Background: an optimization exercise with open tools, aiming at small area. Do not read the settings as production practice.
In this exercise RTL edits were held to simulation tests only and were not proved equivalent to the original.
Power figures rest on the tool's default switching activity, not on a simulated workload.

<file path="flow/constraint.sdc">
create_clock -name core_clock -period 10.0 [get_ports {ACLK}]
set_input_delay 2.0000 -clock core_clock [delete_from_list [all_inputs] [get_ports {ACLK}]]
set_output_delay 2.0000 -clock core_clock [all_outputs]
set_load 0.01 [all_outputs]
</file>
<file path="flow/design.v">
module amba_axi_m2s3
      #(parameter WIDTH_CID   = 4  
                , WIDTH_ID    = 4  
                , WIDTH_AD    =32  
                , WIDTH_DA    =32  
                , WIDTH_DS    =(WIDTH_DA/8)   
                , WIDTH_SID   =(WIDTH_CID+WIDTH_ID) 
                , SLAVE_EN0   = 1 , ADDR_BASE0  =32'h00000000 , ADDR_LENGTH0=12  
                , SLAVE_EN1   = 1 , ADDR_BASE1  =32'h00002000 , ADDR_LENGTH1=12  
                , SLAVE_EN2   = 1 , ADDR_BASE2  =32'h00004000 , ADDR_LENGTH2=12  
                , NUM_MASTER  = 2   
                , NUM_SLAVE   = 3   
       )
(
       input   wire                      ARESETn
     , input   wire                      ACLK
     , input   wire  [WIDTH_CID-1:0]     M0_MID    
     , input   wire  [WIDTH_ID-1:0]      M0_AWID
     , input   wire  [WIDTH_AD-1:0]      M0_AWADDR
     , input   wire  [ 7:0]              M0_AWLEN
     , input   wire                      M0_AWLOCK
     , input   wire  [ 2:0]              M0_AWSIZE
     , input   wire  [ 1:0]              M0_AWBURST
     , input   wire                      M0_AWVALID
     , output  wire                      M0_AWREADY
     , input   wire  [ 3:0]              M0_AWQOS
     , input   wire  [ 3:0]              M0_AWREGION
     , input   wire  [WIDTH_ID-1:0]      M0_WID
     , input   wire  [WIDTH_DA-1:0]      M0_WDATA
     , input   wire  [WIDTH_DS-1:0]      M0_WSTRB
     , input   wire                      M0_WLAST
     , input   wire                      M0_WVALID
     , output  wire                      M0_WREADY
     , output  wire  [WIDTH_ID-1:0]      M0_BID
     , output  wire  [ 1:0]              M0_BRESP
     , output  wire                      M0_BVALID
     , input   wire                      M0_BREADY
     , input   wire  [WIDTH_ID-1:0]      M0_ARID
     , input   wire  [WIDTH_AD-1:0]      M0_ARADDR
     , input   wire  [ 7:0]              M0_ARLEN
     , input   wire                      M0_ARLOCK
     , input   wire  [ 2:0]              M0_ARSIZE
     , input   wire  [ 1:0]              M0_ARBURST
     , input   wire                      M0_ARVALID
     , output  wire                      M0_ARREADY
     , input   wire  [ 3:0]              M0_ARQOS
     , input   wire  [ 3:0]              M0_ARREGION
     , output  wire  [WIDTH_ID-1:0]      M0_RID
     , output  wire  [WIDTH_DA-1:0]      M0_RDATA
     , output  wire  [ 1:0]              M0_RRESP
     , output  wire                      M0_RLAST
     , output  wire                      M0_RVALID
     , input   wire                      M0_RREADY
     , input   wire  [WIDTH_CID-1:0]     M1_MID    
     , input   wire  [WIDTH_ID-1:0]      M1_AWID
     , input   wire  [WIDTH_AD-1:0]      M1_AWADDR
     , input   wire  [ 7:0]              M1_AWLEN
     , input   wire                      M1_AWLOCK
     , input   wire  [ 2:0]              M1_AWSIZE
     , input   wire  [ 1:0]              M1_AWBURST
     , input   wire                      M1_AWVALID
     , output  wire                      M1_AWREADY
     , input   wire  [ 3:0]              M1_AWQOS
     , input   wire  [ 3:0]              M1_AWREGION
     , input   wire  [WIDTH_ID-1:0]      M1_WID
     , input   wire  [WIDTH_DA-1:0]      M1_WDATA
     , input   wire  [WIDTH_DS-1:0]      M1_WSTRB
     , input   wire                      M1_WLAST
     , input   wire                      M1_WVALID
     , output  wire                      M1_WREADY
     , output  wire  [WIDTH_ID-1:0]      M1_BID
     , output  wire  [ 1:0]              M1_BRESP
     , output  wire                      M1_BVALID
     , input   wire                      M1_BREADY
     , input   wire  [WIDTH_ID-1:0]      M1_ARID
     , input   wire  [WIDTH_AD-1:0]      M1_ARADDR
     , input   wire  [ 7:0]              M1_ARLEN
     , input   wire                      M1_ARLOCK
     , input   wire  [ 2:0]              M1_ARSIZE
     , input   wire  [ 1:0]              M1_ARBURST
     , input   wire                      M1_ARVALID
     , output  wire                      M1_ARREADY
     , input   wire  [ 3:0]              M1_ARQOS
     , input   wire  [ 3:0]              M1_ARREGION
     , output  wire  [WIDTH_ID-1:0]      M1_RID
     , output  wire  [WIDTH_DA-1:0]      M1_RDATA
     , output  wire  [ 1:0]              M1_RRESP
     , output  wire                      M1_RLAST
     , output  wire                      M1_RVALID
     , input   wire                      M1_RREADY
     , output  wire   [WIDTH_SID-1:0]    S0_AWID
     , output  wire   [WIDTH_AD-1:0]     S0_AWADDR
     , output  wire   [ 7:0]             S0_AWLEN
     , output  wire                      S0_AWLOCK
     , output  wire   [ 2:0]             S0_AWSIZE
     , output  wire   [ 1:0]             S0_AWBURST
     , output  wire                      S0_AWVALID
     , input   wire                      S0_AWREADY
     , output  wire   [ 3:0]             S0_AWQOS
     , output  wire   [ 3:0]             S0_AWREGION
     , output  wire   [WIDTH_SID-1:0]    S0_WID
     , output  wire   [WIDTH_DA-1:0]     S0_WDATA
     , output  wire   [WIDTH_DS-1:0]     S0_WSTRB
     , output  wire                      S0_WLAST
     , output  wire                      S0_WVALID
     , input   wire                      S0_WREADY
     , input   wire   [WIDTH_SID-1:0]    S0_BID
     , input   wire   [ 1:0]             S0_BRESP
     , input   wire                      S0_BVALID
     , output  wire                      S0_BREADY
     , output  wire   [WIDTH_SID-1:0]    S0_ARID
     , output  wire   [WIDTH_AD-1:0]     S0_ARADDR
     , output  wire   [ 7:0]             S0_ARLEN
     , output  wire                      S0_ARLOCK
     , output  wire   [ 2:0]             S0_ARSIZE
     , output  wire   [ 1:0]             S0_ARBURST
     , output  wire                      S0_ARVALID
     , input   wire                      S0_ARREADY
     , output  wire   [ 3:0]             S0_ARQOS
     , output  wire   [ 3:0]             S0_ARREGION
     , input   wire   [WIDTH_SID-1:0]    S0_RID
     , input   wire   [WIDTH_DA-1:0]     S0_RDATA
     , input   wire   [ 1:0]             S0_RRESP
     , input   wire                      S0_RLAST
     , input   wire                      S0_RVALID
     , output  wire                      S0_RREADY
     , output  wire   [WIDTH_SID-1:0]    S1_AWID
     , output  wire   [WIDTH_AD-1:0]     S1_AWADDR
     , output  wire   [ 7:0]             S1_AWLEN
     , output  wire                      S1_AWLOCK
     , output  wire   [ 2:0]             S1_AWSIZE
     , output  wire   [ 1:0]             S1_AWBURST
     , output  wire                      S1_AWVALID
     , input   wire                      S1_AWREADY
     , output  wire   [ 3:0]             S1_AWQOS
     , output  wire   [ 3:0]             S1_AWREGION
     , output  wire   [WIDTH_SID-1:0]    S1_WID
     , output  wire   [WIDTH_DA-1:0]     S1_WDATA
     , output  wire   [WIDTH_DS-1:0]     S1_WSTRB
     , output  wire                      S1_WLAST
     , output  wire                      S1_WVALID
     , input   wire                      S1_WREADY
     , input   wire   [WIDTH_SID-1:0]    S1_BID
     , input   wire   [ 1:0]             S1_BRESP
     , input   wire                      S1_BVALID
     , output  wire                      S1_BREADY
     , output  wire   [WIDTH_SID-1:0]    S1_ARID
     , output  wire   [WIDTH_AD-1:0]     S1_ARADDR
     , output  wire   [ 7:0]             S1_ARLEN
     , output  wire                      S1_ARLOCK
     , output  wire   [ 2:0]             S1_ARSIZE
     , output  wire   [ 1:0]             S1_ARBURST
     , output  wire                      S1_ARVALID
     , input   wire                      S1_ARREADY
     , output  wire   [ 3:0]             S1_ARQOS
     , output  wire   [ 3:0]             S1_ARREGION
     , input   wire   [WIDTH_SID-1:0]    S1_RID
     , input   wire   [WIDTH_DA-1:0]     S1_RDATA
     , input   wire   [ 1:0]             S1_RRESP
     , input   wire                      S1_RLAST
     , input   wire                      S1_RVALID
     , output  wire                      S1_RREADY
     , output  wire   [WIDTH_SID-1:0]    S2_AWID
     , output  wire   [WIDTH_AD-1:0]     S2_AWADDR
     , output  wire   [ 7:0]             S2_AWLEN
     , output  wire                      S2_AWLOCK
     , output  wire   [ 2:0]             S2_AWSIZE
     , output  wire   [ 1:0]             S2_AWBURST
     , output  wire                      S2_AWVALID
     , input   wire                      S2_AWREADY
     , output  wire   [ 3:0]             S2_AWQOS
     , output  wire   [ 3:0]             S2_AWREGION
     , output  wire   [WIDTH_SID-1:0]    S2_WID
     , output  wire   [WIDTH_DA-1:0]     S2_WDATA
     , output  wire   [WIDTH_DS-1:0]     S2_WSTRB
     , output  wire                      S2_WLAST
     , output  wire                      S2_WVALID
     , input   wire                      S2_WREADY
     , input   wire   [WIDTH_SID-1:0]    S2_BID
     , input   wire   [ 1:0]             S2_BRESP
     , input   wire                      S2_BVALID
     , output  wire                      S2_BREADY
     , output  wire   [WIDTH_SID-1:0]    S2_ARID
     , output  wire   [WIDTH_AD-1:0]     S2_ARADDR
     , output  wire   [ 7:0]             S2_ARLEN
     , output  wire                      S2_ARLOCK
     , output  wire   [ 2:0]             S2_ARSIZE
     , output  wire   [ 1:0]             S2_ARBURST
     , output  wire                      S2_ARVALID
     , input   wire                      S2_ARREADY
     , output  wire   [ 3:0]             S2_ARQOS
     , output  wire   [ 3:0]             S2_ARREGION
     , input   wire   [WIDTH_SID-1:0]    S2_RID
     , input   wire   [WIDTH_DA-1:0]     S2_RDATA
     , input   wire   [ 1:0]             S2_RRESP
     , input   wire                      S2_RLAST
     , input   wire                      S2_RVALID
     , output  wire                      S2_RREADY
);
     wire  [WIDTH_SID-1:0]     SD_AWID     ;
     wire  [WIDTH_AD-1:0]      SD_AWADDR   ;
     wire  [ 7:0]              SD_AWLEN    ;
     wire                      SD_AWLOCK   ;
     wire  [ 2:0]              SD_AWSIZE   ;
     wire  [ 1:0]              SD_AWBURST  ;
     wire                      SD_AWVALID  ;
     wire                      SD_AWREADY  ;
     wire  [ 3:0]              SD_AWQOS    ;
     wire  [ 3:0]              SD_AWREGION ;
     wire  [WIDTH_SID-1:0]     SD_WID      ;
     wire  [WIDTH_DA-1:0]      SD_WDATA    ;
     wire  [WIDTH_DS-1:0]      SD_WSTRB    ;
     wire                      SD_WLAST    ;
     wire                      SD_WVALID   ;
     wire                      SD_WREADY   ;
     wire  [WIDTH_SID-1:0]     SD_BID      ;
     wire  [ 1:0]              SD_BRESP    ;
     wire                      SD_BVALID   ;
     wire                      SD_BREADY   ;
     wire  [WIDTH_SID-1:0]     SD_ARID     ;
     wire  [WIDTH_AD-1:0]      SD_ARADDR   ;
     wire  [ 7:0]              SD_ARLEN    ;
     wire                      SD_ARLOCK   ;
     wire  [ 2:0]              SD_ARSIZE   ;
     wire  [ 1:0]              SD_ARBURST  ;
     wire                      SD_ARVALID  ;
     wire                      SD_ARREADY  ;
     wire  [ 3:0]              SD_ARQOS    ;
     wire  [ 3:0]              SD_ARREGION ;
     wire  [WIDTH_SID-1:0]     SD_RID      ;
     wire  [WIDTH_DA-1:0]      SD_RDATA    ;
     wire  [ 1:0]              SD_RRESP    ;
     wire                      SD_RLAST    ;
     wire                      SD_RVALID   ;
     wire                      SD_RREADY   ;
     wire M0_AWREADY_S0  ,M0_AWREADY_S1  ,M0_AWREADY_S2  ,M0_AWREADY_SD  ;
     wire M0_WREADY_S0   ,M0_WREADY_S1   ,M0_WREADY_S2   ,M0_WREADY_SD   ;
     wire M0_ARREADY_S0  ,M0_ARREADY_S1  ,M0_ARREADY_S2  ,M0_ARREADY_SD  ;
     wire M1_AWREADY_S0  ,M1_AWREADY_S1  ,M1_AWREADY_S2  ,M1_AWREADY_SD  ;
     wire M1_WREADY_S0   ,M1_WREADY_S1   ,M1_WREADY_S2   ,M1_WREADY_SD   ;
     wire M1_ARREADY_S0  ,M1_ARREADY_S1  ,M1_ARREADY_S2  ,M1_ARREADY_SD  ;
     assign M0_AWREADY  = M0_AWREADY_S0  |M0_AWREADY_S1  |M0_AWREADY_S2  |M0_AWREADY_SD  ;
     assign M0_WREADY   = M0_WREADY_S0   |M0_WREADY_S1   |M0_WREADY_S2   |M0_WREADY_SD   ;
     assign M0_ARREADY  = M0_ARREADY_S0  |M0_ARREADY_S1  |M0_ARREADY_S2  |M0_ARREADY_SD  ;
     assign M1_AWREADY  = M1_AWREADY_S0  |M1_AWREADY_S1  |M1_AWREADY_S2  |M1_AWREADY_SD  ;
     assign M1_WREADY   = M1_WREADY_S0   |M1_WREADY_S1   |M1_WREADY_S2   |M1_WREADY_SD   ;
     assign M1_ARREADY  = M1_ARREADY_S0  |M1_ARREADY_S1  |M1_ARREADY_S2  |M1_ARREADY_SD  ;
     wire S0_BREADY_M0,S0_BREADY_M1;
     wire S0_RREADY_M0,S0_RREADY_M1;
     wire S1_BREADY_M0,S1_BREADY_M1;
     wire S1_RREADY_M0,S1_RREADY_M1;
     wire S2_BREADY_M0,S2_BREADY_M1;
     wire S2_RREADY_M0,S2_RREADY_M1;
     wire SD_BREADY_M0,SD_BREADY_M1;
     wire SD_RREADY_M0,SD_RREADY_M1;
     assign S0_BREADY = S0_BREADY_M0|S0_BREADY_M1;
     assign S0_RREADY = S0_RREADY_M0|S0_RREADY_M1;
     assign S1_BREADY = S1_BREADY_M0|S1_BREADY_M1;
     assign S1_RREADY = S1_RREADY_M0|S1_RREADY_M1;
     assign S2_BREADY = S2_BREADY_M0|S2_BREADY_M1;
     assign S2_RREADY = S2_RREADY_M0|S2_RREADY_M1;
     assign SD_BREADY = SD_BREADY_M0|SD_BREADY_M1;
     assign SD_RREADY = SD_RREADY_M0|SD_RREADY_M1;
     wire [NUM_MASTER-1:0] AWSELECT_OUT[0:NUM_SLAVE-1];
     wire [NUM_MASTER-1:0] ARSELECT_OUT[0:NUM_SLAVE-1];
     wire [NUM_MASTER-1:0] AWSELECT;  
     wire [NUM_MASTER-1:0] ARSELECT;  
     assign AWSELECT[0] = AWSELECT_OUT[0][0]|AWSELECT_OUT[1][0]|AWSELECT_OUT[2][0];
     assign AWSELECT[1] = AWSELECT_OUT[0][1]|AWSELECT_OUT[1][1]|AWSELECT_OUT[2][1];
     assign ARSELECT[0] = ARSELECT_OUT[0][0]|ARSELECT_OUT[1][0]|ARSELECT_OUT[2][0];
     assign ARSELECT[1] = ARSELECT_OUT[0][1]|ARSELECT_OUT[1][1]|ARSELECT_OUT[2][1];
     axi_mtos_m2 #(.SLAVE_ID    (0           )
                  ,.SLAVE_EN    (SLAVE_EN0   )
                  ,.ADDR_BASE   (ADDR_BASE0  )
                  ,.ADDR_LENGTH (ADDR_LENGTH0)
                  ,.WIDTH_CID   (WIDTH_CID   )
                  ,.WIDTH_ID    (WIDTH_ID    )
                  ,.WIDTH_AD    (WIDTH_AD    )
                  ,.WIDTH_DA    (WIDTH_DA    )
                  ,.WIDTH_DS    (WIDTH_DS    )
                  ,.WIDTH_SID   (WIDTH_SID   )
                  ,.SLAVE_DEFAULT(1'b0)
                 )
     u_axi_mtos_s0 (
                                .ARESETn              (ARESETn      )
                              , .ACLK                 (ACLK         )
                              , .M0_MID               (M0_MID       )
                              , .M0_AWID              (M0_AWID      )
                              , .M0_AWADDR            (M0_AWADDR    )
                              , .M0_AWLEN             (M0_AWLEN     )
                              , .M0_AWLOCK            (M0_AWLOCK    )
                              , .M0_AWSIZE            (M0_AWSIZE    )
                              , .M0_AWBURST           (M0_AWBURST   )
                              , .M0_AWVALID           (M0_AWVALID   )
                              , .M0_AWREADY           (M0_AWREADY_S0)
                              , .M0_AWQOS             (M0_AWQOS     )
                              , .M0_AWREGION          (M0_AWREGION  )
                              , .M0_WID               (M0_WID       )
                              , .M0_WDATA             (M0_WDATA     )
                              , .M0_WSTRB             (M0_WSTRB     )
                              , .M0_WLAST             (M0_WLAST     )
                              , .M0_WVALID            (M0_WVALID    )
                              , .M0_WREADY            (M0_WREADY_S0 )
                              , .M0_ARID              (M0_ARID      )
                              , .M0_ARADDR            (M0_ARADDR    )
                              , .M0_ARLEN             (M0_ARLEN     )
                              , .M0_ARLOCK            (M0_ARLOCK    )
                              , .M0_ARSIZE            (M0_ARSIZE    )
                              , .M0_ARBURST           (M0_ARBURST   )
                              , .M0_ARVALID           (M0_ARVALID   )
                              , .M0_ARREADY           (M0_ARREADY_S0)
                              , .M0_ARQOS             (M0_ARQOS     )
                              , .M0_ARREGION          (M0_ARREGION  )
                              , .M1_MID               (M1_MID       )
                              , .M1_AWID              (M1_AWID      )
                              , .M1_AWADDR            (M1_AWADDR    )
                              , .M1_AWLEN             (M1_AWLEN     )
                              , .M1_AWLOCK            (M1_AWLOCK    )
                              , .M1_AWSIZE            (M1_AWSIZE    )
                              , .M1_AWBURST           (M1_AWBURST   )
                              , .M1_AWVALID           (M1_AWVALID   )
                              , .M1_AWREADY           (M1_AWREADY_S0)
                              , .M1_AWQOS             (M1_AWQOS     )
                              , .M1_AWREGION          (M1_AWREGION  )
                              , .M1_WID               (M1_WID       )
                              , .M1_WDATA             (M1_WDATA     )
                              , .M1_WSTRB             (M1_WSTRB     )
                              , .M1_WLAST             (M1_WLAST     )
                              , .M1_WVALID            (M1_WVALID    )
                              , .M1_WREADY            (M1_WREADY_S0 )
                              , .M1_ARID              (M1_ARID      )
                              , .M1_ARADDR            (M1_ARADDR    )
                              , .M1_ARLEN             (M1_ARLEN     )
                              , .M1_ARLOCK            (M1_ARLOCK    )
                              , .M1_ARSIZE            (M1_ARSIZE    )
                              , .M1_ARBURST           (M1_ARBURST   )
                              , .M1_ARVALID           (M1_ARVALID   )
                              , .M1_ARREADY           (M1_ARREADY_S0)
                              , .M1_ARQOS             (M1_ARQOS     )
                              , .M1_ARREGION          (M1_ARREGION  )
         , .S_AWID               (S0_AWID      )
         , .S_AWADDR             (S0_AWADDR    )
         , .S_AWLEN              (S0_AWLEN     )
         , .S_AWLOCK             (S0_AWLOCK    )
         , .S_AWSIZE             (S0_AWSIZE    )
         , .S_AWBURST            (S0_AWBURST   )
         , .S_AWVALID            (S0_AWVALID   )
         , .S_AWREADY            (S0_AWREADY   )
         , .S_AWQOS              (S0_AWQOS     )
         , .S_AWREGION           (S0_AWREGION  )
         , .S_WID                (S0_WID       )
         , .S_WDATA              (S0_WDATA     )
         , .S_WSTRB              (S0_WSTRB     )
         , .S_WLAST              (S0_WLAST     )
         , .S_WVALID             (S0_WVALID    )
         , .S_WREADY             (S0_WREADY    )
         , .S_ARID               (S0_ARID      )
         , .S_ARADDR             (S0_ARADDR    )
         , .S_ARLEN              (S0_ARLEN     )
         , .S_ARLOCK             (S0_ARLOCK    )
         , .S_ARSIZE             (S0_ARSIZE    )
         , .S_ARBURST            (S0_ARBURST   )
         , .S_ARVALID            (S0_ARVALID   )
         , .S_ARREADY            (S0_ARREADY   )
         , .S_ARQOS              (S0_ARQOS     )
         , .S_ARREGION           (S0_ARREGION  )
         , .AWSELECT_OUT         (AWSELECT_OUT[0])
         , .ARSELECT_OUT         (ARSELECT_OUT[0])
         , .AWSELECT_IN          (AWSELECT_OUT[0]) 
         , .ARSELECT_IN          (ARSELECT_OUT[0]) 
     );
     axi_mtos_m2 #(.SLAVE_ID    (1           )
                  ,.SLAVE_EN    (SLAVE_EN1   )
                  ,.ADDR_BASE   (ADDR_BASE1  )
                  ,.ADDR_LENGTH (ADDR_LENGTH1)
                  ,.WIDTH_CID   (WIDTH_CID   )
                  ,.WIDTH_ID    (WIDTH_ID    )
                  ,.WIDTH_AD    (WIDTH_AD    )
                  ,.WIDTH_DA    (WIDTH_DA    )
                  ,.WIDTH_DS    (WIDTH_DS    )
                  ,.WIDTH_SID   (WIDTH_SID   )
                  ,.SLAVE_DEFAULT(1'b0)
                 )
     u_axi_mtos_s1 (
                                .ARESETn              (ARESETn      )
                              , .ACLK                 (ACLK         )
                              , .M0_MID               (M0_MID       )
                              , .M0_AWID              (M0_AWID      )
                              , .M0_AWADDR            (M0_AWADDR    )
                              , .M0_AWLEN             (M0_AWLEN     )
                              , .M0_AWLOCK            (M0_AWLOCK    )
                              , .M0_AWSIZE            (M0_AWSIZE    )
                              , .M0_AWBURST           (M0_AWBURST   )
                              , .M0_AWVALID           (M0_AWVALID   )
                              , .M0_AWREADY           (M0_AWREADY_S1)
                              , .M0_AWQOS             (M0_AWQOS     )
                              , .M0_AWREGION          (M0_AWREGION  )
                              , .M0_WID               (M0_WID       )
                              , .M0_WDATA             (M0_WDATA     )
                              , .M0_WSTRB             (M0_WSTRB     )
                              , .M0_WLAST             (M0_WLAST     )
                              , .M0_WVALID            (M0_WVALID    )
                              , .M0_WREADY            (M0_WREADY_S1 )
                              , .M0_ARID              (M0_ARID      )
                              , .M0_ARADDR            (M0_ARADDR    )
                              , .M0_ARLEN             (M0_ARLEN     )
                              , .M0_ARLOCK            (M0_ARLOCK    )
                              , .M0_ARSIZE            (M0_ARSIZE    )
                              , .M0_ARBURST           (M0_ARBURST   )
                              , .M0_ARVALID           (M0_ARVALID   )
                              , .M0_ARREADY           (M0_ARREADY_S1)
                              , .M0_ARQOS             (M0_ARQOS     )
                              , .M0_ARREGION          (M0_ARREGION  )
                              , .M1_MID               (M1_MID       )
                              , .M1_AWID              (M1_AWID      )
                              , .M1_AWADDR            (M1_AWADDR    )
                              , .M1_AWLEN             (M1_AWLEN     )
                              , .M1_AWLOCK            (M1_AWLOCK    )
                              , .M1_AWSIZE            (M1_AWSIZE    )
                              , .M1_AWBURST           (M1_AWBURST   )
                              , .M1_AWVALID           (M1_AWVALID   )
                              , .M1_AWREADY           (M1_AWREADY_S1)
                              , .M1_AWQOS             (M1_AWQOS     )
                              , .M1_AWREGION          (M1_AWREGION  )
                              , .M1_WID               (M1_WID       )
                              , .M1_WDATA             (M1_WDATA     )
                              , .M1_WSTRB             (M1_WSTRB     )
                              , .M1_WLAST             (M1_WLAST     )
                              , .M1_WVALID            (M1_WVALID    )
                              , .M1_WREADY            (M1_WREADY_S1 )
                              , .M1_ARID              (M1_ARID      )
                              , .M1_ARADDR            (M1_ARADDR    )
                              , .M1_ARLEN             (M1_ARLEN     )
                              , .M1_ARLOCK            (M1_ARLOCK    )
                              , .M1_ARSIZE            (M1_ARSIZE    )
                              , .M1_ARBURST           (M1_ARBURST   )
                              , .M1_ARVALID           (M1_ARVALID   )
                              , .M1_ARREADY           (M1_ARREADY_S1)
                              , .M1_ARQOS             (M1_ARQOS     )
                              , .M1_ARREGION          (M1_ARREGION  )
         , .S_AWID               (S1_AWID      )
         , .S_AWADDR             (S1_AWADDR    )
         , .S_AWLEN              (S1_AWLEN     )
         , .S_AWLOCK             (S1_AWLOCK    )
         , .S_AWSIZE             (S1_AWSIZE    )
         , .S_AWBURST            (S1_AWBURST   )
         , .S_AWVALID            (S1_AWVALID   )
         , .S_AWREADY            (S1_AWREADY   )
         , .S_AWQOS              (S1_AWQOS     )
         , .S_AWREGION           (S1_AWREGION  )
         , .S_WID                (S1_WID       )
         , .S_WDATA              (S1_WDATA     )
         , .S_WSTRB              (S1_WSTRB     )
         , .S_WLAST              (S1_WLAST     )
         , .S_WVALID             (S1_WVALID    )
         , .S_WREADY             (S1_WREADY    )
         , .S_ARID               (S1_ARID      )
         , .S_ARADDR             (S1_ARADDR    )
         , .S_ARLEN              (S1_ARLEN     )
         , .S_ARLOCK             (S1_ARLOCK    )
         , .S_ARSIZE             (S1_ARSIZE    )
         , .S_ARBURST            (S1_ARBURST   )
         , .S_ARVALID            (S1_ARVALID   )
         , .S_ARREADY            (S1_ARREADY   )
         , .S_ARQOS              (S1_ARQOS     )
         , .S_ARREGION           (S1_ARREGION  )
         , .AWSELECT_OUT         (AWSELECT_OUT[1])
         , .ARSELECT_OUT         (ARSELECT_OUT[1])
         , .AWSELECT_IN          (AWSELECT_OUT[1]) 
         , .ARSELECT_IN          (ARSELECT_OUT[1]) 
     );
     axi_mtos_m2 #(.SLAVE_ID    (2           )
                  ,.SLAVE_EN    (SLAVE_EN2   )
                  ,.ADDR_BASE   (ADDR_BASE2  )
                  ,.ADDR_LENGTH (ADDR_LENGTH2)
                  ,.WIDTH_CID   (WIDTH_CID   )
                  ,.WIDTH_ID    (WIDTH_ID    )
                  ,.WIDTH_AD    (WIDTH_AD    )
                  ,.WIDTH_DA    (WIDTH_DA    )
                  ,.WIDTH_DS    (WIDTH_DS    )
                  ,.WIDTH_SID   (WIDTH_SID   )
                  ,.SLAVE_DEFAULT(1'b0)
                 )
     u_axi_mtos_s2 (
                                .ARESETn              (ARESETn      )
                              , .ACLK                 (ACLK         )
                              , .M0_MID               (M0_MID       )
                              , .M0_AWID              (M0_AWID      )
                              , .M0_AWADDR            (M0_AWADDR    )
                              , .M0_AWLEN             (M0_AWLEN     )
                              , .M0_AWLOCK            (M0_AWLOCK    )
                              , .M0_AWSIZE            (M0_AWSIZE    )
                              , .M0_AWBURST           (M0_AWBURST   )
                              , .M0_AWVALID           (M0_AWVALID   )
                              , .M0_AWREADY           (M0_AWREADY_S2)
                              , .M0_AWQOS             (M0_AWQOS     )
                              , .M0_AWREGION          (M0_AWREGION  )
                              , .M0_WID               (M0_WID       )
                              , .M0_WDATA             (M0_WDATA     )
                              , .M0_WSTRB             (M0_WSTRB     )
                              , .M0_WLAST             (M0_WLAST     )
                              , .M0_WVALID            (M0_WVALID    )
                              , .M0_WREADY            (M0_WREADY_S2 )
                              , .M0_ARID              (M0_ARID      )
                              , .M0_ARADDR            (M0_ARADDR    )
                              , .M0_ARLEN             (M0_ARLEN     )
                              , .M0_ARLOCK            (M0_ARLOCK    )
                              , .M0_ARSIZE            (M0_ARSIZE    )
                              , .M0_ARBURST           (M0_ARBURST   )
                              , .M0_ARVALID           (M0_ARVALID   )
                              , .M0_ARREADY           (M0_ARREADY_S2)
                              , .M0_ARQOS             (M0_ARQOS     )
                              , .M0_ARREGION          (M0_ARREGION  )
                              , .M1_MID               (M1_MID       )
                              , .M1_AWID              (M1_AWID      )
                              , .M1_AWADDR            (M1_AWADDR    )
                              , .M1_AWLEN             (M1_AWLEN     )
                              , .M1_AWLOCK            (M1_AWLOCK    )
                              , .M1_AWSIZE            (M1_AWSIZE    )
                              , .M1_AWBURST           (M1_AWBURST   )
                              , .M1_AWVALID           (M1_AWVALID   )
                              , .M1_AWREADY           (M1_AWREADY_S2)
                              , .M1_AWQOS             (M1_AWQOS     )
                              , .M1_AWREGION          (M1_AWREGION  )
                              , .M1_WID               (M1_WID       )
                              , .M1_WDATA             (M1_WDATA     )
                              , .M1_WSTRB             (M1_WSTRB     )
                              , .M1_WLAST             (M1_WLAST     )
                              , .M1_WVALID            (M1_WVALID    )
                              , .M1_WREADY            (M1_WREADY_S2 )
                              , .M1_ARID              (M1_ARID      )
                              , .M1_ARADDR            (M1_ARADDR    )
                              , .M1_ARLEN             (M1_ARLEN     )
                              , .M1_ARLOCK            (M1_ARLOCK    )
                              , .M1_ARSIZE            (M1_ARSIZE    )
                              , .M1_ARBURST           (M1_ARBURST   )
                              , .M1_ARVALID           (M1_ARVALID   )
                              , .M1_ARREADY           (M1_ARREADY_S2)
                              , .M1_ARQOS             (M1_ARQOS     )
                              , .M1_ARREGION          (M1_ARREGION  )
         , .S_AWID               (S2_AWID      )
         , .S_AWADDR             (S2_AWADDR    )
         , .S_AWLEN              (S2_AWLEN     )
         , .S_AWLOCK             (S2_AWLOCK    )
         , .S_AWSIZE             (S2_AWSIZE    )
         , .S_AWBURST            (S2_AWBURST   )
         , .S_AWVALID            (S2_AWVALID   )
         , .S_AWREADY            (S2_AWREADY   )
         , .S_AWQOS              (S2_AWQOS     )
         , .S_AWREGION           (S2_AWREGION  )
         , .S_WID                (S2_WID       )
         , .S_WDATA              (S2_WDATA     )
         , .S_WSTRB              (S2_WSTRB     )
         , .S_WLAST              (S2_WLAST     )
         , .S_WVALID             (S2_WVALID    )
         , .S_WREADY             (S2_WREADY    )
         , .S_ARID               (S2_ARID      )
         , .S_ARADDR             (S2_ARADDR    )
         , .S_ARLEN              (S2_ARLEN     )
         , .S_ARLOCK             (S2_ARLOCK    )
         , .S_ARSIZE             (S2_ARSIZE    )
         , .S_ARBURST            (S2_ARBURST   )
         , .S_ARVALID            (S2_ARVALID   )
         , .S_ARREADY            (S2_ARREADY   )
         , .S_ARQOS              (S2_ARQOS     )
         , .S_ARREGION           (S2_ARREGION  )
         , .AWSELECT_OUT         (AWSELECT_OUT[2])
         , .ARSELECT_OUT         (ARSELECT_OUT[2])
         , .AWSELECT_IN          (AWSELECT_OUT[2]) 
         , .ARSELECT_IN          (ARSELECT_OUT[2]) 
     );
     axi_mtos_m2 #(.SLAVE_ID    (NUM_SLAVE   )
                  ,.SLAVE_EN    (1'b1        )  
                  ,.ADDR_BASE   (ADDR_BASE1  )
                  ,.ADDR_LENGTH (ADDR_LENGTH1)
                  ,.WIDTH_CID   (WIDTH_CID   )
                  ,.WIDTH_ID    (WIDTH_ID    )
                  ,.WIDTH_AD    (WIDTH_AD    )
                  ,.WIDTH_DA    (WIDTH_DA    )
                  ,.WIDTH_DS    (WIDTH_DS    )
                  ,.WIDTH_SID   (WIDTH_SID   )
                  ,.SLAVE_DEFAULT(1'b1)
                 )
     u_axi_mtos_sd (
           .ARESETn              (ARESETn      )
         , .ACLK                 (ACLK         )
                              , .M0_MID               (M0_MID       )
                              , .M0_AWID              (M0_AWID      )
                              , .M0_AWADDR            (M0_AWADDR    )
                              , .M0_AWLEN             (M0_AWLEN     )
                              , .M0_AWLOCK            (M0_AWLOCK    )
                              , .M0_AWSIZE            (M0_AWSIZE    )
                              , .M0_AWBURST           (M0_AWBURST   )
                              , .M0_AWVALID           (M0_AWVALID   )
                              , .M0_AWREADY           (M0_AWREADY_SD)
                              , .M0_AWQOS             (M0_AWQOS     )
                              , .M0_AWREGION          (M0_AWREGION  )
                              , .M0_WID               (M0_WID       )
                              , .M0_WDATA             (M0_WDATA     )
                              , .M0_WSTRB             (M0_WSTRB     )
                              , .M0_WLAST             (M0_WLAST     )
                              , .M0_WVALID            (M0_WVALID    )
                              , .M0_WREADY            (M0_WREADY_SD )
                              , .M0_ARID              (M0_ARID      )
                              , .M0_ARADDR            (M0_ARADDR    )
                              , .M0_ARLEN             (M0_ARLEN     )
                              , .M0_ARLOCK            (M0_ARLOCK    )
                              , .M0_ARSIZE            (M0_ARSIZE    )
                              , .M0_ARBURST           (M0_ARBURST   )
                              , .M0_ARVALID           (M0_ARVALID   )
                              , .M0_ARREADY           (M0_ARREADY_SD)
                              , .M0_ARQOS             (M0_ARQOS     )
                              , .M0_ARREGION          (M0_ARREGION  )
                              , .M1_MID               (M1_MID       )
                              , .M1_AWID              (M1_AWID      )
                              , .M1_AWADDR            (M1_AWADDR    )
                              , .M1_AWLEN             (M1_AWLEN     )
                              , .M1_AWLOCK            (M1_AWLOCK    )
                              , .M1_AWSIZE            (M1_AWSIZE    )
                              , .M1_AWBURST           (M1_AWBURST   )
                              , .M1_AWVALID           (M1_AWVALID   )
                              , .M1_AWREADY           (M1_AWREADY_SD)
                              , .M1_AWQOS             (M1_AWQOS     )
                              , .M1_AWREGION          (M1_AWREGION  )
                              , .M1_WID               (M1_WID       )
                              , .M1_WDATA             (M1_WDATA     )
                              , .M1_WSTRB             (M1_WSTRB     )
                              , .M1_WLAST             (M1_WLAST     )
                              , .M1_WVALID            (M1_WVALID    )
                              , .M1_WREADY            (M1_WREADY_SD )
                              , .M1_ARID              (M1_ARID      )
                              , .M1_ARADDR            (M1_ARADDR    )
                              , .M1_ARLEN             (M1_ARLEN     )
                              , .M1_ARLOCK            (M1_ARLOCK    )
                              , .M1_ARSIZE            (M1_ARSIZE    )
                              , .M1_ARBURST           (M1_ARBURST   )
                              , .M1_ARVALID           (M1_ARVALID   )
                              , .M1_ARREADY           (M1_ARREADY_SD)
                              , .M1_ARQOS             (M1_ARQOS     )
                              , .M1_ARREGION          (M1_ARREGION  )
         , .S_AWID               (SD_AWID      )
         , .S_AWADDR             (SD_AWADDR    )
         , .S_AWLEN              (SD_AWLEN     )
         , .S_AWLOCK             (SD_AWLOCK    )
         , .S_AWSIZE             (SD_AWSIZE    )
         , .S_AWBURST            (SD_AWBURST   )
         , .S_AWVALID            (SD_AWVALID   )
         , .S_AWREADY            (SD_AWREADY   )
         , .S_AWQOS              (SD_AWQOS     )
         , .S_AWREGION           (SD_AWREGION  )
         , .S_WID                (SD_WID       )
         , .S_WDATA              (SD_WDATA     )
         , .S_WSTRB              (SD_WSTRB     )
         , .S_WLAST              (SD_WLAST     )
         , .S_WVALID             (SD_WVALID    )
         , .S_WREADY             (SD_WREADY    )
         , .S_ARID               (SD_ARID      )
         , .S_ARADDR             (SD_ARADDR    )
         , .S_ARLEN              (SD_ARLEN     )
         , .S_ARLOCK             (SD_ARLOCK    )
         , .S_ARSIZE             (SD_ARSIZE    )
         , .S_ARBURST            (SD_ARBURST   )
         , .S_ARVALID            (SD_ARVALID   )
         , .S_ARREADY            (SD_ARREADY   )
         , .S_ARQOS              (SD_ARQOS     )
         , .S_ARREGION           (SD_ARREGION  )
         , .AWSELECT_OUT         (             ) 
         , .ARSELECT_OUT         (             ) 
         , .AWSELECT_IN          (AWSELECT     )
         , .ARSELECT_IN          (ARSELECT     )
     );
     axi_stom_s3 #(.MASTER_ID(0)
                  ,.WIDTH_CID   (WIDTH_CID   )
                  ,.WIDTH_ID    (WIDTH_ID    )
                  ,.WIDTH_AD    (WIDTH_AD    )
                  ,.WIDTH_DA    (WIDTH_DA    )
                  ,.WIDTH_DS    (WIDTH_DS    )
                  ,.WIDTH_SID   (WIDTH_SID   )
                 )
     u_axi_stom_m0 (
           .ARESETn              (ARESETn     )
         , .ACLK                 (ACLK        )
         , .M_MID                (M0_MID      )
         , .M_BID                (M0_BID      )
         , .M_BRESP              (M0_BRESP    )
         , .M_BVALID             (M0_BVALID   )
         , .M_BREADY             (M0_BREADY   )
         , .M_RID                (M0_RID      )
         , .M_RDATA              (M0_RDATA    )
         , .M_RRESP              (M0_RRESP    )
         , .M_RLAST              (M0_RLAST    )
         , .M_RVALID             (M0_RVALID   )
         , .M_RREADY             (M0_RREADY   )
                           , .S0_BID               (S0_BID      )
                           , .S0_BRESP             (S0_BRESP    )
                           , .S0_BVALID            (S0_BVALID   )
                           , .S0_BREADY            (S0_BREADY_M0)
                           , .S0_RID               (S0_RID      )
                           , .S0_RDATA             (S0_RDATA    )
                           , .S0_RRESP             (S0_RRESP    )
                           , .S0_RLAST             (S0_RLAST    )
                           , .S0_RVALID            (S0_RVALID   )
                           , .S0_RREADY            (S0_RREADY_M0)
                           , .S1_BID               (S1_BID      )
                           , .S1_BRESP             (S1_BRESP    )
                           , .S1_BVALID            (S1_BVALID   )
                           , .S1_BREADY            (S1_BREADY_M0)
                           , .S1_RID               (S1_RID      )
                           , .S1_RDATA             (S1_RDATA    )
                           , .S1_RRESP             (S1_RRESP    )
                           , .S1_RLAST             (S1_RLAST    )
                           , .S1_RVALID            (S1_RVALID   )
                           , .S1_RREADY            (S1_RREADY_M0)
                           , .S2_BID               (S2_BID      )
                           , .S2_BRESP             (S2_BRESP    )
                           , .S2_BVALID            (S2_BVALID   )
                           , .S2_BREADY            (S2_BREADY_M0)
                           , .S2_RID               (S2_RID      )
                           , .S2_RDATA             (S2_RDATA    )
                           , .S2_RRESP             (S2_RRESP    )
                           , .S2_RLAST             (S2_RLAST    )
                           , .S2_RVALID            (S2_RVALID   )
                           , .S2_RREADY            (S2_RREADY_M0)
                           , .SD_BID               (SD_BID      )
                           , .SD_BRESP             (SD_BRESP    )
                           , .SD_BVALID            (SD_BVALID   )
                           , .SD_BREADY            (SD_BREADY_M0)
                           , .SD_RID               (SD_RID      )
                           , .SD_RDATA             (SD_RDATA    )
                           , .SD_RRESP             (SD_RRESP    )
                           , .SD_RLAST             (SD_RLAST    )
                           , .SD_RVALID            (SD_RVALID   )
                           , .SD_RREADY            (SD_RREADY_M0)
     );
     axi_stom_s3 #(.MASTER_ID(1)
                  ,.WIDTH_CID   (WIDTH_CID   )
                  ,.WIDTH_ID    (WIDTH_ID    )
                  ,.WIDTH_AD    (WIDTH_AD    )
                  ,.WIDTH_DA    (WIDTH_DA    )
                  ,.WIDTH_DS    (WIDTH_DS    )
                  ,.WIDTH_SID   (WIDTH_SID   )
                 )
     u_axi_stom_m1 (
           .ARESETn              (ARESETn     )
         , .ACLK                 (ACLK        )
         , .M_MID                (M1_MID      )
         , .M_BID                (M1_BID      )
         , .M_BRESP              (M1_BRESP    )
         , .M_BVALID             (M1_BVALID   )
         , .M_BREADY             (M1_BREADY   )
         , .M_RID                (M1_RID      )
         , .M_RDATA              (M1_RDATA    )
         , .M_RRESP              (M1_RRESP    )
         , .M_RLAST              (M1_RLAST    )
         , .M_RVALID             (M1_RVALID   )
         , .M_RREADY             (M1_RREADY   )
                           , .S0_BID               (S0_BID      )
                           , .S0_BRESP             (S0_BRESP    )
                           , .S0_BVALID            (S0_BVALID   )
                           , .S0_BREADY            (S0_BREADY_M1)
                           , .S0_RID               (S0_RID      )
                           , .S0_RDATA             (S0_RDATA    )
                           , .S0_RRESP             (S0_RRESP    )
                           , .S0_RLAST             (S0_RLAST    )
                           , .S0_RVALID            (S0_RVALID   )
                           , .S0_RREADY            (S0_RREADY_M1)
                           , .S1_BID               (S1_BID      )
                           , .S1_BRESP             (S1_BRESP    )
                           , .S1_BVALID            (S1_BVALID   )
                           , .S1_BREADY            (S1_BREADY_M1)
                           , .S1_RID               (S1_RID      )
                           , .S1_RDATA             (S1_RDATA    )
                           , .S1_RRESP             (S1_RRESP    )
                           , .S1_RLAST             (S1_RLAST    )
                           , .S1_RVALID            (S1_RVALID   )
                           , .S1_RREADY            (S1_RREADY_M1)
                           , .S2_BID               (S2_BID      )
                           , .S2_BRESP             (S2_BRESP    )
                           , .S2_BVALID            (S2_BVALID   )
                           , .S2_BREADY            (S2_BREADY_M1)
                           , .S2_RID               (S2_RID      )
                           , .S2_RDATA             (S2_RDATA    )
                           , .S2_RRESP             (S2_RRESP    )
                           , .S2_RLAST             (S2_RLAST    )
                           , .S2_RVALID            (S2_RVALID   )
                           , .S2_RREADY            (S2_RREADY_M1)
                           , .SD_BID               (SD_BID      )
                           , .SD_BRESP             (SD_BRESP    )
                           , .SD_BVALID            (SD_BVALID   )
                           , .SD_BREADY            (SD_BREADY_M1)
                           , .SD_RID               (SD_RID      )
                           , .SD_RDATA             (SD_RDATA    )
                           , .SD_RRESP             (SD_RRESP    )
                           , .SD_RLAST             (SD_RLAST    )
                           , .SD_RVALID            (SD_RVALID   )
                           , .SD_RREADY            (SD_RREADY_M1)
     );
     axi_default_slave #(.WIDTH_CID(WIDTH_CID) 
                        ,.WIDTH_ID (WIDTH_ID ) 
                        ,.WIDTH_AD (WIDTH_AD ) 
                        ,.WIDTH_DA (WIDTH_DA ) 
                        )
     u_axi_default_slave (
            .ARESETn  (ARESETn )
          , .ACLK     (ACLK    )
          , .AWID     (SD_AWID    )
          , .AWADDR   (SD_AWADDR  )
          , .AWLEN    (SD_AWLEN   )
          , .AWLOCK   (SD_AWLOCK  )
          , .AWSIZE   (SD_AWSIZE  )
          , .AWBURST  (SD_AWBURST )
          , .AWVALID  (SD_AWVALID )
          , .AWREADY  (SD_AWREADY )
          , .AWQOS    (SD_AWQOS   )
          , .AWREGION (SD_AWREGION)
          , .WID      (SD_WID     )
          , .WDATA    (SD_WDATA   )
          , .WSTRB    (SD_WSTRB   )
          , .WLAST    (SD_WLAST   )
          , .WVALID   (SD_WVALID  )
          , .WREADY   (SD_WREADY  )
          , .BID      (SD_BID     )
          , .BRESP    (SD_BRESP   )
          , .BVALID   (SD_BVALID  )
          , .BREADY   (SD_BREADY  )
          , .ARID     (SD_ARID    )
          , .ARADDR   (SD_ARADDR  )
          , .ARLEN    (SD_ARLEN   )
          , .ARLOCK   (SD_ARLOCK  )
          , .ARSIZE   (SD_ARSIZE  )
          , .ARBURST  (SD_ARBURST )
          , .ARVALID  (SD_ARVALID )
          , .ARREADY  (SD_ARREADY )
          , .ARQOS    (SD_ARQOS   )
          , .ARREGION (SD_ARREGION)
          , .RID      (SD_RID     )
          , .RDATA    (SD_RDATA   )
          , .RRESP    (SD_RRESP   )
          , .RLAST    (SD_RLAST   )
          , .RVALID   (SD_RVALID  )
          , .RREADY   (SD_RREADY  )
     );
endmodule
module axi_arbiter_mtos_m2
     #(parameter WIDTH_CID=4  
               , WIDTH_ID =4  
               , WIDTH_SID=(WIDTH_CID+WIDTH_ID)
               , NUM      =2  
               )
(
       input  wire                  ARESETn
     , input  wire                  ACLK
     , input  wire  [NUM-1:0]       AWSELECT   
     , input  wire  [NUM-1:0]       AWVALID
     , input  wire  [NUM-1:0]       AWREADY
     , input  wire  [NUM-1:0]       AWLOCK     
     , output wire  [NUM-1:0]       AWGRANT
     , input  wire  [WIDTH_SID-1:0] AWSID0    
     , input  wire  [WIDTH_SID-1:0] AWSID1    
     , input  wire  [NUM-1:0]       WVALID
     , input  wire  [NUM-1:0]       WLAST
     , input  wire  [NUM-1:0]       WREADY
     , output reg   [NUM-1:0]       WGRANT
     , input  wire  [WIDTH_SID-1:0] WSID0   
     , input  wire  [WIDTH_SID-1:0] WSID1   
     , input  wire  [NUM-1:0]       ARSELECT   
     , input  wire  [NUM-1:0]       ARVALID
     , input  wire  [NUM-1:0]       ARLOCK     
     , input  wire  [NUM-1:0]       ARREADY
     , output wire  [NUM-1:0]       ARGRANT
     , input  wire  [WIDTH_SID-1:0] ARSID0    
     , input  wire  [WIDTH_SID-1:0] ARSID1    
     , input  wire  [WIDTH_CID-1:0] MID0  
     , input  wire  [WIDTH_CID-1:0] MID1  
);
     reg                  locked, unlock;
     reg  [WIDTH_SID-1:0] locksid;  
     wire [WIDTH_SID-1:0] granted_arsid = ({WIDTH_SID{ARGRANT[0]}}&ARSID0)
                                        | ({WIDTH_SID{ARGRANT[1]}}&ARSID1)
                                        ;
     reg  [NUM-1:0] argrant_reg;
     localparam STAR_RUN    = 'h0,
                STAR_WAIT   = 'h1,
                STAR_LOCK   = 'h2;
     reg [1:0] stateAR;
     always @ (posedge ACLK or negedge ARESETn) begin
           if (ARESETn==1'b0) begin
               locked      <= 1'b0;
               locksid     <=  'h0;
               argrant_reg <= 'h0;
               stateAR     <= STAR_RUN;
           end else begin
               case (stateAR)
               STAR_RUN: begin
                    if (|(ARGRANT&ARLOCK)) begin
                        locked      <= 1'b1;
                        locksid     <= granted_arsid;
                        argrant_reg <= ARGRANT;
                        stateAR     <= STAR_LOCK;
                    end else begin
                        if (|ARGRANT) begin
                           if (~|(ARGRANT&ARREADY)) begin
                               argrant_reg <= ARGRANT;
                               stateAR     <= STAR_WAIT;
                           end
                        end
                    end
                    end  
               STAR_WAIT: begin
                    if (|(ARGRANT&ARVALID&ARREADY)) begin
                        stateAR <= STAR_RUN;
                    end
                    end  
               STAR_LOCK: begin
                    if (unlock) begin
                        locked      <= 1'b0;
                        locksid     <=  'h0;
                        argrant_reg <=  'h0;
                        stateAR     <= STAR_RUN;
                    end
                    end  
               endcase
           end
     end
     assign ARGRANT = (stateAR==STAR_RUN) ? priority_sel(ARSELECT&ARVALID)
                                          : argrant_reg;
     wire [WIDTH_SID-1:0] fifo_push_din   = (AWGRANT[0]==1'b1) ? AWSID0
                                          : (AWGRANT[1]==1'b1) ? AWSID1
                                          : 'h0;
     wire                 fifo_push_valid = |(AWGRANT&AWREADY);
     wire                 fifo_pop_ready;
     wire                 fifo_pop_valid;
     wire [WIDTH_SID-1:0] fifo_pop_dout ;
     reg [NUM-1:0] awgrant_reg;
     localparam STAW_RUN    = 'h0,
                STAW_WAIT   = 'h1,
                STAW_LOCK   = 'h2;
     reg [1:0] stateAW;
     always @ (posedge ACLK or negedge ARESETn) begin
     if (ARESETn==1'b0) begin
         awgrant_reg <=  'h0;
         unlock      <= 1'b0;
         stateAW     <= STAW_RUN;
     end else begin
     case (stateAW)
     STAW_RUN: begin
          if (~locked) begin
              if (|AWGRANT) begin
                  if (~|(AWGRANT&AWREADY)) begin
                     awgrant_reg <= AWGRANT;
                     stateAW     <= STAW_WAIT;
                  end
              end
          end else begin
              if (locksid[WIDTH_SID-1:WIDTH_ID]==MID0) begin
                 if (AWSELECT[0]&AWVALID[0]) begin
                     if (locksid[WIDTH_SID-1:WIDTH_ID]==
                         AWSID0[WIDTH_SID-1:WIDTH_ID]) begin
                         awgrant_reg <= 6'b000001;
                         if (~AWLOCK[0]) unlock <= 1'b1;
                         else            unlock <= 1'b0;
                         stateAW <= STAW_LOCK;
                     end else begin
                     end
                 end
              end else if (locksid[WIDTH_SID-1:WIDTH_ID]==MID1) begin
                 if (AWSELECT[1]&AWVALID[1]) begin
                     if (locksid[WIDTH_SID-1:WIDTH_ID]==
                         AWSID1[WIDTH_SID-1:WIDTH_ID]) begin
                         awgrant_reg <= 2'h2;
                         if (~AWLOCK[1]) unlock <= 1'b1;
                         else            unlock <= 1'b0;
                         stateAW <= STAW_LOCK;
                     end else begin
                     end
                 end
              end
          end
          end  
     STAW_WAIT: begin
          if (|(AWGRANT&AWVALID&AWREADY)) begin
             awgrant_reg <= 'h0;
             stateAW     <= STAW_RUN;
          end
          end  
     STAW_LOCK: begin
          if (|(AWGRANT&AWVALID&AWREADY)) begin
             awgrant_reg <=  'h0;
             unlock      <= 1'b0;
             stateAW     <= STAW_RUN;
          end
          end  
     default: begin
          awgrant_reg <=  'h0;
          unlock      <= 1'b0;
          stateAW     <= STAW_RUN;
              end
     endcase
     end  
     end  
     assign AWGRANT = ((stateAW==STAW_RUN)&~locked) ? priority_sel(AWSELECT&AWVALID)
                                                    : awgrant_reg;
     axi_arbiter_fifo_sync #(.FDW(WIDTH_SID), .FAW(4))
     u_axi_arbiter_fifo_sync
     (
           .rstn     (ARESETn)
         , .clr      (1'b0   )
         , .clk      (ACLK   )
         , .wr_rdy   (               )
         , .wr_vld   (fifo_push_valid)
         , .wr_din   (fifo_push_din  )
         , .rd_rdy   (fifo_pop_ready )
         , .rd_vld   (fifo_pop_valid )
         , .rd_dout  (fifo_pop_dout  )
         , .full     (               )
         , .empty    ()
         , .fullN    ()
         , .emptyN   ()
         , .item_cnt ()
         , .room_cnt ()
     );
     wire active_wvalid = |(WGRANT&WVALID);
     wire active_wready = |WREADY;
     wire active_wlast  = |(WGRANT&WLAST);
     assign fifo_pop_ready = fifo_pop_valid
                           & active_wvalid
                           & active_wready
                           & active_wlast;
     always @ ( * ) begin
     if (~fifo_pop_valid) begin
         WGRANT = 2'h0;
     end else begin
              if (fifo_pop_dout[WIDTH_SID-1:WIDTH_ID]==MID0) WGRANT = 2'h1;
         else if (fifo_pop_dout[WIDTH_SID-1:WIDTH_ID]==MID1) WGRANT = 2'h2;
         else WGRANT = 2'h0;
     end  
     end  
     function [NUM-1:0] priority_sel;
     input    [NUM-1:0] request;
     begin
          casex (request)
          2'bx1: priority_sel = 2'h1;
          2'b10: priority_sel = 2'h2;
          default:   priority_sel = 2'h0;
          endcase
     end
     endfunction
endmodule
module axi_arbiter_fifo_sync
     #(parameter FDW =32,  
                 FAW =5,   
                 FULN=4)   
(
       input   wire           rstn 
     , input   wire           clr  
     , input   wire           clk
     , output  wire           wr_rdy
     , input   wire           wr_vld
     , input   wire [FDW-1:0] wr_din
     , input   wire           rd_rdy
     , output  wire           rd_vld
     , output  wire [FDW-1:0] rd_dout
     , output  wire           full
     , output  wire           empty
     , output  wire           fullN   
     , output  wire           emptyN  
     , output  reg  [FAW:0]   item_cnt  
     , output  wire [FAW:0]   room_cnt  
);
   localparam FDT = 1<<FAW;
   reg  [FAW:0]   fifo_head;  
   reg  [FAW:0]   fifo_tail;  
   reg  [FAW:0]   next_tail;
   reg  [FAW:0]   next_head;
   wire [FAW-1:0] read_addr = (rd_vld&rd_rdy) ? next_head[FAW-1:0] : fifo_head[FAW-1:0];
   always @(posedge clk or negedge rstn) begin
      if (rstn==1'b0) begin
          fifo_tail <= 0;
          next_tail <= 1;
      end else if (clr) begin
          fifo_tail <= 0;
          next_tail <= 1;
      end else begin
          if (!full && wr_vld) begin
              fifo_tail <= next_tail;
              next_tail <= next_tail + 1;
          end 
      end
   end
   always @(posedge clk or negedge rstn) begin
      if (rstn==1'b0) begin
          fifo_head <= 0;
          next_head <= 1;
      end else if (clr) begin
          fifo_head <= 0;
          next_head <= 1;
      end else begin
          if (!empty && rd_rdy) begin
              fifo_head <= next_head;
              next_head <= next_head + 1;
          end
      end
   end
   assign  room_cnt = FDT-item_cnt;
   always @(posedge clk or negedge rstn) begin
      if (rstn==1'b0) begin
         item_cnt <= 0;
      end else if (clr) begin
         item_cnt <= 0;
      end else begin
         if (wr_vld&&!full&&(!rd_rdy||(rd_rdy&&empty))) begin
             item_cnt <= item_cnt + 1;
         end else
         if (rd_rdy&&!empty&&(!wr_vld||(wr_vld&&full))) begin
             item_cnt <= item_cnt - 1;
         end
      end
   end
   assign rd_vld = ~empty;
   assign wr_rdy = ~full;
   assign empty  = (fifo_head == fifo_tail);
   assign full   = (item_cnt>=FDT);
   assign fullN  = (item_cnt>=(FDT-FULN));
   assign emptyN = (item_cnt<=FULN);
   reg [FDW-1:0] Mem [0:FDT-1];
   assign rd_dout  = Mem[fifo_head[FAW-1:0]];
   always @(posedge clk) begin
       if (!full && wr_vld) begin
           Mem[fifo_tail[FAW-1:0]] <= wr_din;
       end
   end
endmodule
module axi_arbiter_stom_s3
     #(parameter NUM=3)  
(
       input  wire           ARESETn
     , input  wire           ACLK
     , input  wire  [NUM:0]  BSELECT   
     , input  wire  [NUM:0]  BVALID
     , input  wire  [NUM:0]  BREADY
     , output wire  [NUM:0]  BGRANT
     , input  wire  [NUM:0]  RSELECT   
     , input  wire  [NUM:0]  RVALID
     , input  wire  [NUM:0]  RREADY
     , input  wire  [NUM:0]  RLAST
     , output wire  [NUM:0]  RGRANT
);
     reg [NUM:0] rgrant_reg;
     localparam STR_RUN    = 'h0,
                STR_WAIT   = 'h1;
     reg stateR;
     always @ (posedge ACLK or negedge ARESETn) begin
           if (ARESETn==1'b0) begin
               rgrant_reg  <= 'h0;
               stateR      <= STR_RUN;
           end else begin
               case (stateR)
               STR_RUN: begin
                    if (|RGRANT) begin
                       if (~|(RGRANT&RREADY&RLAST)) begin
                           rgrant_reg <= RGRANT;
                           stateR     <= STR_WAIT;
                       end
                    end
                    end  
               STR_WAIT: begin
                    if (|(RGRANT&RVALID&RREADY&RLAST)) begin
                        rgrant_reg <= 'h0;
                        stateR     <= STR_RUN;
                    end
                    end  
               endcase
           end
     end
     assign RGRANT = (stateR==STR_RUN) ? priority_sel(RSELECT&RVALID)
                                       : rgrant_reg;
     reg [NUM:0] bgrant_reg;
     localparam STB_RUN    = 'h0,
                STB_WAIT   = 'h1;
     reg stateB;
     always @ (posedge ACLK or negedge ARESETn) begin
           if (ARESETn==1'b0) begin
               bgrant_reg  <= 'h0;
               stateB      <= STB_RUN;
           end else begin
               case (stateB)
               STB_RUN: begin
                    if (|BGRANT) begin
                       if (~|(BGRANT&BREADY)) begin
                           bgrant_reg <= BGRANT;
                           stateB     <= STB_WAIT;
                       end
                    end
                    end  
               STB_WAIT: begin
                    if (|(BGRANT&BVALID&BREADY)) begin
                        bgrant_reg <= 'h0;
                        stateB     <= STB_RUN;
                    end
                    end  
               endcase
           end
     end
     assign BGRANT = (stateB==STB_RUN) ? priority_sel(BSELECT&BVALID)
                                       : bgrant_reg;
     function [NUM:0] priority_sel;
        input [NUM:0] request;
     begin
          casex (request)
          4'bxxx1: priority_sel = 4'h1;
          4'bxx10: priority_sel = 4'h2;
          4'bx100: priority_sel = 4'h4;
          4'b1000: priority_sel = 4'h8;
          default: priority_sel = 4'h0;
          endcase
     end
     endfunction
endmodule
module axi_mtos_m2
       #(parameter SLAVE_ID     =0     
                 , SLAVE_EN     =1'b1  
                 , ADDR_BASE    =32'h0000_0000
                 , ADDR_LENGTH  =12  
                 , WIDTH_CID    =4   
                 , WIDTH_ID     =4   
                 , WIDTH_AD     =32  
                 , WIDTH_DA     =32  
                 , WIDTH_DS     =(WIDTH_DA/8)   
                 , WIDTH_SID    =WIDTH_CID+WIDTH_ID  
                 , NUM_MASTER   =2     
                 , SLAVE_DEFAULT=1'b0   
        )
(
       input   wire                      ARESETn
     , input   wire                      ACLK
     , input   wire  [WIDTH_CID-1:0]     M0_MID
     , input   wire  [WIDTH_ID-1:0]      M0_AWID
     , input   wire  [WIDTH_AD-1:0]      M0_AWADDR
     , input   wire  [ 7:0]              M0_AWLEN
     , input   wire                      M0_AWLOCK
     , input   wire  [ 2:0]              M0_AWSIZE
     , input   wire  [ 1:0]              M0_AWBURST
     , input   wire                      M0_AWVALID
     , output  wire                      M0_AWREADY
     , input   wire  [ 3:0]              M0_AWQOS
     , input   wire  [ 3:0]              M0_AWREGION
     , input   wire  [WIDTH_ID-1:0]      M0_WID
     , input   wire  [WIDTH_DA-1:0]      M0_WDATA
     , input   wire  [WIDTH_DS-1:0]      M0_WSTRB
     , input   wire                      M0_WLAST
     , input   wire                      M0_WVALID
     , output  wire                      M0_WREADY
     , input   wire  [WIDTH_ID-1:0]      M0_ARID
     , input   wire  [WIDTH_AD-1:0]      M0_ARADDR
     , input   wire  [ 7:0]              M0_ARLEN
     , input   wire                      M0_ARLOCK
     , input   wire  [ 2:0]              M0_ARSIZE
     , input   wire  [ 1:0]              M0_ARBURST
     , input   wire                      M0_ARVALID
     , output  wire                      M0_ARREADY
     , input   wire  [ 3:0]              M0_ARQOS
     , input   wire  [ 3:0]              M0_ARREGION
     , input   wire  [WIDTH_CID-1:0]     M1_MID
     , input   wire  [WIDTH_ID-1:0]      M1_AWID
     , input   wire  [WIDTH_AD-1:0]      M1_AWADDR
     , input   wire  [ 7:0]              M1_AWLEN
     , input   wire                      M1_AWLOCK
     , input   wire  [ 2:0]              M1_AWSIZE
     , input   wire  [ 1:0]              M1_AWBURST
     , input   wire                      M1_AWVALID
     , output  wire                      M1_AWREADY
     , input   wire  [ 3:0]              M1_AWQOS
     , input   wire  [ 3:0]              M1_AWREGION
     , input   wire  [WIDTH_ID-1:0]      M1_WID
     , input   wire  [WIDTH_DA-1:0]      M1_WDATA
     , input   wire  [WIDTH_DS-1:0]      M1_WSTRB
     , input   wire                      M1_WLAST
     , input   wire                      M1_WVALID
     , output  wire                      M1_WREADY
     , input   wire  [WIDTH_ID-1:0]      M1_ARID
     , input   wire  [WIDTH_AD-1:0]      M1_ARADDR
     , input   wire  [ 7:0]              M1_ARLEN
     , input   wire                      M1_ARLOCK
     , input   wire  [ 2:0]              M1_ARSIZE
     , input   wire  [ 1:0]              M1_ARBURST
     , input   wire                      M1_ARVALID
     , output  wire                      M1_ARREADY
     , input   wire  [ 3:0]              M1_ARQOS
     , input   wire  [ 3:0]              M1_ARREGION
     , output  reg    [WIDTH_SID-1:0]    S_AWID
     , output  reg    [WIDTH_AD-1:0]     S_AWADDR
     , output  reg    [ 7:0]             S_AWLEN
     , output  reg                       S_AWLOCK
     , output  reg    [ 2:0]             S_AWSIZE
     , output  reg    [ 1:0]             S_AWBURST
     , output  reg                       S_AWVALID
     , input   wire                      S_AWREADY
     , output  reg    [ 3:0]             S_AWQOS
     , output  reg    [ 3:0]             S_AWREGION
     , output  reg    [WIDTH_SID-1:0]    S_WID
     , output  reg    [WIDTH_DA-1:0]     S_WDATA
     , output  reg    [WIDTH_DS-1:0]     S_WSTRB
     , output  reg                       S_WLAST
     , output  reg                       S_WVALID
     , input   wire                      S_WREADY
     , output  reg    [WIDTH_SID-1:0]    S_ARID
     , output  reg    [WIDTH_AD-1:0]     S_ARADDR
     , output  reg    [ 7:0]             S_ARLEN
     , output  reg                       S_ARLOCK
     , output  reg    [ 2:0]             S_ARSIZE
     , output  reg    [ 1:0]             S_ARBURST
     , output  reg                       S_ARVALID
     , input   wire                      S_ARREADY
     , output  reg    [ 3:0]             S_ARQOS
     , output  reg    [ 3:0]             S_ARREGION
     , output  wire  [NUM_MASTER-1:0]    AWSELECT_OUT
     , output  wire  [NUM_MASTER-1:0]    ARSELECT_OUT
     , input   wire  [NUM_MASTER-1:0]    AWSELECT_IN
     , input   wire  [NUM_MASTER-1:0]    ARSELECT_IN
);
     reg  [NUM_MASTER-1:0] AWSELECT;
     reg  [NUM_MASTER-1:0] ARSELECT;
     wire [NUM_MASTER-1:0] AWGRANT, WGRANT, ARGRANT;
     assign  AWSELECT_OUT = AWSELECT;
     assign  ARSELECT_OUT = ARSELECT;
     always @ ( * ) begin
        if (SLAVE_DEFAULT=='h0) begin
            AWSELECT[0] = SLAVE_EN[0]&(M0_AWADDR[WIDTH_AD-1:ADDR_LENGTH]==ADDR_BASE[WIDTH_AD-1:ADDR_LENGTH]);
            AWSELECT[1] = SLAVE_EN[0]&(M1_AWADDR[WIDTH_AD-1:ADDR_LENGTH]==ADDR_BASE[WIDTH_AD-1:ADDR_LENGTH]);
            ARSELECT[0] = SLAVE_EN[0]&(M0_ARADDR[WIDTH_AD-1:ADDR_LENGTH]==ADDR_BASE[WIDTH_AD-1:ADDR_LENGTH]);
            ARSELECT[1] = SLAVE_EN[0]&(M1_ARADDR[WIDTH_AD-1:ADDR_LENGTH]==ADDR_BASE[WIDTH_AD-1:ADDR_LENGTH]);
        end else begin
            AWSELECT = ~AWSELECT_IN & {M1_AWVALID,M0_AWVALID};
            ARSELECT = ~ARSELECT_IN & {M1_ARVALID,M0_ARVALID};
        end
     end
     wire [NUM_MASTER-1:0] AWVALID_ALL = {M1_AWVALID,M0_AWVALID};
     wire [NUM_MASTER-1:0] AWREADY_ALL = {M1_AWREADY,M0_AWREADY};
     wire [NUM_MASTER-1:0] AWLOCK_ALL = {M1_AWLOCK,M0_AWLOCK};
     wire [NUM_MASTER-1:0] ARVALID_ALL = {M1_ARVALID,M0_ARVALID};
     wire [NUM_MASTER-1:0] ARREADY_ALL = {M1_ARREADY,M0_ARREADY};
     wire [NUM_MASTER-1:0] ARLOCK_ALL = {M1_ARLOCK,M0_ARLOCK};
     wire [NUM_MASTER-1:0] WVALID_ALL = {M1_WVALID,M0_WVALID};
     wire [NUM_MASTER-1:0] WREADY_ALL = {M1_WREADY,M0_WREADY};
     wire [NUM_MASTER-1:0] WLAST_ALL = {M1_WLAST,M0_WLAST};
     axi_arbiter_mtos_m2 #(.WIDTH_CID(WIDTH_CID)  
                          ,.WIDTH_ID (WIDTH_ID )  
                          )
     u_axi_arbiter_mtos_m2 (
           .ARESETn  (ARESETn           )
         , .ACLK     (ACLK              )
         , .AWSELECT (AWSELECT          )
         , .AWVALID  (AWVALID_ALL       )
         , .AWREADY  (AWREADY_ALL       )
         , .AWLOCK   (AWLOCK_ALL        )
         , .AWGRANT  (AWGRANT           )
         , .AWSID0  ({M0_MID,M0_AWID}  )
         , .AWSID1  ({M1_MID,M1_AWID}  )
         , .WVALID   (WVALID_ALL        )
         , .WREADY   (WREADY_ALL        )
         , .WLAST    (WLAST_ALL         )
         , .WGRANT   (WGRANT            )
         , .WSID0    ({M0_MID,M0_WID}   )
         , .WSID1    ({M1_MID,M1_WID}   )
         , .ARSELECT (ARSELECT          )
         , .ARVALID  (ARVALID_ALL       )
         , .ARREADY  (ARREADY_ALL       )
         , .ARLOCK   (ARLOCK_ALL        )
         , .ARGRANT  (ARGRANT           )
         , .ARSID0   ({M0_MID,M0_ARID}  )
         , .ARSID1   ({M1_MID,M1_ARID}  )
         , .MID0     (M0_MID            )
         , .MID1     (M1_MID            )
     );
     localparam NUM_AW_WIDTH = 0
                    + WIDTH_SID           
                    + WIDTH_AD            
                    +  8                  
                    +  1                  
                    +  3                  
                    +  2                  
                    +  1                  
                    +  4                  
                    +  4                  
                    ;
     localparam NUM_W_WIDTH = 0
                    + WIDTH_SID           
                    + WIDTH_DA            
                    + WIDTH_DS            
                    + 1                   
                    + 1                   
                    ;
     localparam NUM_AR_WIDTH = 0
                    + WIDTH_SID           
                    + WIDTH_AD            
                    +  8                  
                    +  1                  
                    +  3                  
                    +  2                  
                    +  1                  
                    +  4                  
                    +  4                  
                    ;
     wire [NUM_AW_WIDTH-1:0] bus_aw[0:NUM_MASTER-1];
     wire [NUM_W_WIDTH-1 :0] bus_w [0:NUM_MASTER-1];
     wire [NUM_AR_WIDTH-1:0] bus_ar[0:NUM_MASTER-1];
     assign M0_AWREADY = AWGRANT[0]&S_AWREADY;
     assign M1_AWREADY = AWGRANT[1]&S_AWREADY;
     assign M0_WREADY  = WGRANT [0]&S_WREADY;
     assign M1_WREADY  = WGRANT [1]&S_WREADY;
     assign M0_ARREADY = ARGRANT[0]&S_ARREADY;
     assign M1_ARREADY = ARGRANT[1]&S_ARREADY;
     assign bus_aw[0] = {  M0_MID  
                          ,M0_AWID
                          ,M0_AWADDR
                          ,M0_AWLEN
                          ,M0_AWLOCK
                          ,M0_AWSIZE
                          ,M0_AWBURST
                          ,M0_AWVALID
                          ,M0_AWQOS
                          ,M0_AWREGION
                        };
     assign bus_aw[1] = {  M1_MID  
                          ,M1_AWID
                          ,M1_AWADDR
                          ,M1_AWLEN
                          ,M1_AWLOCK
                          ,M1_AWSIZE
                          ,M1_AWBURST
                          ,M1_AWVALID
                          ,M1_AWQOS
                          ,M1_AWREGION
                        };
     assign bus_w[0]  = {  M0_MID
                          ,M0_WID
                          ,M0_WDATA
                          ,M0_WSTRB
                          ,M0_WLAST
                          ,M0_WVALID
                        };
     assign bus_w[1]  = {  M1_MID
                          ,M1_WID
                          ,M1_WDATA
                          ,M1_WSTRB
                          ,M1_WLAST
                          ,M1_WVALID
                        };
     assign bus_ar[0] = {  M0_MID
                          ,M0_ARID
                          ,M0_ARADDR
                          ,M0_ARLEN
                          ,M0_ARLOCK
                          ,M0_ARSIZE
                          ,M0_ARBURST
                          ,M0_ARVALID
                          ,M0_ARQOS
                          ,M0_ARREGION
                        };
     assign bus_ar[1] = {  M1_MID
                          ,M1_ARID
                          ,M1_ARADDR
                          ,M1_ARLEN
                          ,M1_ARLOCK
                          ,M1_ARSIZE
                          ,M1_ARBURST
                          ,M1_ARVALID
                          ,M1_ARQOS
                          ,M1_ARREGION
                        };
     always @ ( AWGRANT, bus_aw[0], bus_aw[1] ) begin
            {S_AWID
                     ,S_AWADDR
                     ,S_AWLEN
                     ,S_AWLOCK
                     ,S_AWSIZE
                     ,S_AWBURST
                     ,S_AWVALID
                     ,S_AWQOS
                     ,S_AWREGION
                     } = ({NUM_AW_WIDTH{AWGRANT[0]}}&bus_aw[0])
                     | ({NUM_AW_WIDTH{AWGRANT[1]}}&bus_aw[1])
                     ;
     end
     always @ ( WGRANT, bus_w[0], bus_w[1] ) begin
            {S_WID
                    ,S_WDATA
                    ,S_WSTRB
                    ,S_WLAST
                    ,S_WVALID
                    } = ({NUM_W_WIDTH{WGRANT[0]}}&bus_w[0])
                    | ({NUM_W_WIDTH{WGRANT[1]}}&bus_w[1])
                    ;
     end
     always @ ( ARGRANT, bus_ar[0], bus_ar[1] ) begin
            {S_ARID
                     ,S_ARADDR
                     ,S_ARLEN
                     ,S_ARLOCK
                     ,S_ARSIZE
                     ,S_ARBURST
                     ,S_ARVALID
                     ,S_ARQOS
                     ,S_ARREGION
                     } = ({NUM_AR_WIDTH{ARGRANT[0]}}&bus_ar[0])
                     | ({NUM_AR_WIDTH{ARGRANT[1]}}&bus_ar[1])
                     ;
     end
endmodule
module axi_stom_s3
       #(parameter MASTER_ID   = 0  
                 , WIDTH_CID   = 4  
                 , WIDTH_ID    = 4  
                 , WIDTH_AD    =32  
                 , WIDTH_DA    =32  
                 , WIDTH_DS    =(WIDTH_DA/8)   
                 , WIDTH_SID   =WIDTH_CID+WIDTH_ID  
        )
(
       input   wire                      ARESETn
     , input   wire                      ACLK
     , input   wire  [WIDTH_CID-1:0]     M_MID
     , output  reg   [WIDTH_ID-1:0]      M_BID
     , output  reg   [ 1:0]              M_BRESP
     , output  reg                       M_BVALID
     , input   wire                      M_BREADY
     , output  reg   [WIDTH_ID-1:0]      M_RID
     , output  reg   [WIDTH_DA-1:0]      M_RDATA
     , output  reg   [ 1:0]              M_RRESP
     , output  reg                       M_RLAST
     , output  reg                       M_RVALID
     , input   wire                      M_RREADY
     , input   wire   [WIDTH_SID-1:0]    S0_BID
     , input   wire   [ 1:0]             S0_BRESP
     , input   wire                      S0_BVALID
     , output  wire                      S0_BREADY
     , input   wire   [WIDTH_SID-1:0]    S0_RID
     , input   wire   [WIDTH_DA-1:0]     S0_RDATA
     , input   wire   [ 1:0]             S0_RRESP
     , input   wire                      S0_RLAST
     , input   wire                      S0_RVALID
     , output  wire                      S0_RREADY
     , input   wire   [WIDTH_SID-1:0]    S1_BID
     , input   wire   [ 1:0]             S1_BRESP
     , input   wire                      S1_BVALID
     , output  wire                      S1_BREADY
     , input   wire   [WIDTH_SID-1:0]    S1_RID
     , input   wire   [WIDTH_DA-1:0]     S1_RDATA
     , input   wire   [ 1:0]             S1_RRESP
     , input   wire                      S1_RLAST
     , input   wire                      S1_RVALID
     , output  wire                      S1_RREADY
     , input   wire   [WIDTH_SID-1:0]    S2_BID
     , input   wire   [ 1:0]             S2_BRESP
     , input   wire                      S2_BVALID
     , output  wire                      S2_BREADY
     , input   wire   [WIDTH_SID-1:0]    S2_RID
     , input   wire   [WIDTH_DA-1:0]     S2_RDATA
     , input   wire   [ 1:0]             S2_RRESP
     , input   wire                      S2_RLAST
     , input   wire                      S2_RVALID
     , output  wire                      S2_RREADY
     , input   wire   [WIDTH_SID-1:0]    SD_BID
     , input   wire   [ 1:0]             SD_BRESP
     , input   wire                      SD_BVALID
     , output  wire                      SD_BREADY
     , input   wire   [WIDTH_SID-1:0]    SD_RID
     , input   wire   [WIDTH_DA-1:0]     SD_RDATA
     , input   wire   [ 1:0]             SD_RRESP
     , input   wire                      SD_RLAST
     , input   wire                      SD_RVALID
     , output  wire                      SD_RREADY
);
     localparam NUM=3;
     wire [NUM:0] BSELECT, RSELECT;
     wire [NUM:0] BGRANT , RGRANT ;
     assign BSELECT[0]   = (S0_BID[WIDTH_SID-1:WIDTH_ID]==M_MID);
     assign BSELECT[1]   = (S1_BID[WIDTH_SID-1:WIDTH_ID]==M_MID);
     assign BSELECT[2]   = (S2_BID[WIDTH_SID-1:WIDTH_ID]==M_MID);
     assign BSELECT[3]   = (SD_BID[WIDTH_SID-1:WIDTH_ID]==M_MID);
     assign RSELECT[0]   = (S0_RID[WIDTH_SID-1:WIDTH_ID]==M_MID);
     assign RSELECT[1]   = (S1_RID[WIDTH_SID-1:WIDTH_ID]==M_MID);
     assign RSELECT[2]   = (S2_RID[WIDTH_SID-1:WIDTH_ID]==M_MID);
     assign RSELECT[3]   = (SD_RID[WIDTH_SID-1:WIDTH_ID]==M_MID);
     axi_arbiter_stom_s3 #(.NUM(NUM))
     u_axi_arbiter_stom_s3 (
           .ARESETn  (ARESETn)
         , .ACLK     (ACLK   )
         , .BSELECT  (BSELECT)
         , .BVALID   ({SD_BVALID,S2_BVALID,S1_BVALID,S0_BVALID})
         , .BREADY   ({SD_BREADY,S2_BREADY,S1_BREADY,S0_BREADY})
         , .BGRANT   (BGRANT )
         , .RSELECT  (RSELECT)
         , .RVALID   ({SD_RVALID,S2_RVALID,S1_RVALID,S0_RVALID})
         , .RREADY   ({SD_RREADY,S2_RREADY,S1_RREADY,S0_RREADY})
         , .RLAST    ({SD_RLAST,S2_RLAST,S1_RLAST,S0_RLAST})
         , .RGRANT   (RGRANT )
     );
     localparam NUM_B_WIDTH = 0
                    + WIDTH_ID            
                    +  2                  
                    +  1                  
                    ;
     localparam NUM_R_WIDTH = 0
                    + WIDTH_ID            
                    + WIDTH_DA            
                    +  2                  
                    +  1                  
                    +  1                  
                    ;
     wire [NUM_B_WIDTH-1:0] bus_b[0:NUM];
     wire [NUM_R_WIDTH-1:0] bus_r[0:NUM];
     assign bus_b[0] = {  S0_BID[WIDTH_ID-1:0]
                         ,S0_BRESP
                         ,S0_BVALID
                       };
     assign bus_b[1] = {  S1_BID[WIDTH_ID-1:0]
                         ,S1_BRESP
                         ,S1_BVALID
                       };
     assign bus_b[2] = {  S2_BID[WIDTH_ID-1:0]
                         ,S2_BRESP
                         ,S2_BVALID
                       };
     assign bus_b[NUM] = {SD_BID[WIDTH_ID-1:0]
                         ,SD_BRESP
                         ,SD_BVALID
                       };
     assign bus_r[0] = {  S0_RID[WIDTH_ID-1:0]
                         ,S0_RDATA
                         ,S0_RRESP
                         ,S0_RLAST
                         ,S0_RVALID
                       };
     assign bus_r[1] = {  S1_RID[WIDTH_ID-1:0]
                         ,S1_RDATA
                         ,S1_RRESP
                         ,S1_RLAST
                         ,S1_RVALID
                       };
     assign bus_r[2] = {  S2_RID[WIDTH_ID-1:0]
                         ,S2_RDATA
                         ,S2_RRESP
                         ,S2_RLAST
                         ,S2_RVALID
                       };
     assign bus_r[NUM] = {SD_RID[WIDTH_ID-1:0]
                         ,SD_RDATA
                         ,SD_RRESP
                         ,SD_RLAST
                         ,SD_RVALID
                       };
     always @ ( BGRANT, bus_b[0], bus_b[1], bus_b[2], bus_b[NUM] ) begin
            {M_BID[WIDTH_ID-1:0]
                    ,M_BRESP
                    ,M_BVALID
                    } = ({NUM_B_WIDTH{BGRANT[0]}}&bus_b[0])
                    | ({NUM_B_WIDTH{BGRANT[1]}}&bus_b[1])
                    | ({NUM_B_WIDTH{BGRANT[2]}}&bus_b[2])
                    | ({NUM_B_WIDTH{BGRANT[NUM]}}&bus_b[NUM]);
     end
     always @ ( RGRANT, bus_r[0], bus_r[1], bus_r[2], bus_r[NUM] ) begin
            {M_RID[WIDTH_ID-1:0]
                    ,M_RDATA
                    ,M_RRESP
                    ,M_RLAST
                    ,M_RVALID
                    } = ({NUM_R_WIDTH{RGRANT[0]}}&bus_r[0])
                    | ({NUM_R_WIDTH{RGRANT[1]}}&bus_r[1])
                    | ({NUM_R_WIDTH{RGRANT[2]}}&bus_r[2])
                    | ({NUM_R_WIDTH{RGRANT[NUM]}}&bus_r[NUM]);
     end
     assign S0_BREADY = BGRANT[0]&M_BREADY;
     assign S1_BREADY = BGRANT[1]&M_BREADY;
     assign S2_BREADY = BGRANT[2]&M_BREADY;
     assign SD_BREADY = BGRANT[NUM]&M_BREADY;
     assign S0_RREADY = RGRANT[0]&M_RREADY;
     assign S1_RREADY = RGRANT[1]&M_RREADY;
     assign S2_RREADY = RGRANT[2]&M_RREADY;
     assign SD_RREADY = RGRANT[NUM]&M_RREADY;
endmodule
module axi_default_slave
     #(parameter WIDTH_CID=4         
               , WIDTH_ID=4          
               , WIDTH_AD=32         
               , WIDTH_DA=32        
               , WIDTH_DS=WIDTH_DA/8   
               , WIDTH_SID=WIDTH_CID+WIDTH_ID
      )
(
       input  wire                 ARESETn
     , input  wire                 ACLK
     , input  wire [WIDTH_SID-1:0] AWID
     , input  wire [WIDTH_AD-1:0]  AWADDR
     , input  wire [ 7:0]          AWLEN
     , input  wire                 AWLOCK
     , input  wire [ 2:0]          AWSIZE
     , input  wire [ 1:0]          AWBURST
     , input  wire                 AWVALID
     , output reg                  AWREADY
     , input  wire [ 3:0]          AWQOS
     , input  wire [ 3:0]          AWREGION
     , input  wire [WIDTH_SID-1:0] WID
     , input  wire [WIDTH_DA-1:0]  WDATA
     , input  wire [WIDTH_DS-1:0]  WSTRB
     , input  wire                 WLAST
     , input  wire                 WVALID
     , output reg                  WREADY
     , output reg  [WIDTH_SID-1:0] BID
     , output wire [ 1:0]          BRESP
     , output reg                  BVALID
     , input  wire                 BREADY
     , input  wire [WIDTH_SID-1:0] ARID
     , input  wire [WIDTH_AD-1:0]  ARADDR
     , input  wire [ 7:0]          ARLEN
     , input  wire                 ARLOCK
     , input  wire [ 2:0]          ARSIZE
     , input  wire [ 1:0]          ARBURST
     , input  wire                 ARVALID
     , output reg                  ARREADY
     , input  wire [ 3:0]          ARQOS
     , input  wire [ 3:0]          ARREGION
     , output reg  [WIDTH_SID-1:0] RID
     , output wire [WIDTH_DA-1:0]  RDATA
     , output wire [ 1:0]          RRESP
     , output reg                  RLAST
     , output reg                  RVALID
     , input  wire                 RREADY
);
     assign BRESP = 2'b11;  
     reg [WIDTH_SID-1:0] awid_reg;
     reg [8:0] countW, awlen_reg;
     localparam STW_IDLE   = 'h0,
                STW_RUN    = 'h1,
                STW_WAIT   = 'h2,
                STW_RSP    = 'h3;
     reg [1:0] stateW;
     always @ (posedge ACLK or negedge ARESETn) begin
         if (ARESETn==1'b0) begin
             AWREADY   <= 1'b0;
             WREADY    <= 1'b0;
             BID       <=  'h0;
             BVALID    <= 1'b0;
             countW    <=  'h0;
             awlen_reg <=  'h0;
             awid_reg  <=  'h0;
             stateW    <= STW_IDLE;
         end else begin
             case (stateW)
             STW_IDLE: begin
                 if (AWVALID==1'b1) begin
                     AWREADY <= 1'b1;
                     stateW  <= STW_RUN;
                 end
                 end  
             STW_RUN: begin
                 if ((AWVALID==1'b1)&&(AWREADY==1'b1)) begin
                      AWREADY   <= 1'b0;
                      WREADY    <= 1'b1;
                      awlen_reg <= {1'b0,AWLEN};
                      awid_reg  <= AWID;
                      stateW    <= STW_WAIT;
                 end else begin
                 end
                 end  
             STW_WAIT: begin
                 if (WVALID==1'b1) begin
                     if ((countW>=awlen_reg)||(WLAST==1'b1)) begin
                         BID    <= awid_reg;
                         BVALID <= 1'b1;
                         WREADY <= 1'b0;
                         countW <= 'h0;
                         stateW <= STW_RSP;
                     end else begin
                         countW <= countW + 1;
                     end
                 end
                 end  
             STW_RSP: begin
                 if (BREADY==1'b1) begin
                     BVALID  <= 1'b0;
                     if (AWVALID==1'b1) begin
                         AWREADY <= 1'b1;
                         stateW  <= STW_RUN;
                     end else begin
                         stateW  <= STW_IDLE;
                     end
                 end
                 end  
             endcase
         end
     end
     assign RRESP = 2'b11;  
     assign RDATA = ~'h0;
     reg [WIDTH_SID-1:0] arid_reg;
     reg [8:0] countR, arlen_reg;
     localparam STR_IDLE   = 'h0,
                STR_RUN    = 'h1,
                STR_WAIT   = 'h2,
                STR_END    = 'h3;
     reg [1:0] stateR;
     always @ (posedge ACLK or negedge ARESETn) begin
         if (ARESETn==1'b0) begin
             ARREADY   <= 1'b0;
             RID       <=  'h0;
             RLAST     <= 1'b0;
             RVALID    <= 1'b0;
             arid_reg  <=  'h0;
             arlen_reg <=  'h0;
             countR    <=  'h0;
             stateR    <= STR_IDLE;
         end else begin
             case (stateR)
             STR_IDLE: begin
                 if (ARVALID==1'b1) begin
                      ARREADY   <= 1'b1;
                      stateR    <= STR_RUN;
                 end
                 end  
             STR_RUN: begin
                 if ((ARVALID==1'b1)&&(ARREADY==1'b1)) begin
                      ARREADY   <= 1'b0;
                      arlen_reg <= ARLEN+1;
                      arid_reg  <= ARID;
                      RID       <= ARID;
                      RVALID    <= 1'b1;
                      RLAST     <= (ARLEN=='h0) ? 1'b1 : 1'b0;
                      countR    <=  'h2;
                      stateR    <= STR_WAIT;
                 end
                 end  
             STR_WAIT: begin
                 if (RREADY==1'b1) begin
                     if (countR>=(arlen_reg+1)) begin
                         RVALID  <= 1'b0;
                         RLAST   <= 1'b0;
                         countR  <= 'h0;
                         stateR  <= STR_END;
                     end else begin
                         if (countR==arlen_reg) RLAST  <= 1'b1;
                         countR <= countR + 1;
                     end
                 end
                 end  
             STR_END: begin
                 if (ARVALID==1'b1) begin
                      ARREADY   <= 1'b1;
                      stateR    <= STR_RUN;
                 end else begin
                      stateR    <= STR_IDLE;
                 end
                 end  
             endcase
         end
     end
endmodule
</file>
<file path="flow/config.mk">
export PLATFORM = sky130hd
export DESIGN_NAME = amba_axi_m2s3
export DESIGN_NICKNAME = amba_axi_m2s3
export VERILOG_FILES = /design/flow/design.v
export SDC_FILE = /design/flow/constraint.sdc
export NUM_CORES = 4
export LEC_CHECK = 0
export CAP_MARGIN = 20
export CORE_AREA = 10 10 410 410
export DIE_AREA = 0 0 420 420
export SLEW_MARGIN = 20
</file>
<file path="flow/run.sh">
#!/bin/bash
# synth_recipe.tcl (not shown) runs the flow's synth.tcl, then flattens the netlist and writes it again
# the make line also repeats each setting of config.mk as NAME=value (left out here)
make -C /OpenROAD-flow-scripts/flow DESIGN_CONFIG=/design/flow/config.mk WORK_HOME=/design/flow/orfs CLKGATE_MAP_FILE= SYNTH_SCRIPT=/design/flow/synth_recipe.tcl finish
</file>
Fig. 1: logic cells by family
(1.5 px per um)
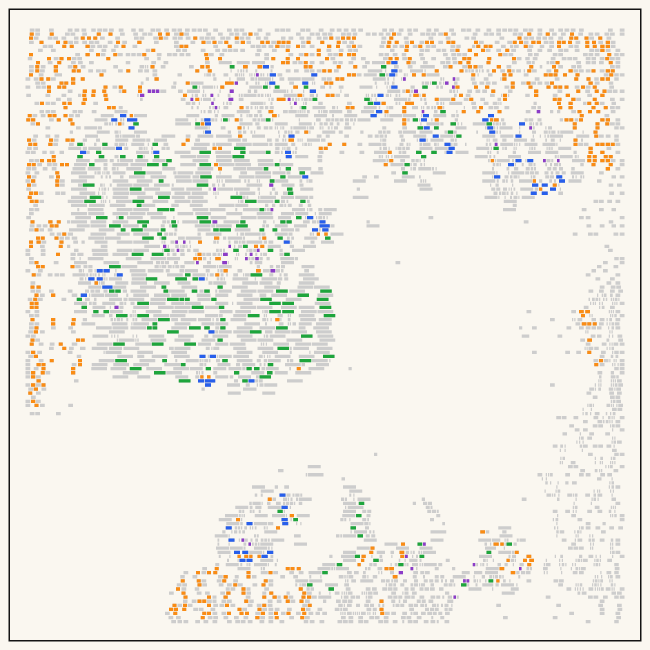
| family | colour | cells |
|---|---|---|
| non-inverting ao/oa cells | orange | 598 |
| and/or cells | purple | 54 |
| fa/ha/maj cells | blue | 87 |
| mux cells | green | 200 |
commonest non-fill, non-tap cell in the layout: clkdlybuf4s50_1
multi-input combinational area share: 37.04%
post-route insts no fill: 6340

Fig. 2: signal wires on met3
(1.5 px per um) Cells faint in the background.
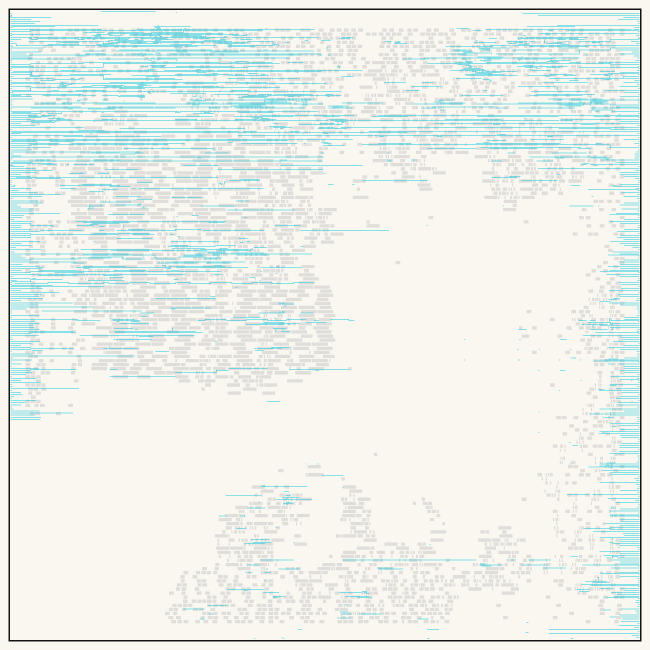
wire length on this layer: 24.3 mm
nets with wire on the layer: 958
longest straight run: 268 um
main direction: horizontal
grt met3 use: 8.558%
WL final: 206.1 mm
via count: 33660

Fig. 3: the clock tree on the layout
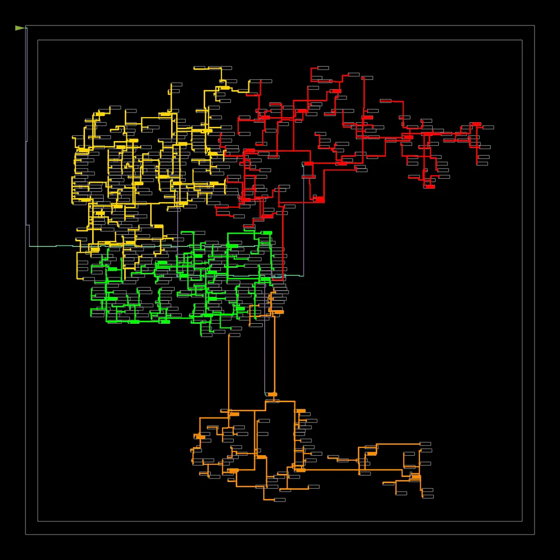
CTS Root Cell: clkbuf_16
FFs & Latches: 501
clock sink count: 501
H-tree levels: 2

Fig. 4: signal wires by layer
(1.5 px per um)
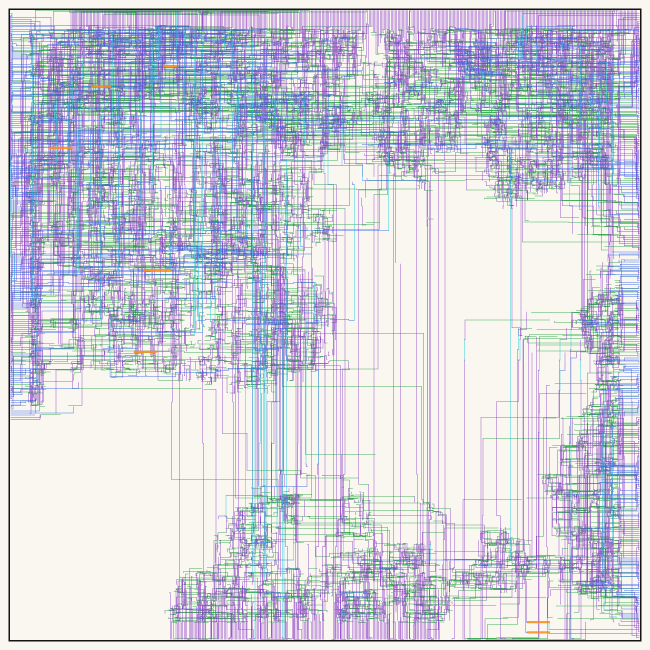
| layer | colour | wire length |
|---|---|---|
| M4 | cyan | 11400 um |
| M3 | blue | 24.3 mm |
| M1 | green | 74.5 mm |
| M2 | purple | 95.6 mm |
| M5 | orange | 92.9 um |
Routed WL per cell: 32.50 um
Tot GR Track Use: 21.81%

[worst paths after layout]
check | from | endpoint | slack [ns] | cells after the start
min in group asynchronous | ARESETn | async pin | 1.39 | 1
worst max-delay path | M0_ARADDR[31] | S0_ARADDR[28] | 1.52 | 9
worst max register to register | flip-flop | flip-flop | 4.15 | 17
worst min-delay path | flip-flop | flip-flop | 0.47 | 1
max in group asynchronous | ARESETn | u_axi_stom_m1.u_axi_arbiter_stom_s3.stateR$_DFF_PN0_ | 6.96 | 2
worst min register to register | flip-flop | flip-flop | 0.47 | 1
[kinds of logic after synthesis]
kind of cell | after synthesis
DFF | 501
adders and majority gates | 87
xor gates and xnor gates | 220
and+or+nand+nor | 945
AOI/OAI and AO/OA | 899
muxes | 200
buffers and inverters | 355
[layer usage]
layer,up-vias,track usage [%],wire length [um]
met4,14,10.49,11450
met3,376,8.558,24340
met1,17010,24.86,74530
met2,1950,35.59,95650
met5,-,0,92
li1,14310,-,-
[power breakdown]
group | leakage (nW) | internal [W] | total [W] | switching [W]
Combinational | 11.7 | 0.00181 | 0.00409 | 0.00228
Clock | 1.03 | 0.00141 | 0.00236 | 0.000953
Sequential | 5.52 | 0.00254 | 0.00282 | 0.000278
[cell usage after synthesis (all sizes together) (10+ instances only)]
library cell	count
a21boi	12
a21o	19
a21oi	49
a221o	10
a221oi	16
a222oi	19
a22o	536
a22oi	41
and2	11
and3	17
buf	83
clkbuf	168
dfrtp	237
edfxtp	256
ha	83
inv	102
mux2	89
mux2i	45
mux4	66
nand2	414
nand2b	24
nand3	59
nand3b	19
nand4	105
nor2	138
nor2b	24
nor3	50
nor3b	11
nor4	40
o21ai	89
o22ai	11
o31ai	13
xnor2	115
xor2	105
[worst register-to-register path, cell delays in order (launching register included)]
cell,delay [ns]
dfrtp_1,0.76
buf_8,0.25
mux4_2,0.55
mux4_2,0.53
xor2_1,0.17
nor3_1,0.21
and4_2,0.86
a22o_1,0.40
and3_1,0.53
inv_1,0.10
ha_1,0.24
inv_1,0.14
ha_1,0.29
a21o_1,0.19
a21oi_1,0.17
xnor2_1,0.13
nor2_1,0.07
xor2_1,0.15
[stage by stage]
| stage | hold slack, ns | power (W) | cell area, um^2 |
|---|---|---|---|
| finish | 0.4681 | 0.009268 | 48880 |
| global placement | 0.4562 | 0.006845 | 46600 |
| CTS | 0.4702 | 0.009312 | 48790 |
| floorplan | 0.4378 | 0.004834 | 33100 |
| global route | 0.4805 | 0.009717 | 48870 |
| detailed placement | 0.4624 | 0.006913 | 46640 |
[layout by cell type (no fill, tap or decap), types with 22 or more instances in the layout]
cell type,netlist,layout
buf_4,8,61
nand2b_1,24,24
nand3_1,59,58
nand4_1,105,105
nand2_1,414,414
a22o_1,536,536
inv_1,101,101
a22oi_1,40,40
mux4_2,66,66
edfxtp_1,256,256
clkbuf_16,0,59
nor2b_1,24,22
mux2i_1,45,45
ha_1,83,83
dfrtp_1,237,237
clkdlybuf4s50_1,0,1120
nor2_1,137,136
mux2_2,78,78
xor2_1,105,105
nor3_1,49,48
xnor2_1,115,115
a21oi_1,49,49
o21ai_0,83,80
nor4_1,39,37
[layout make-up]
cell class                 instances  area (um^2)  share of cell area (%)
clock inverter                    34        496.7                   1.016
timing repair buffer            1194        11800                   24.14
tap                             2072         2592                   5.303
inverter                         104        390.4                  0.7986
multi-input combinational       2351        18100                   37.04
clock buffer                      76         1650                   3.376
antenna                            8        20.02                 0.04095
sequential                       501        13830                   28.29
==> run summary <==
* Outcome: timing/DRC/antenna clean
* Required @ worst endpoint at approximately 8.0 ns
* Worst Setup End Kind: primary output
* Clock buffer count from CTS at between 50 and 60
* Final worst slack at 1.517 ns
* Crit path max fanout at 38
* RSZ-0062 raised after global routing: false
* RePlAce Congestion at a little over 1
* Die outline height at around 420 um
* YS warnings at 11
* Max incr delay on CP at approximately 0.84 ns
* Fraction of layout cells with a size suffix above 1 at a little under a tenth
* Setup TNS at 0 ns
* Maximum vdd drop at roughly 150 uV
* WP buf/inv at 3
* Synth unique cells at 94
* DR DRC count at 0
* Slew Limit Fails at 0
* Max Cap Viol at 0
* Fin. Hold Viols at 0
* Std cell rows at about 150
* Period utilization at ~85%
* Initial Util at roughly a fifth
* Synth-to-layout area growth at 47.70%
* Largest family of logic cells by synthesized area: compound AO/OA/AOI/OAI gates
* Total setup buffers inserted after CTS at 0
* Largest net degree at the start of global routing at approximately 110
* Synth Cell Area at around 33000 um^2
* Dpl cells at between 6000 and 7000
* Critical path type: input port to primary output
* Antenna violations before repair at 29
* Fmax achieved at 117.9 MHz
* Crit path DAT at 6.48 ns
* Number of vias per cell at 5.309
* Chip Width at about 420 um
* Post-synth top area share at between 20% and 30%
* Slowest-stage cell, CP: nor4_1
* DRT antenna net count at 0
* Initial detailed-routing violation count at ~3500
* Syn_area_per_cell at between 10 and 15 um^2
* Finished Core Util at slightly above 30%
* PostCTS Resize Cnt at 0
* Final min period at between 8 and 9 ns
* Vias in the first global route at 32920
* Clock slew at reported path FFs at ~0.06 ns
* FILL cells at between 15000 and 20000
* Number of hold buffers added after CTS at 0
* Crit-path cells: clkdlybuf4s50_1 -> nor4_1 -> nand2_1 -> nor4_1 -> nor2b_1 -> mux2_2 -> buf_4 -> a22o_1 -> clkdlybuf4s50_1
* Setup Skew at slightly below 0.09 ns
* Cell Pwr Density at about 190 nW/um^2
* CTS tree: built
* Clk buf depth at 3
* Mux cell area share after synthesis at 8.880%
* Compound-cell area share of the yosys netlist at between 20% and 30%
* First-pass GRT wire length at approximately 270 mm
* Area contributors post-synth: edfxtp_1 23%, dfrtp_1 18%, a22o_1 14%
* Final setup violation count at 0
* Drt pass-1 iters at 8
* Clock insertion delay at the later pin of the skew report at slightly below 0.7 ns
* HPWL Detailed at around 170 mm
* Total grt overflow at 0
* DIE AREA at roughly 180000 um^2
* XOR/XNOR Fraction of Synth Area at about 5.8%
* Core Region at 158700 um^2
* Leakage at roughly 18 nW
* Syn Inst Count at 3207
* Setup crit start kind: input port
* Leading area contributor after synthesis: edfxtp_1
* Cell family with most CP delay: simple AND/OR/NAND/NOR gates
* Hold Path Class: flip-flop to flip-flop
* Synth Area in Simple Gates at approximately 14%
* Post-synthesis sequential area ratio at between 40% and 50%
* Seq cells post-synth at about 500
* Synth Net Count at ~3800
* Synth Area in Adders at under 10%
* Rel. slew slack at between 20% and 30%
* Ys flop type: edfxtp_1
* Top Ports at about 1100
* Post-place setup slack at around 1.6 ns
* Synth async-reset ratio at about half
* Number of synthesized flops with an enable pin at approximately 260
* Worst Max-Slew Pin Slew at about 1.1 ns
* Fin nets at 4806
* Port Buffers at roughly 1100

## port drivers added, routing unchanged
The results above use ideal ports. As a check the final layout listed here was re-extracted and re-timed, cells and wires unchanged.
Step 1 assumes that a clkbuf_16 drives the clock port and a buf_2 every other input.
Step 2, shift: input delay + t, output delay - t, t = (earliest + latest rising clock arrival at the registers) / 2. This alone moves slack from input paths to output paths.
Three values: no drivers, after step 1, after step 2; two values: the first two.
t, ns: 0.741
setup WS [ns]: 1.517 / 1.490 / 1.490
worst setup path at the end: input to output
cell pins on the clock port's net: 1
After both steps setup and hold are still met in this run. For this run, drivers alone change the setup slack by -0.027 ns; drivers and shift together by -0.027 ns.
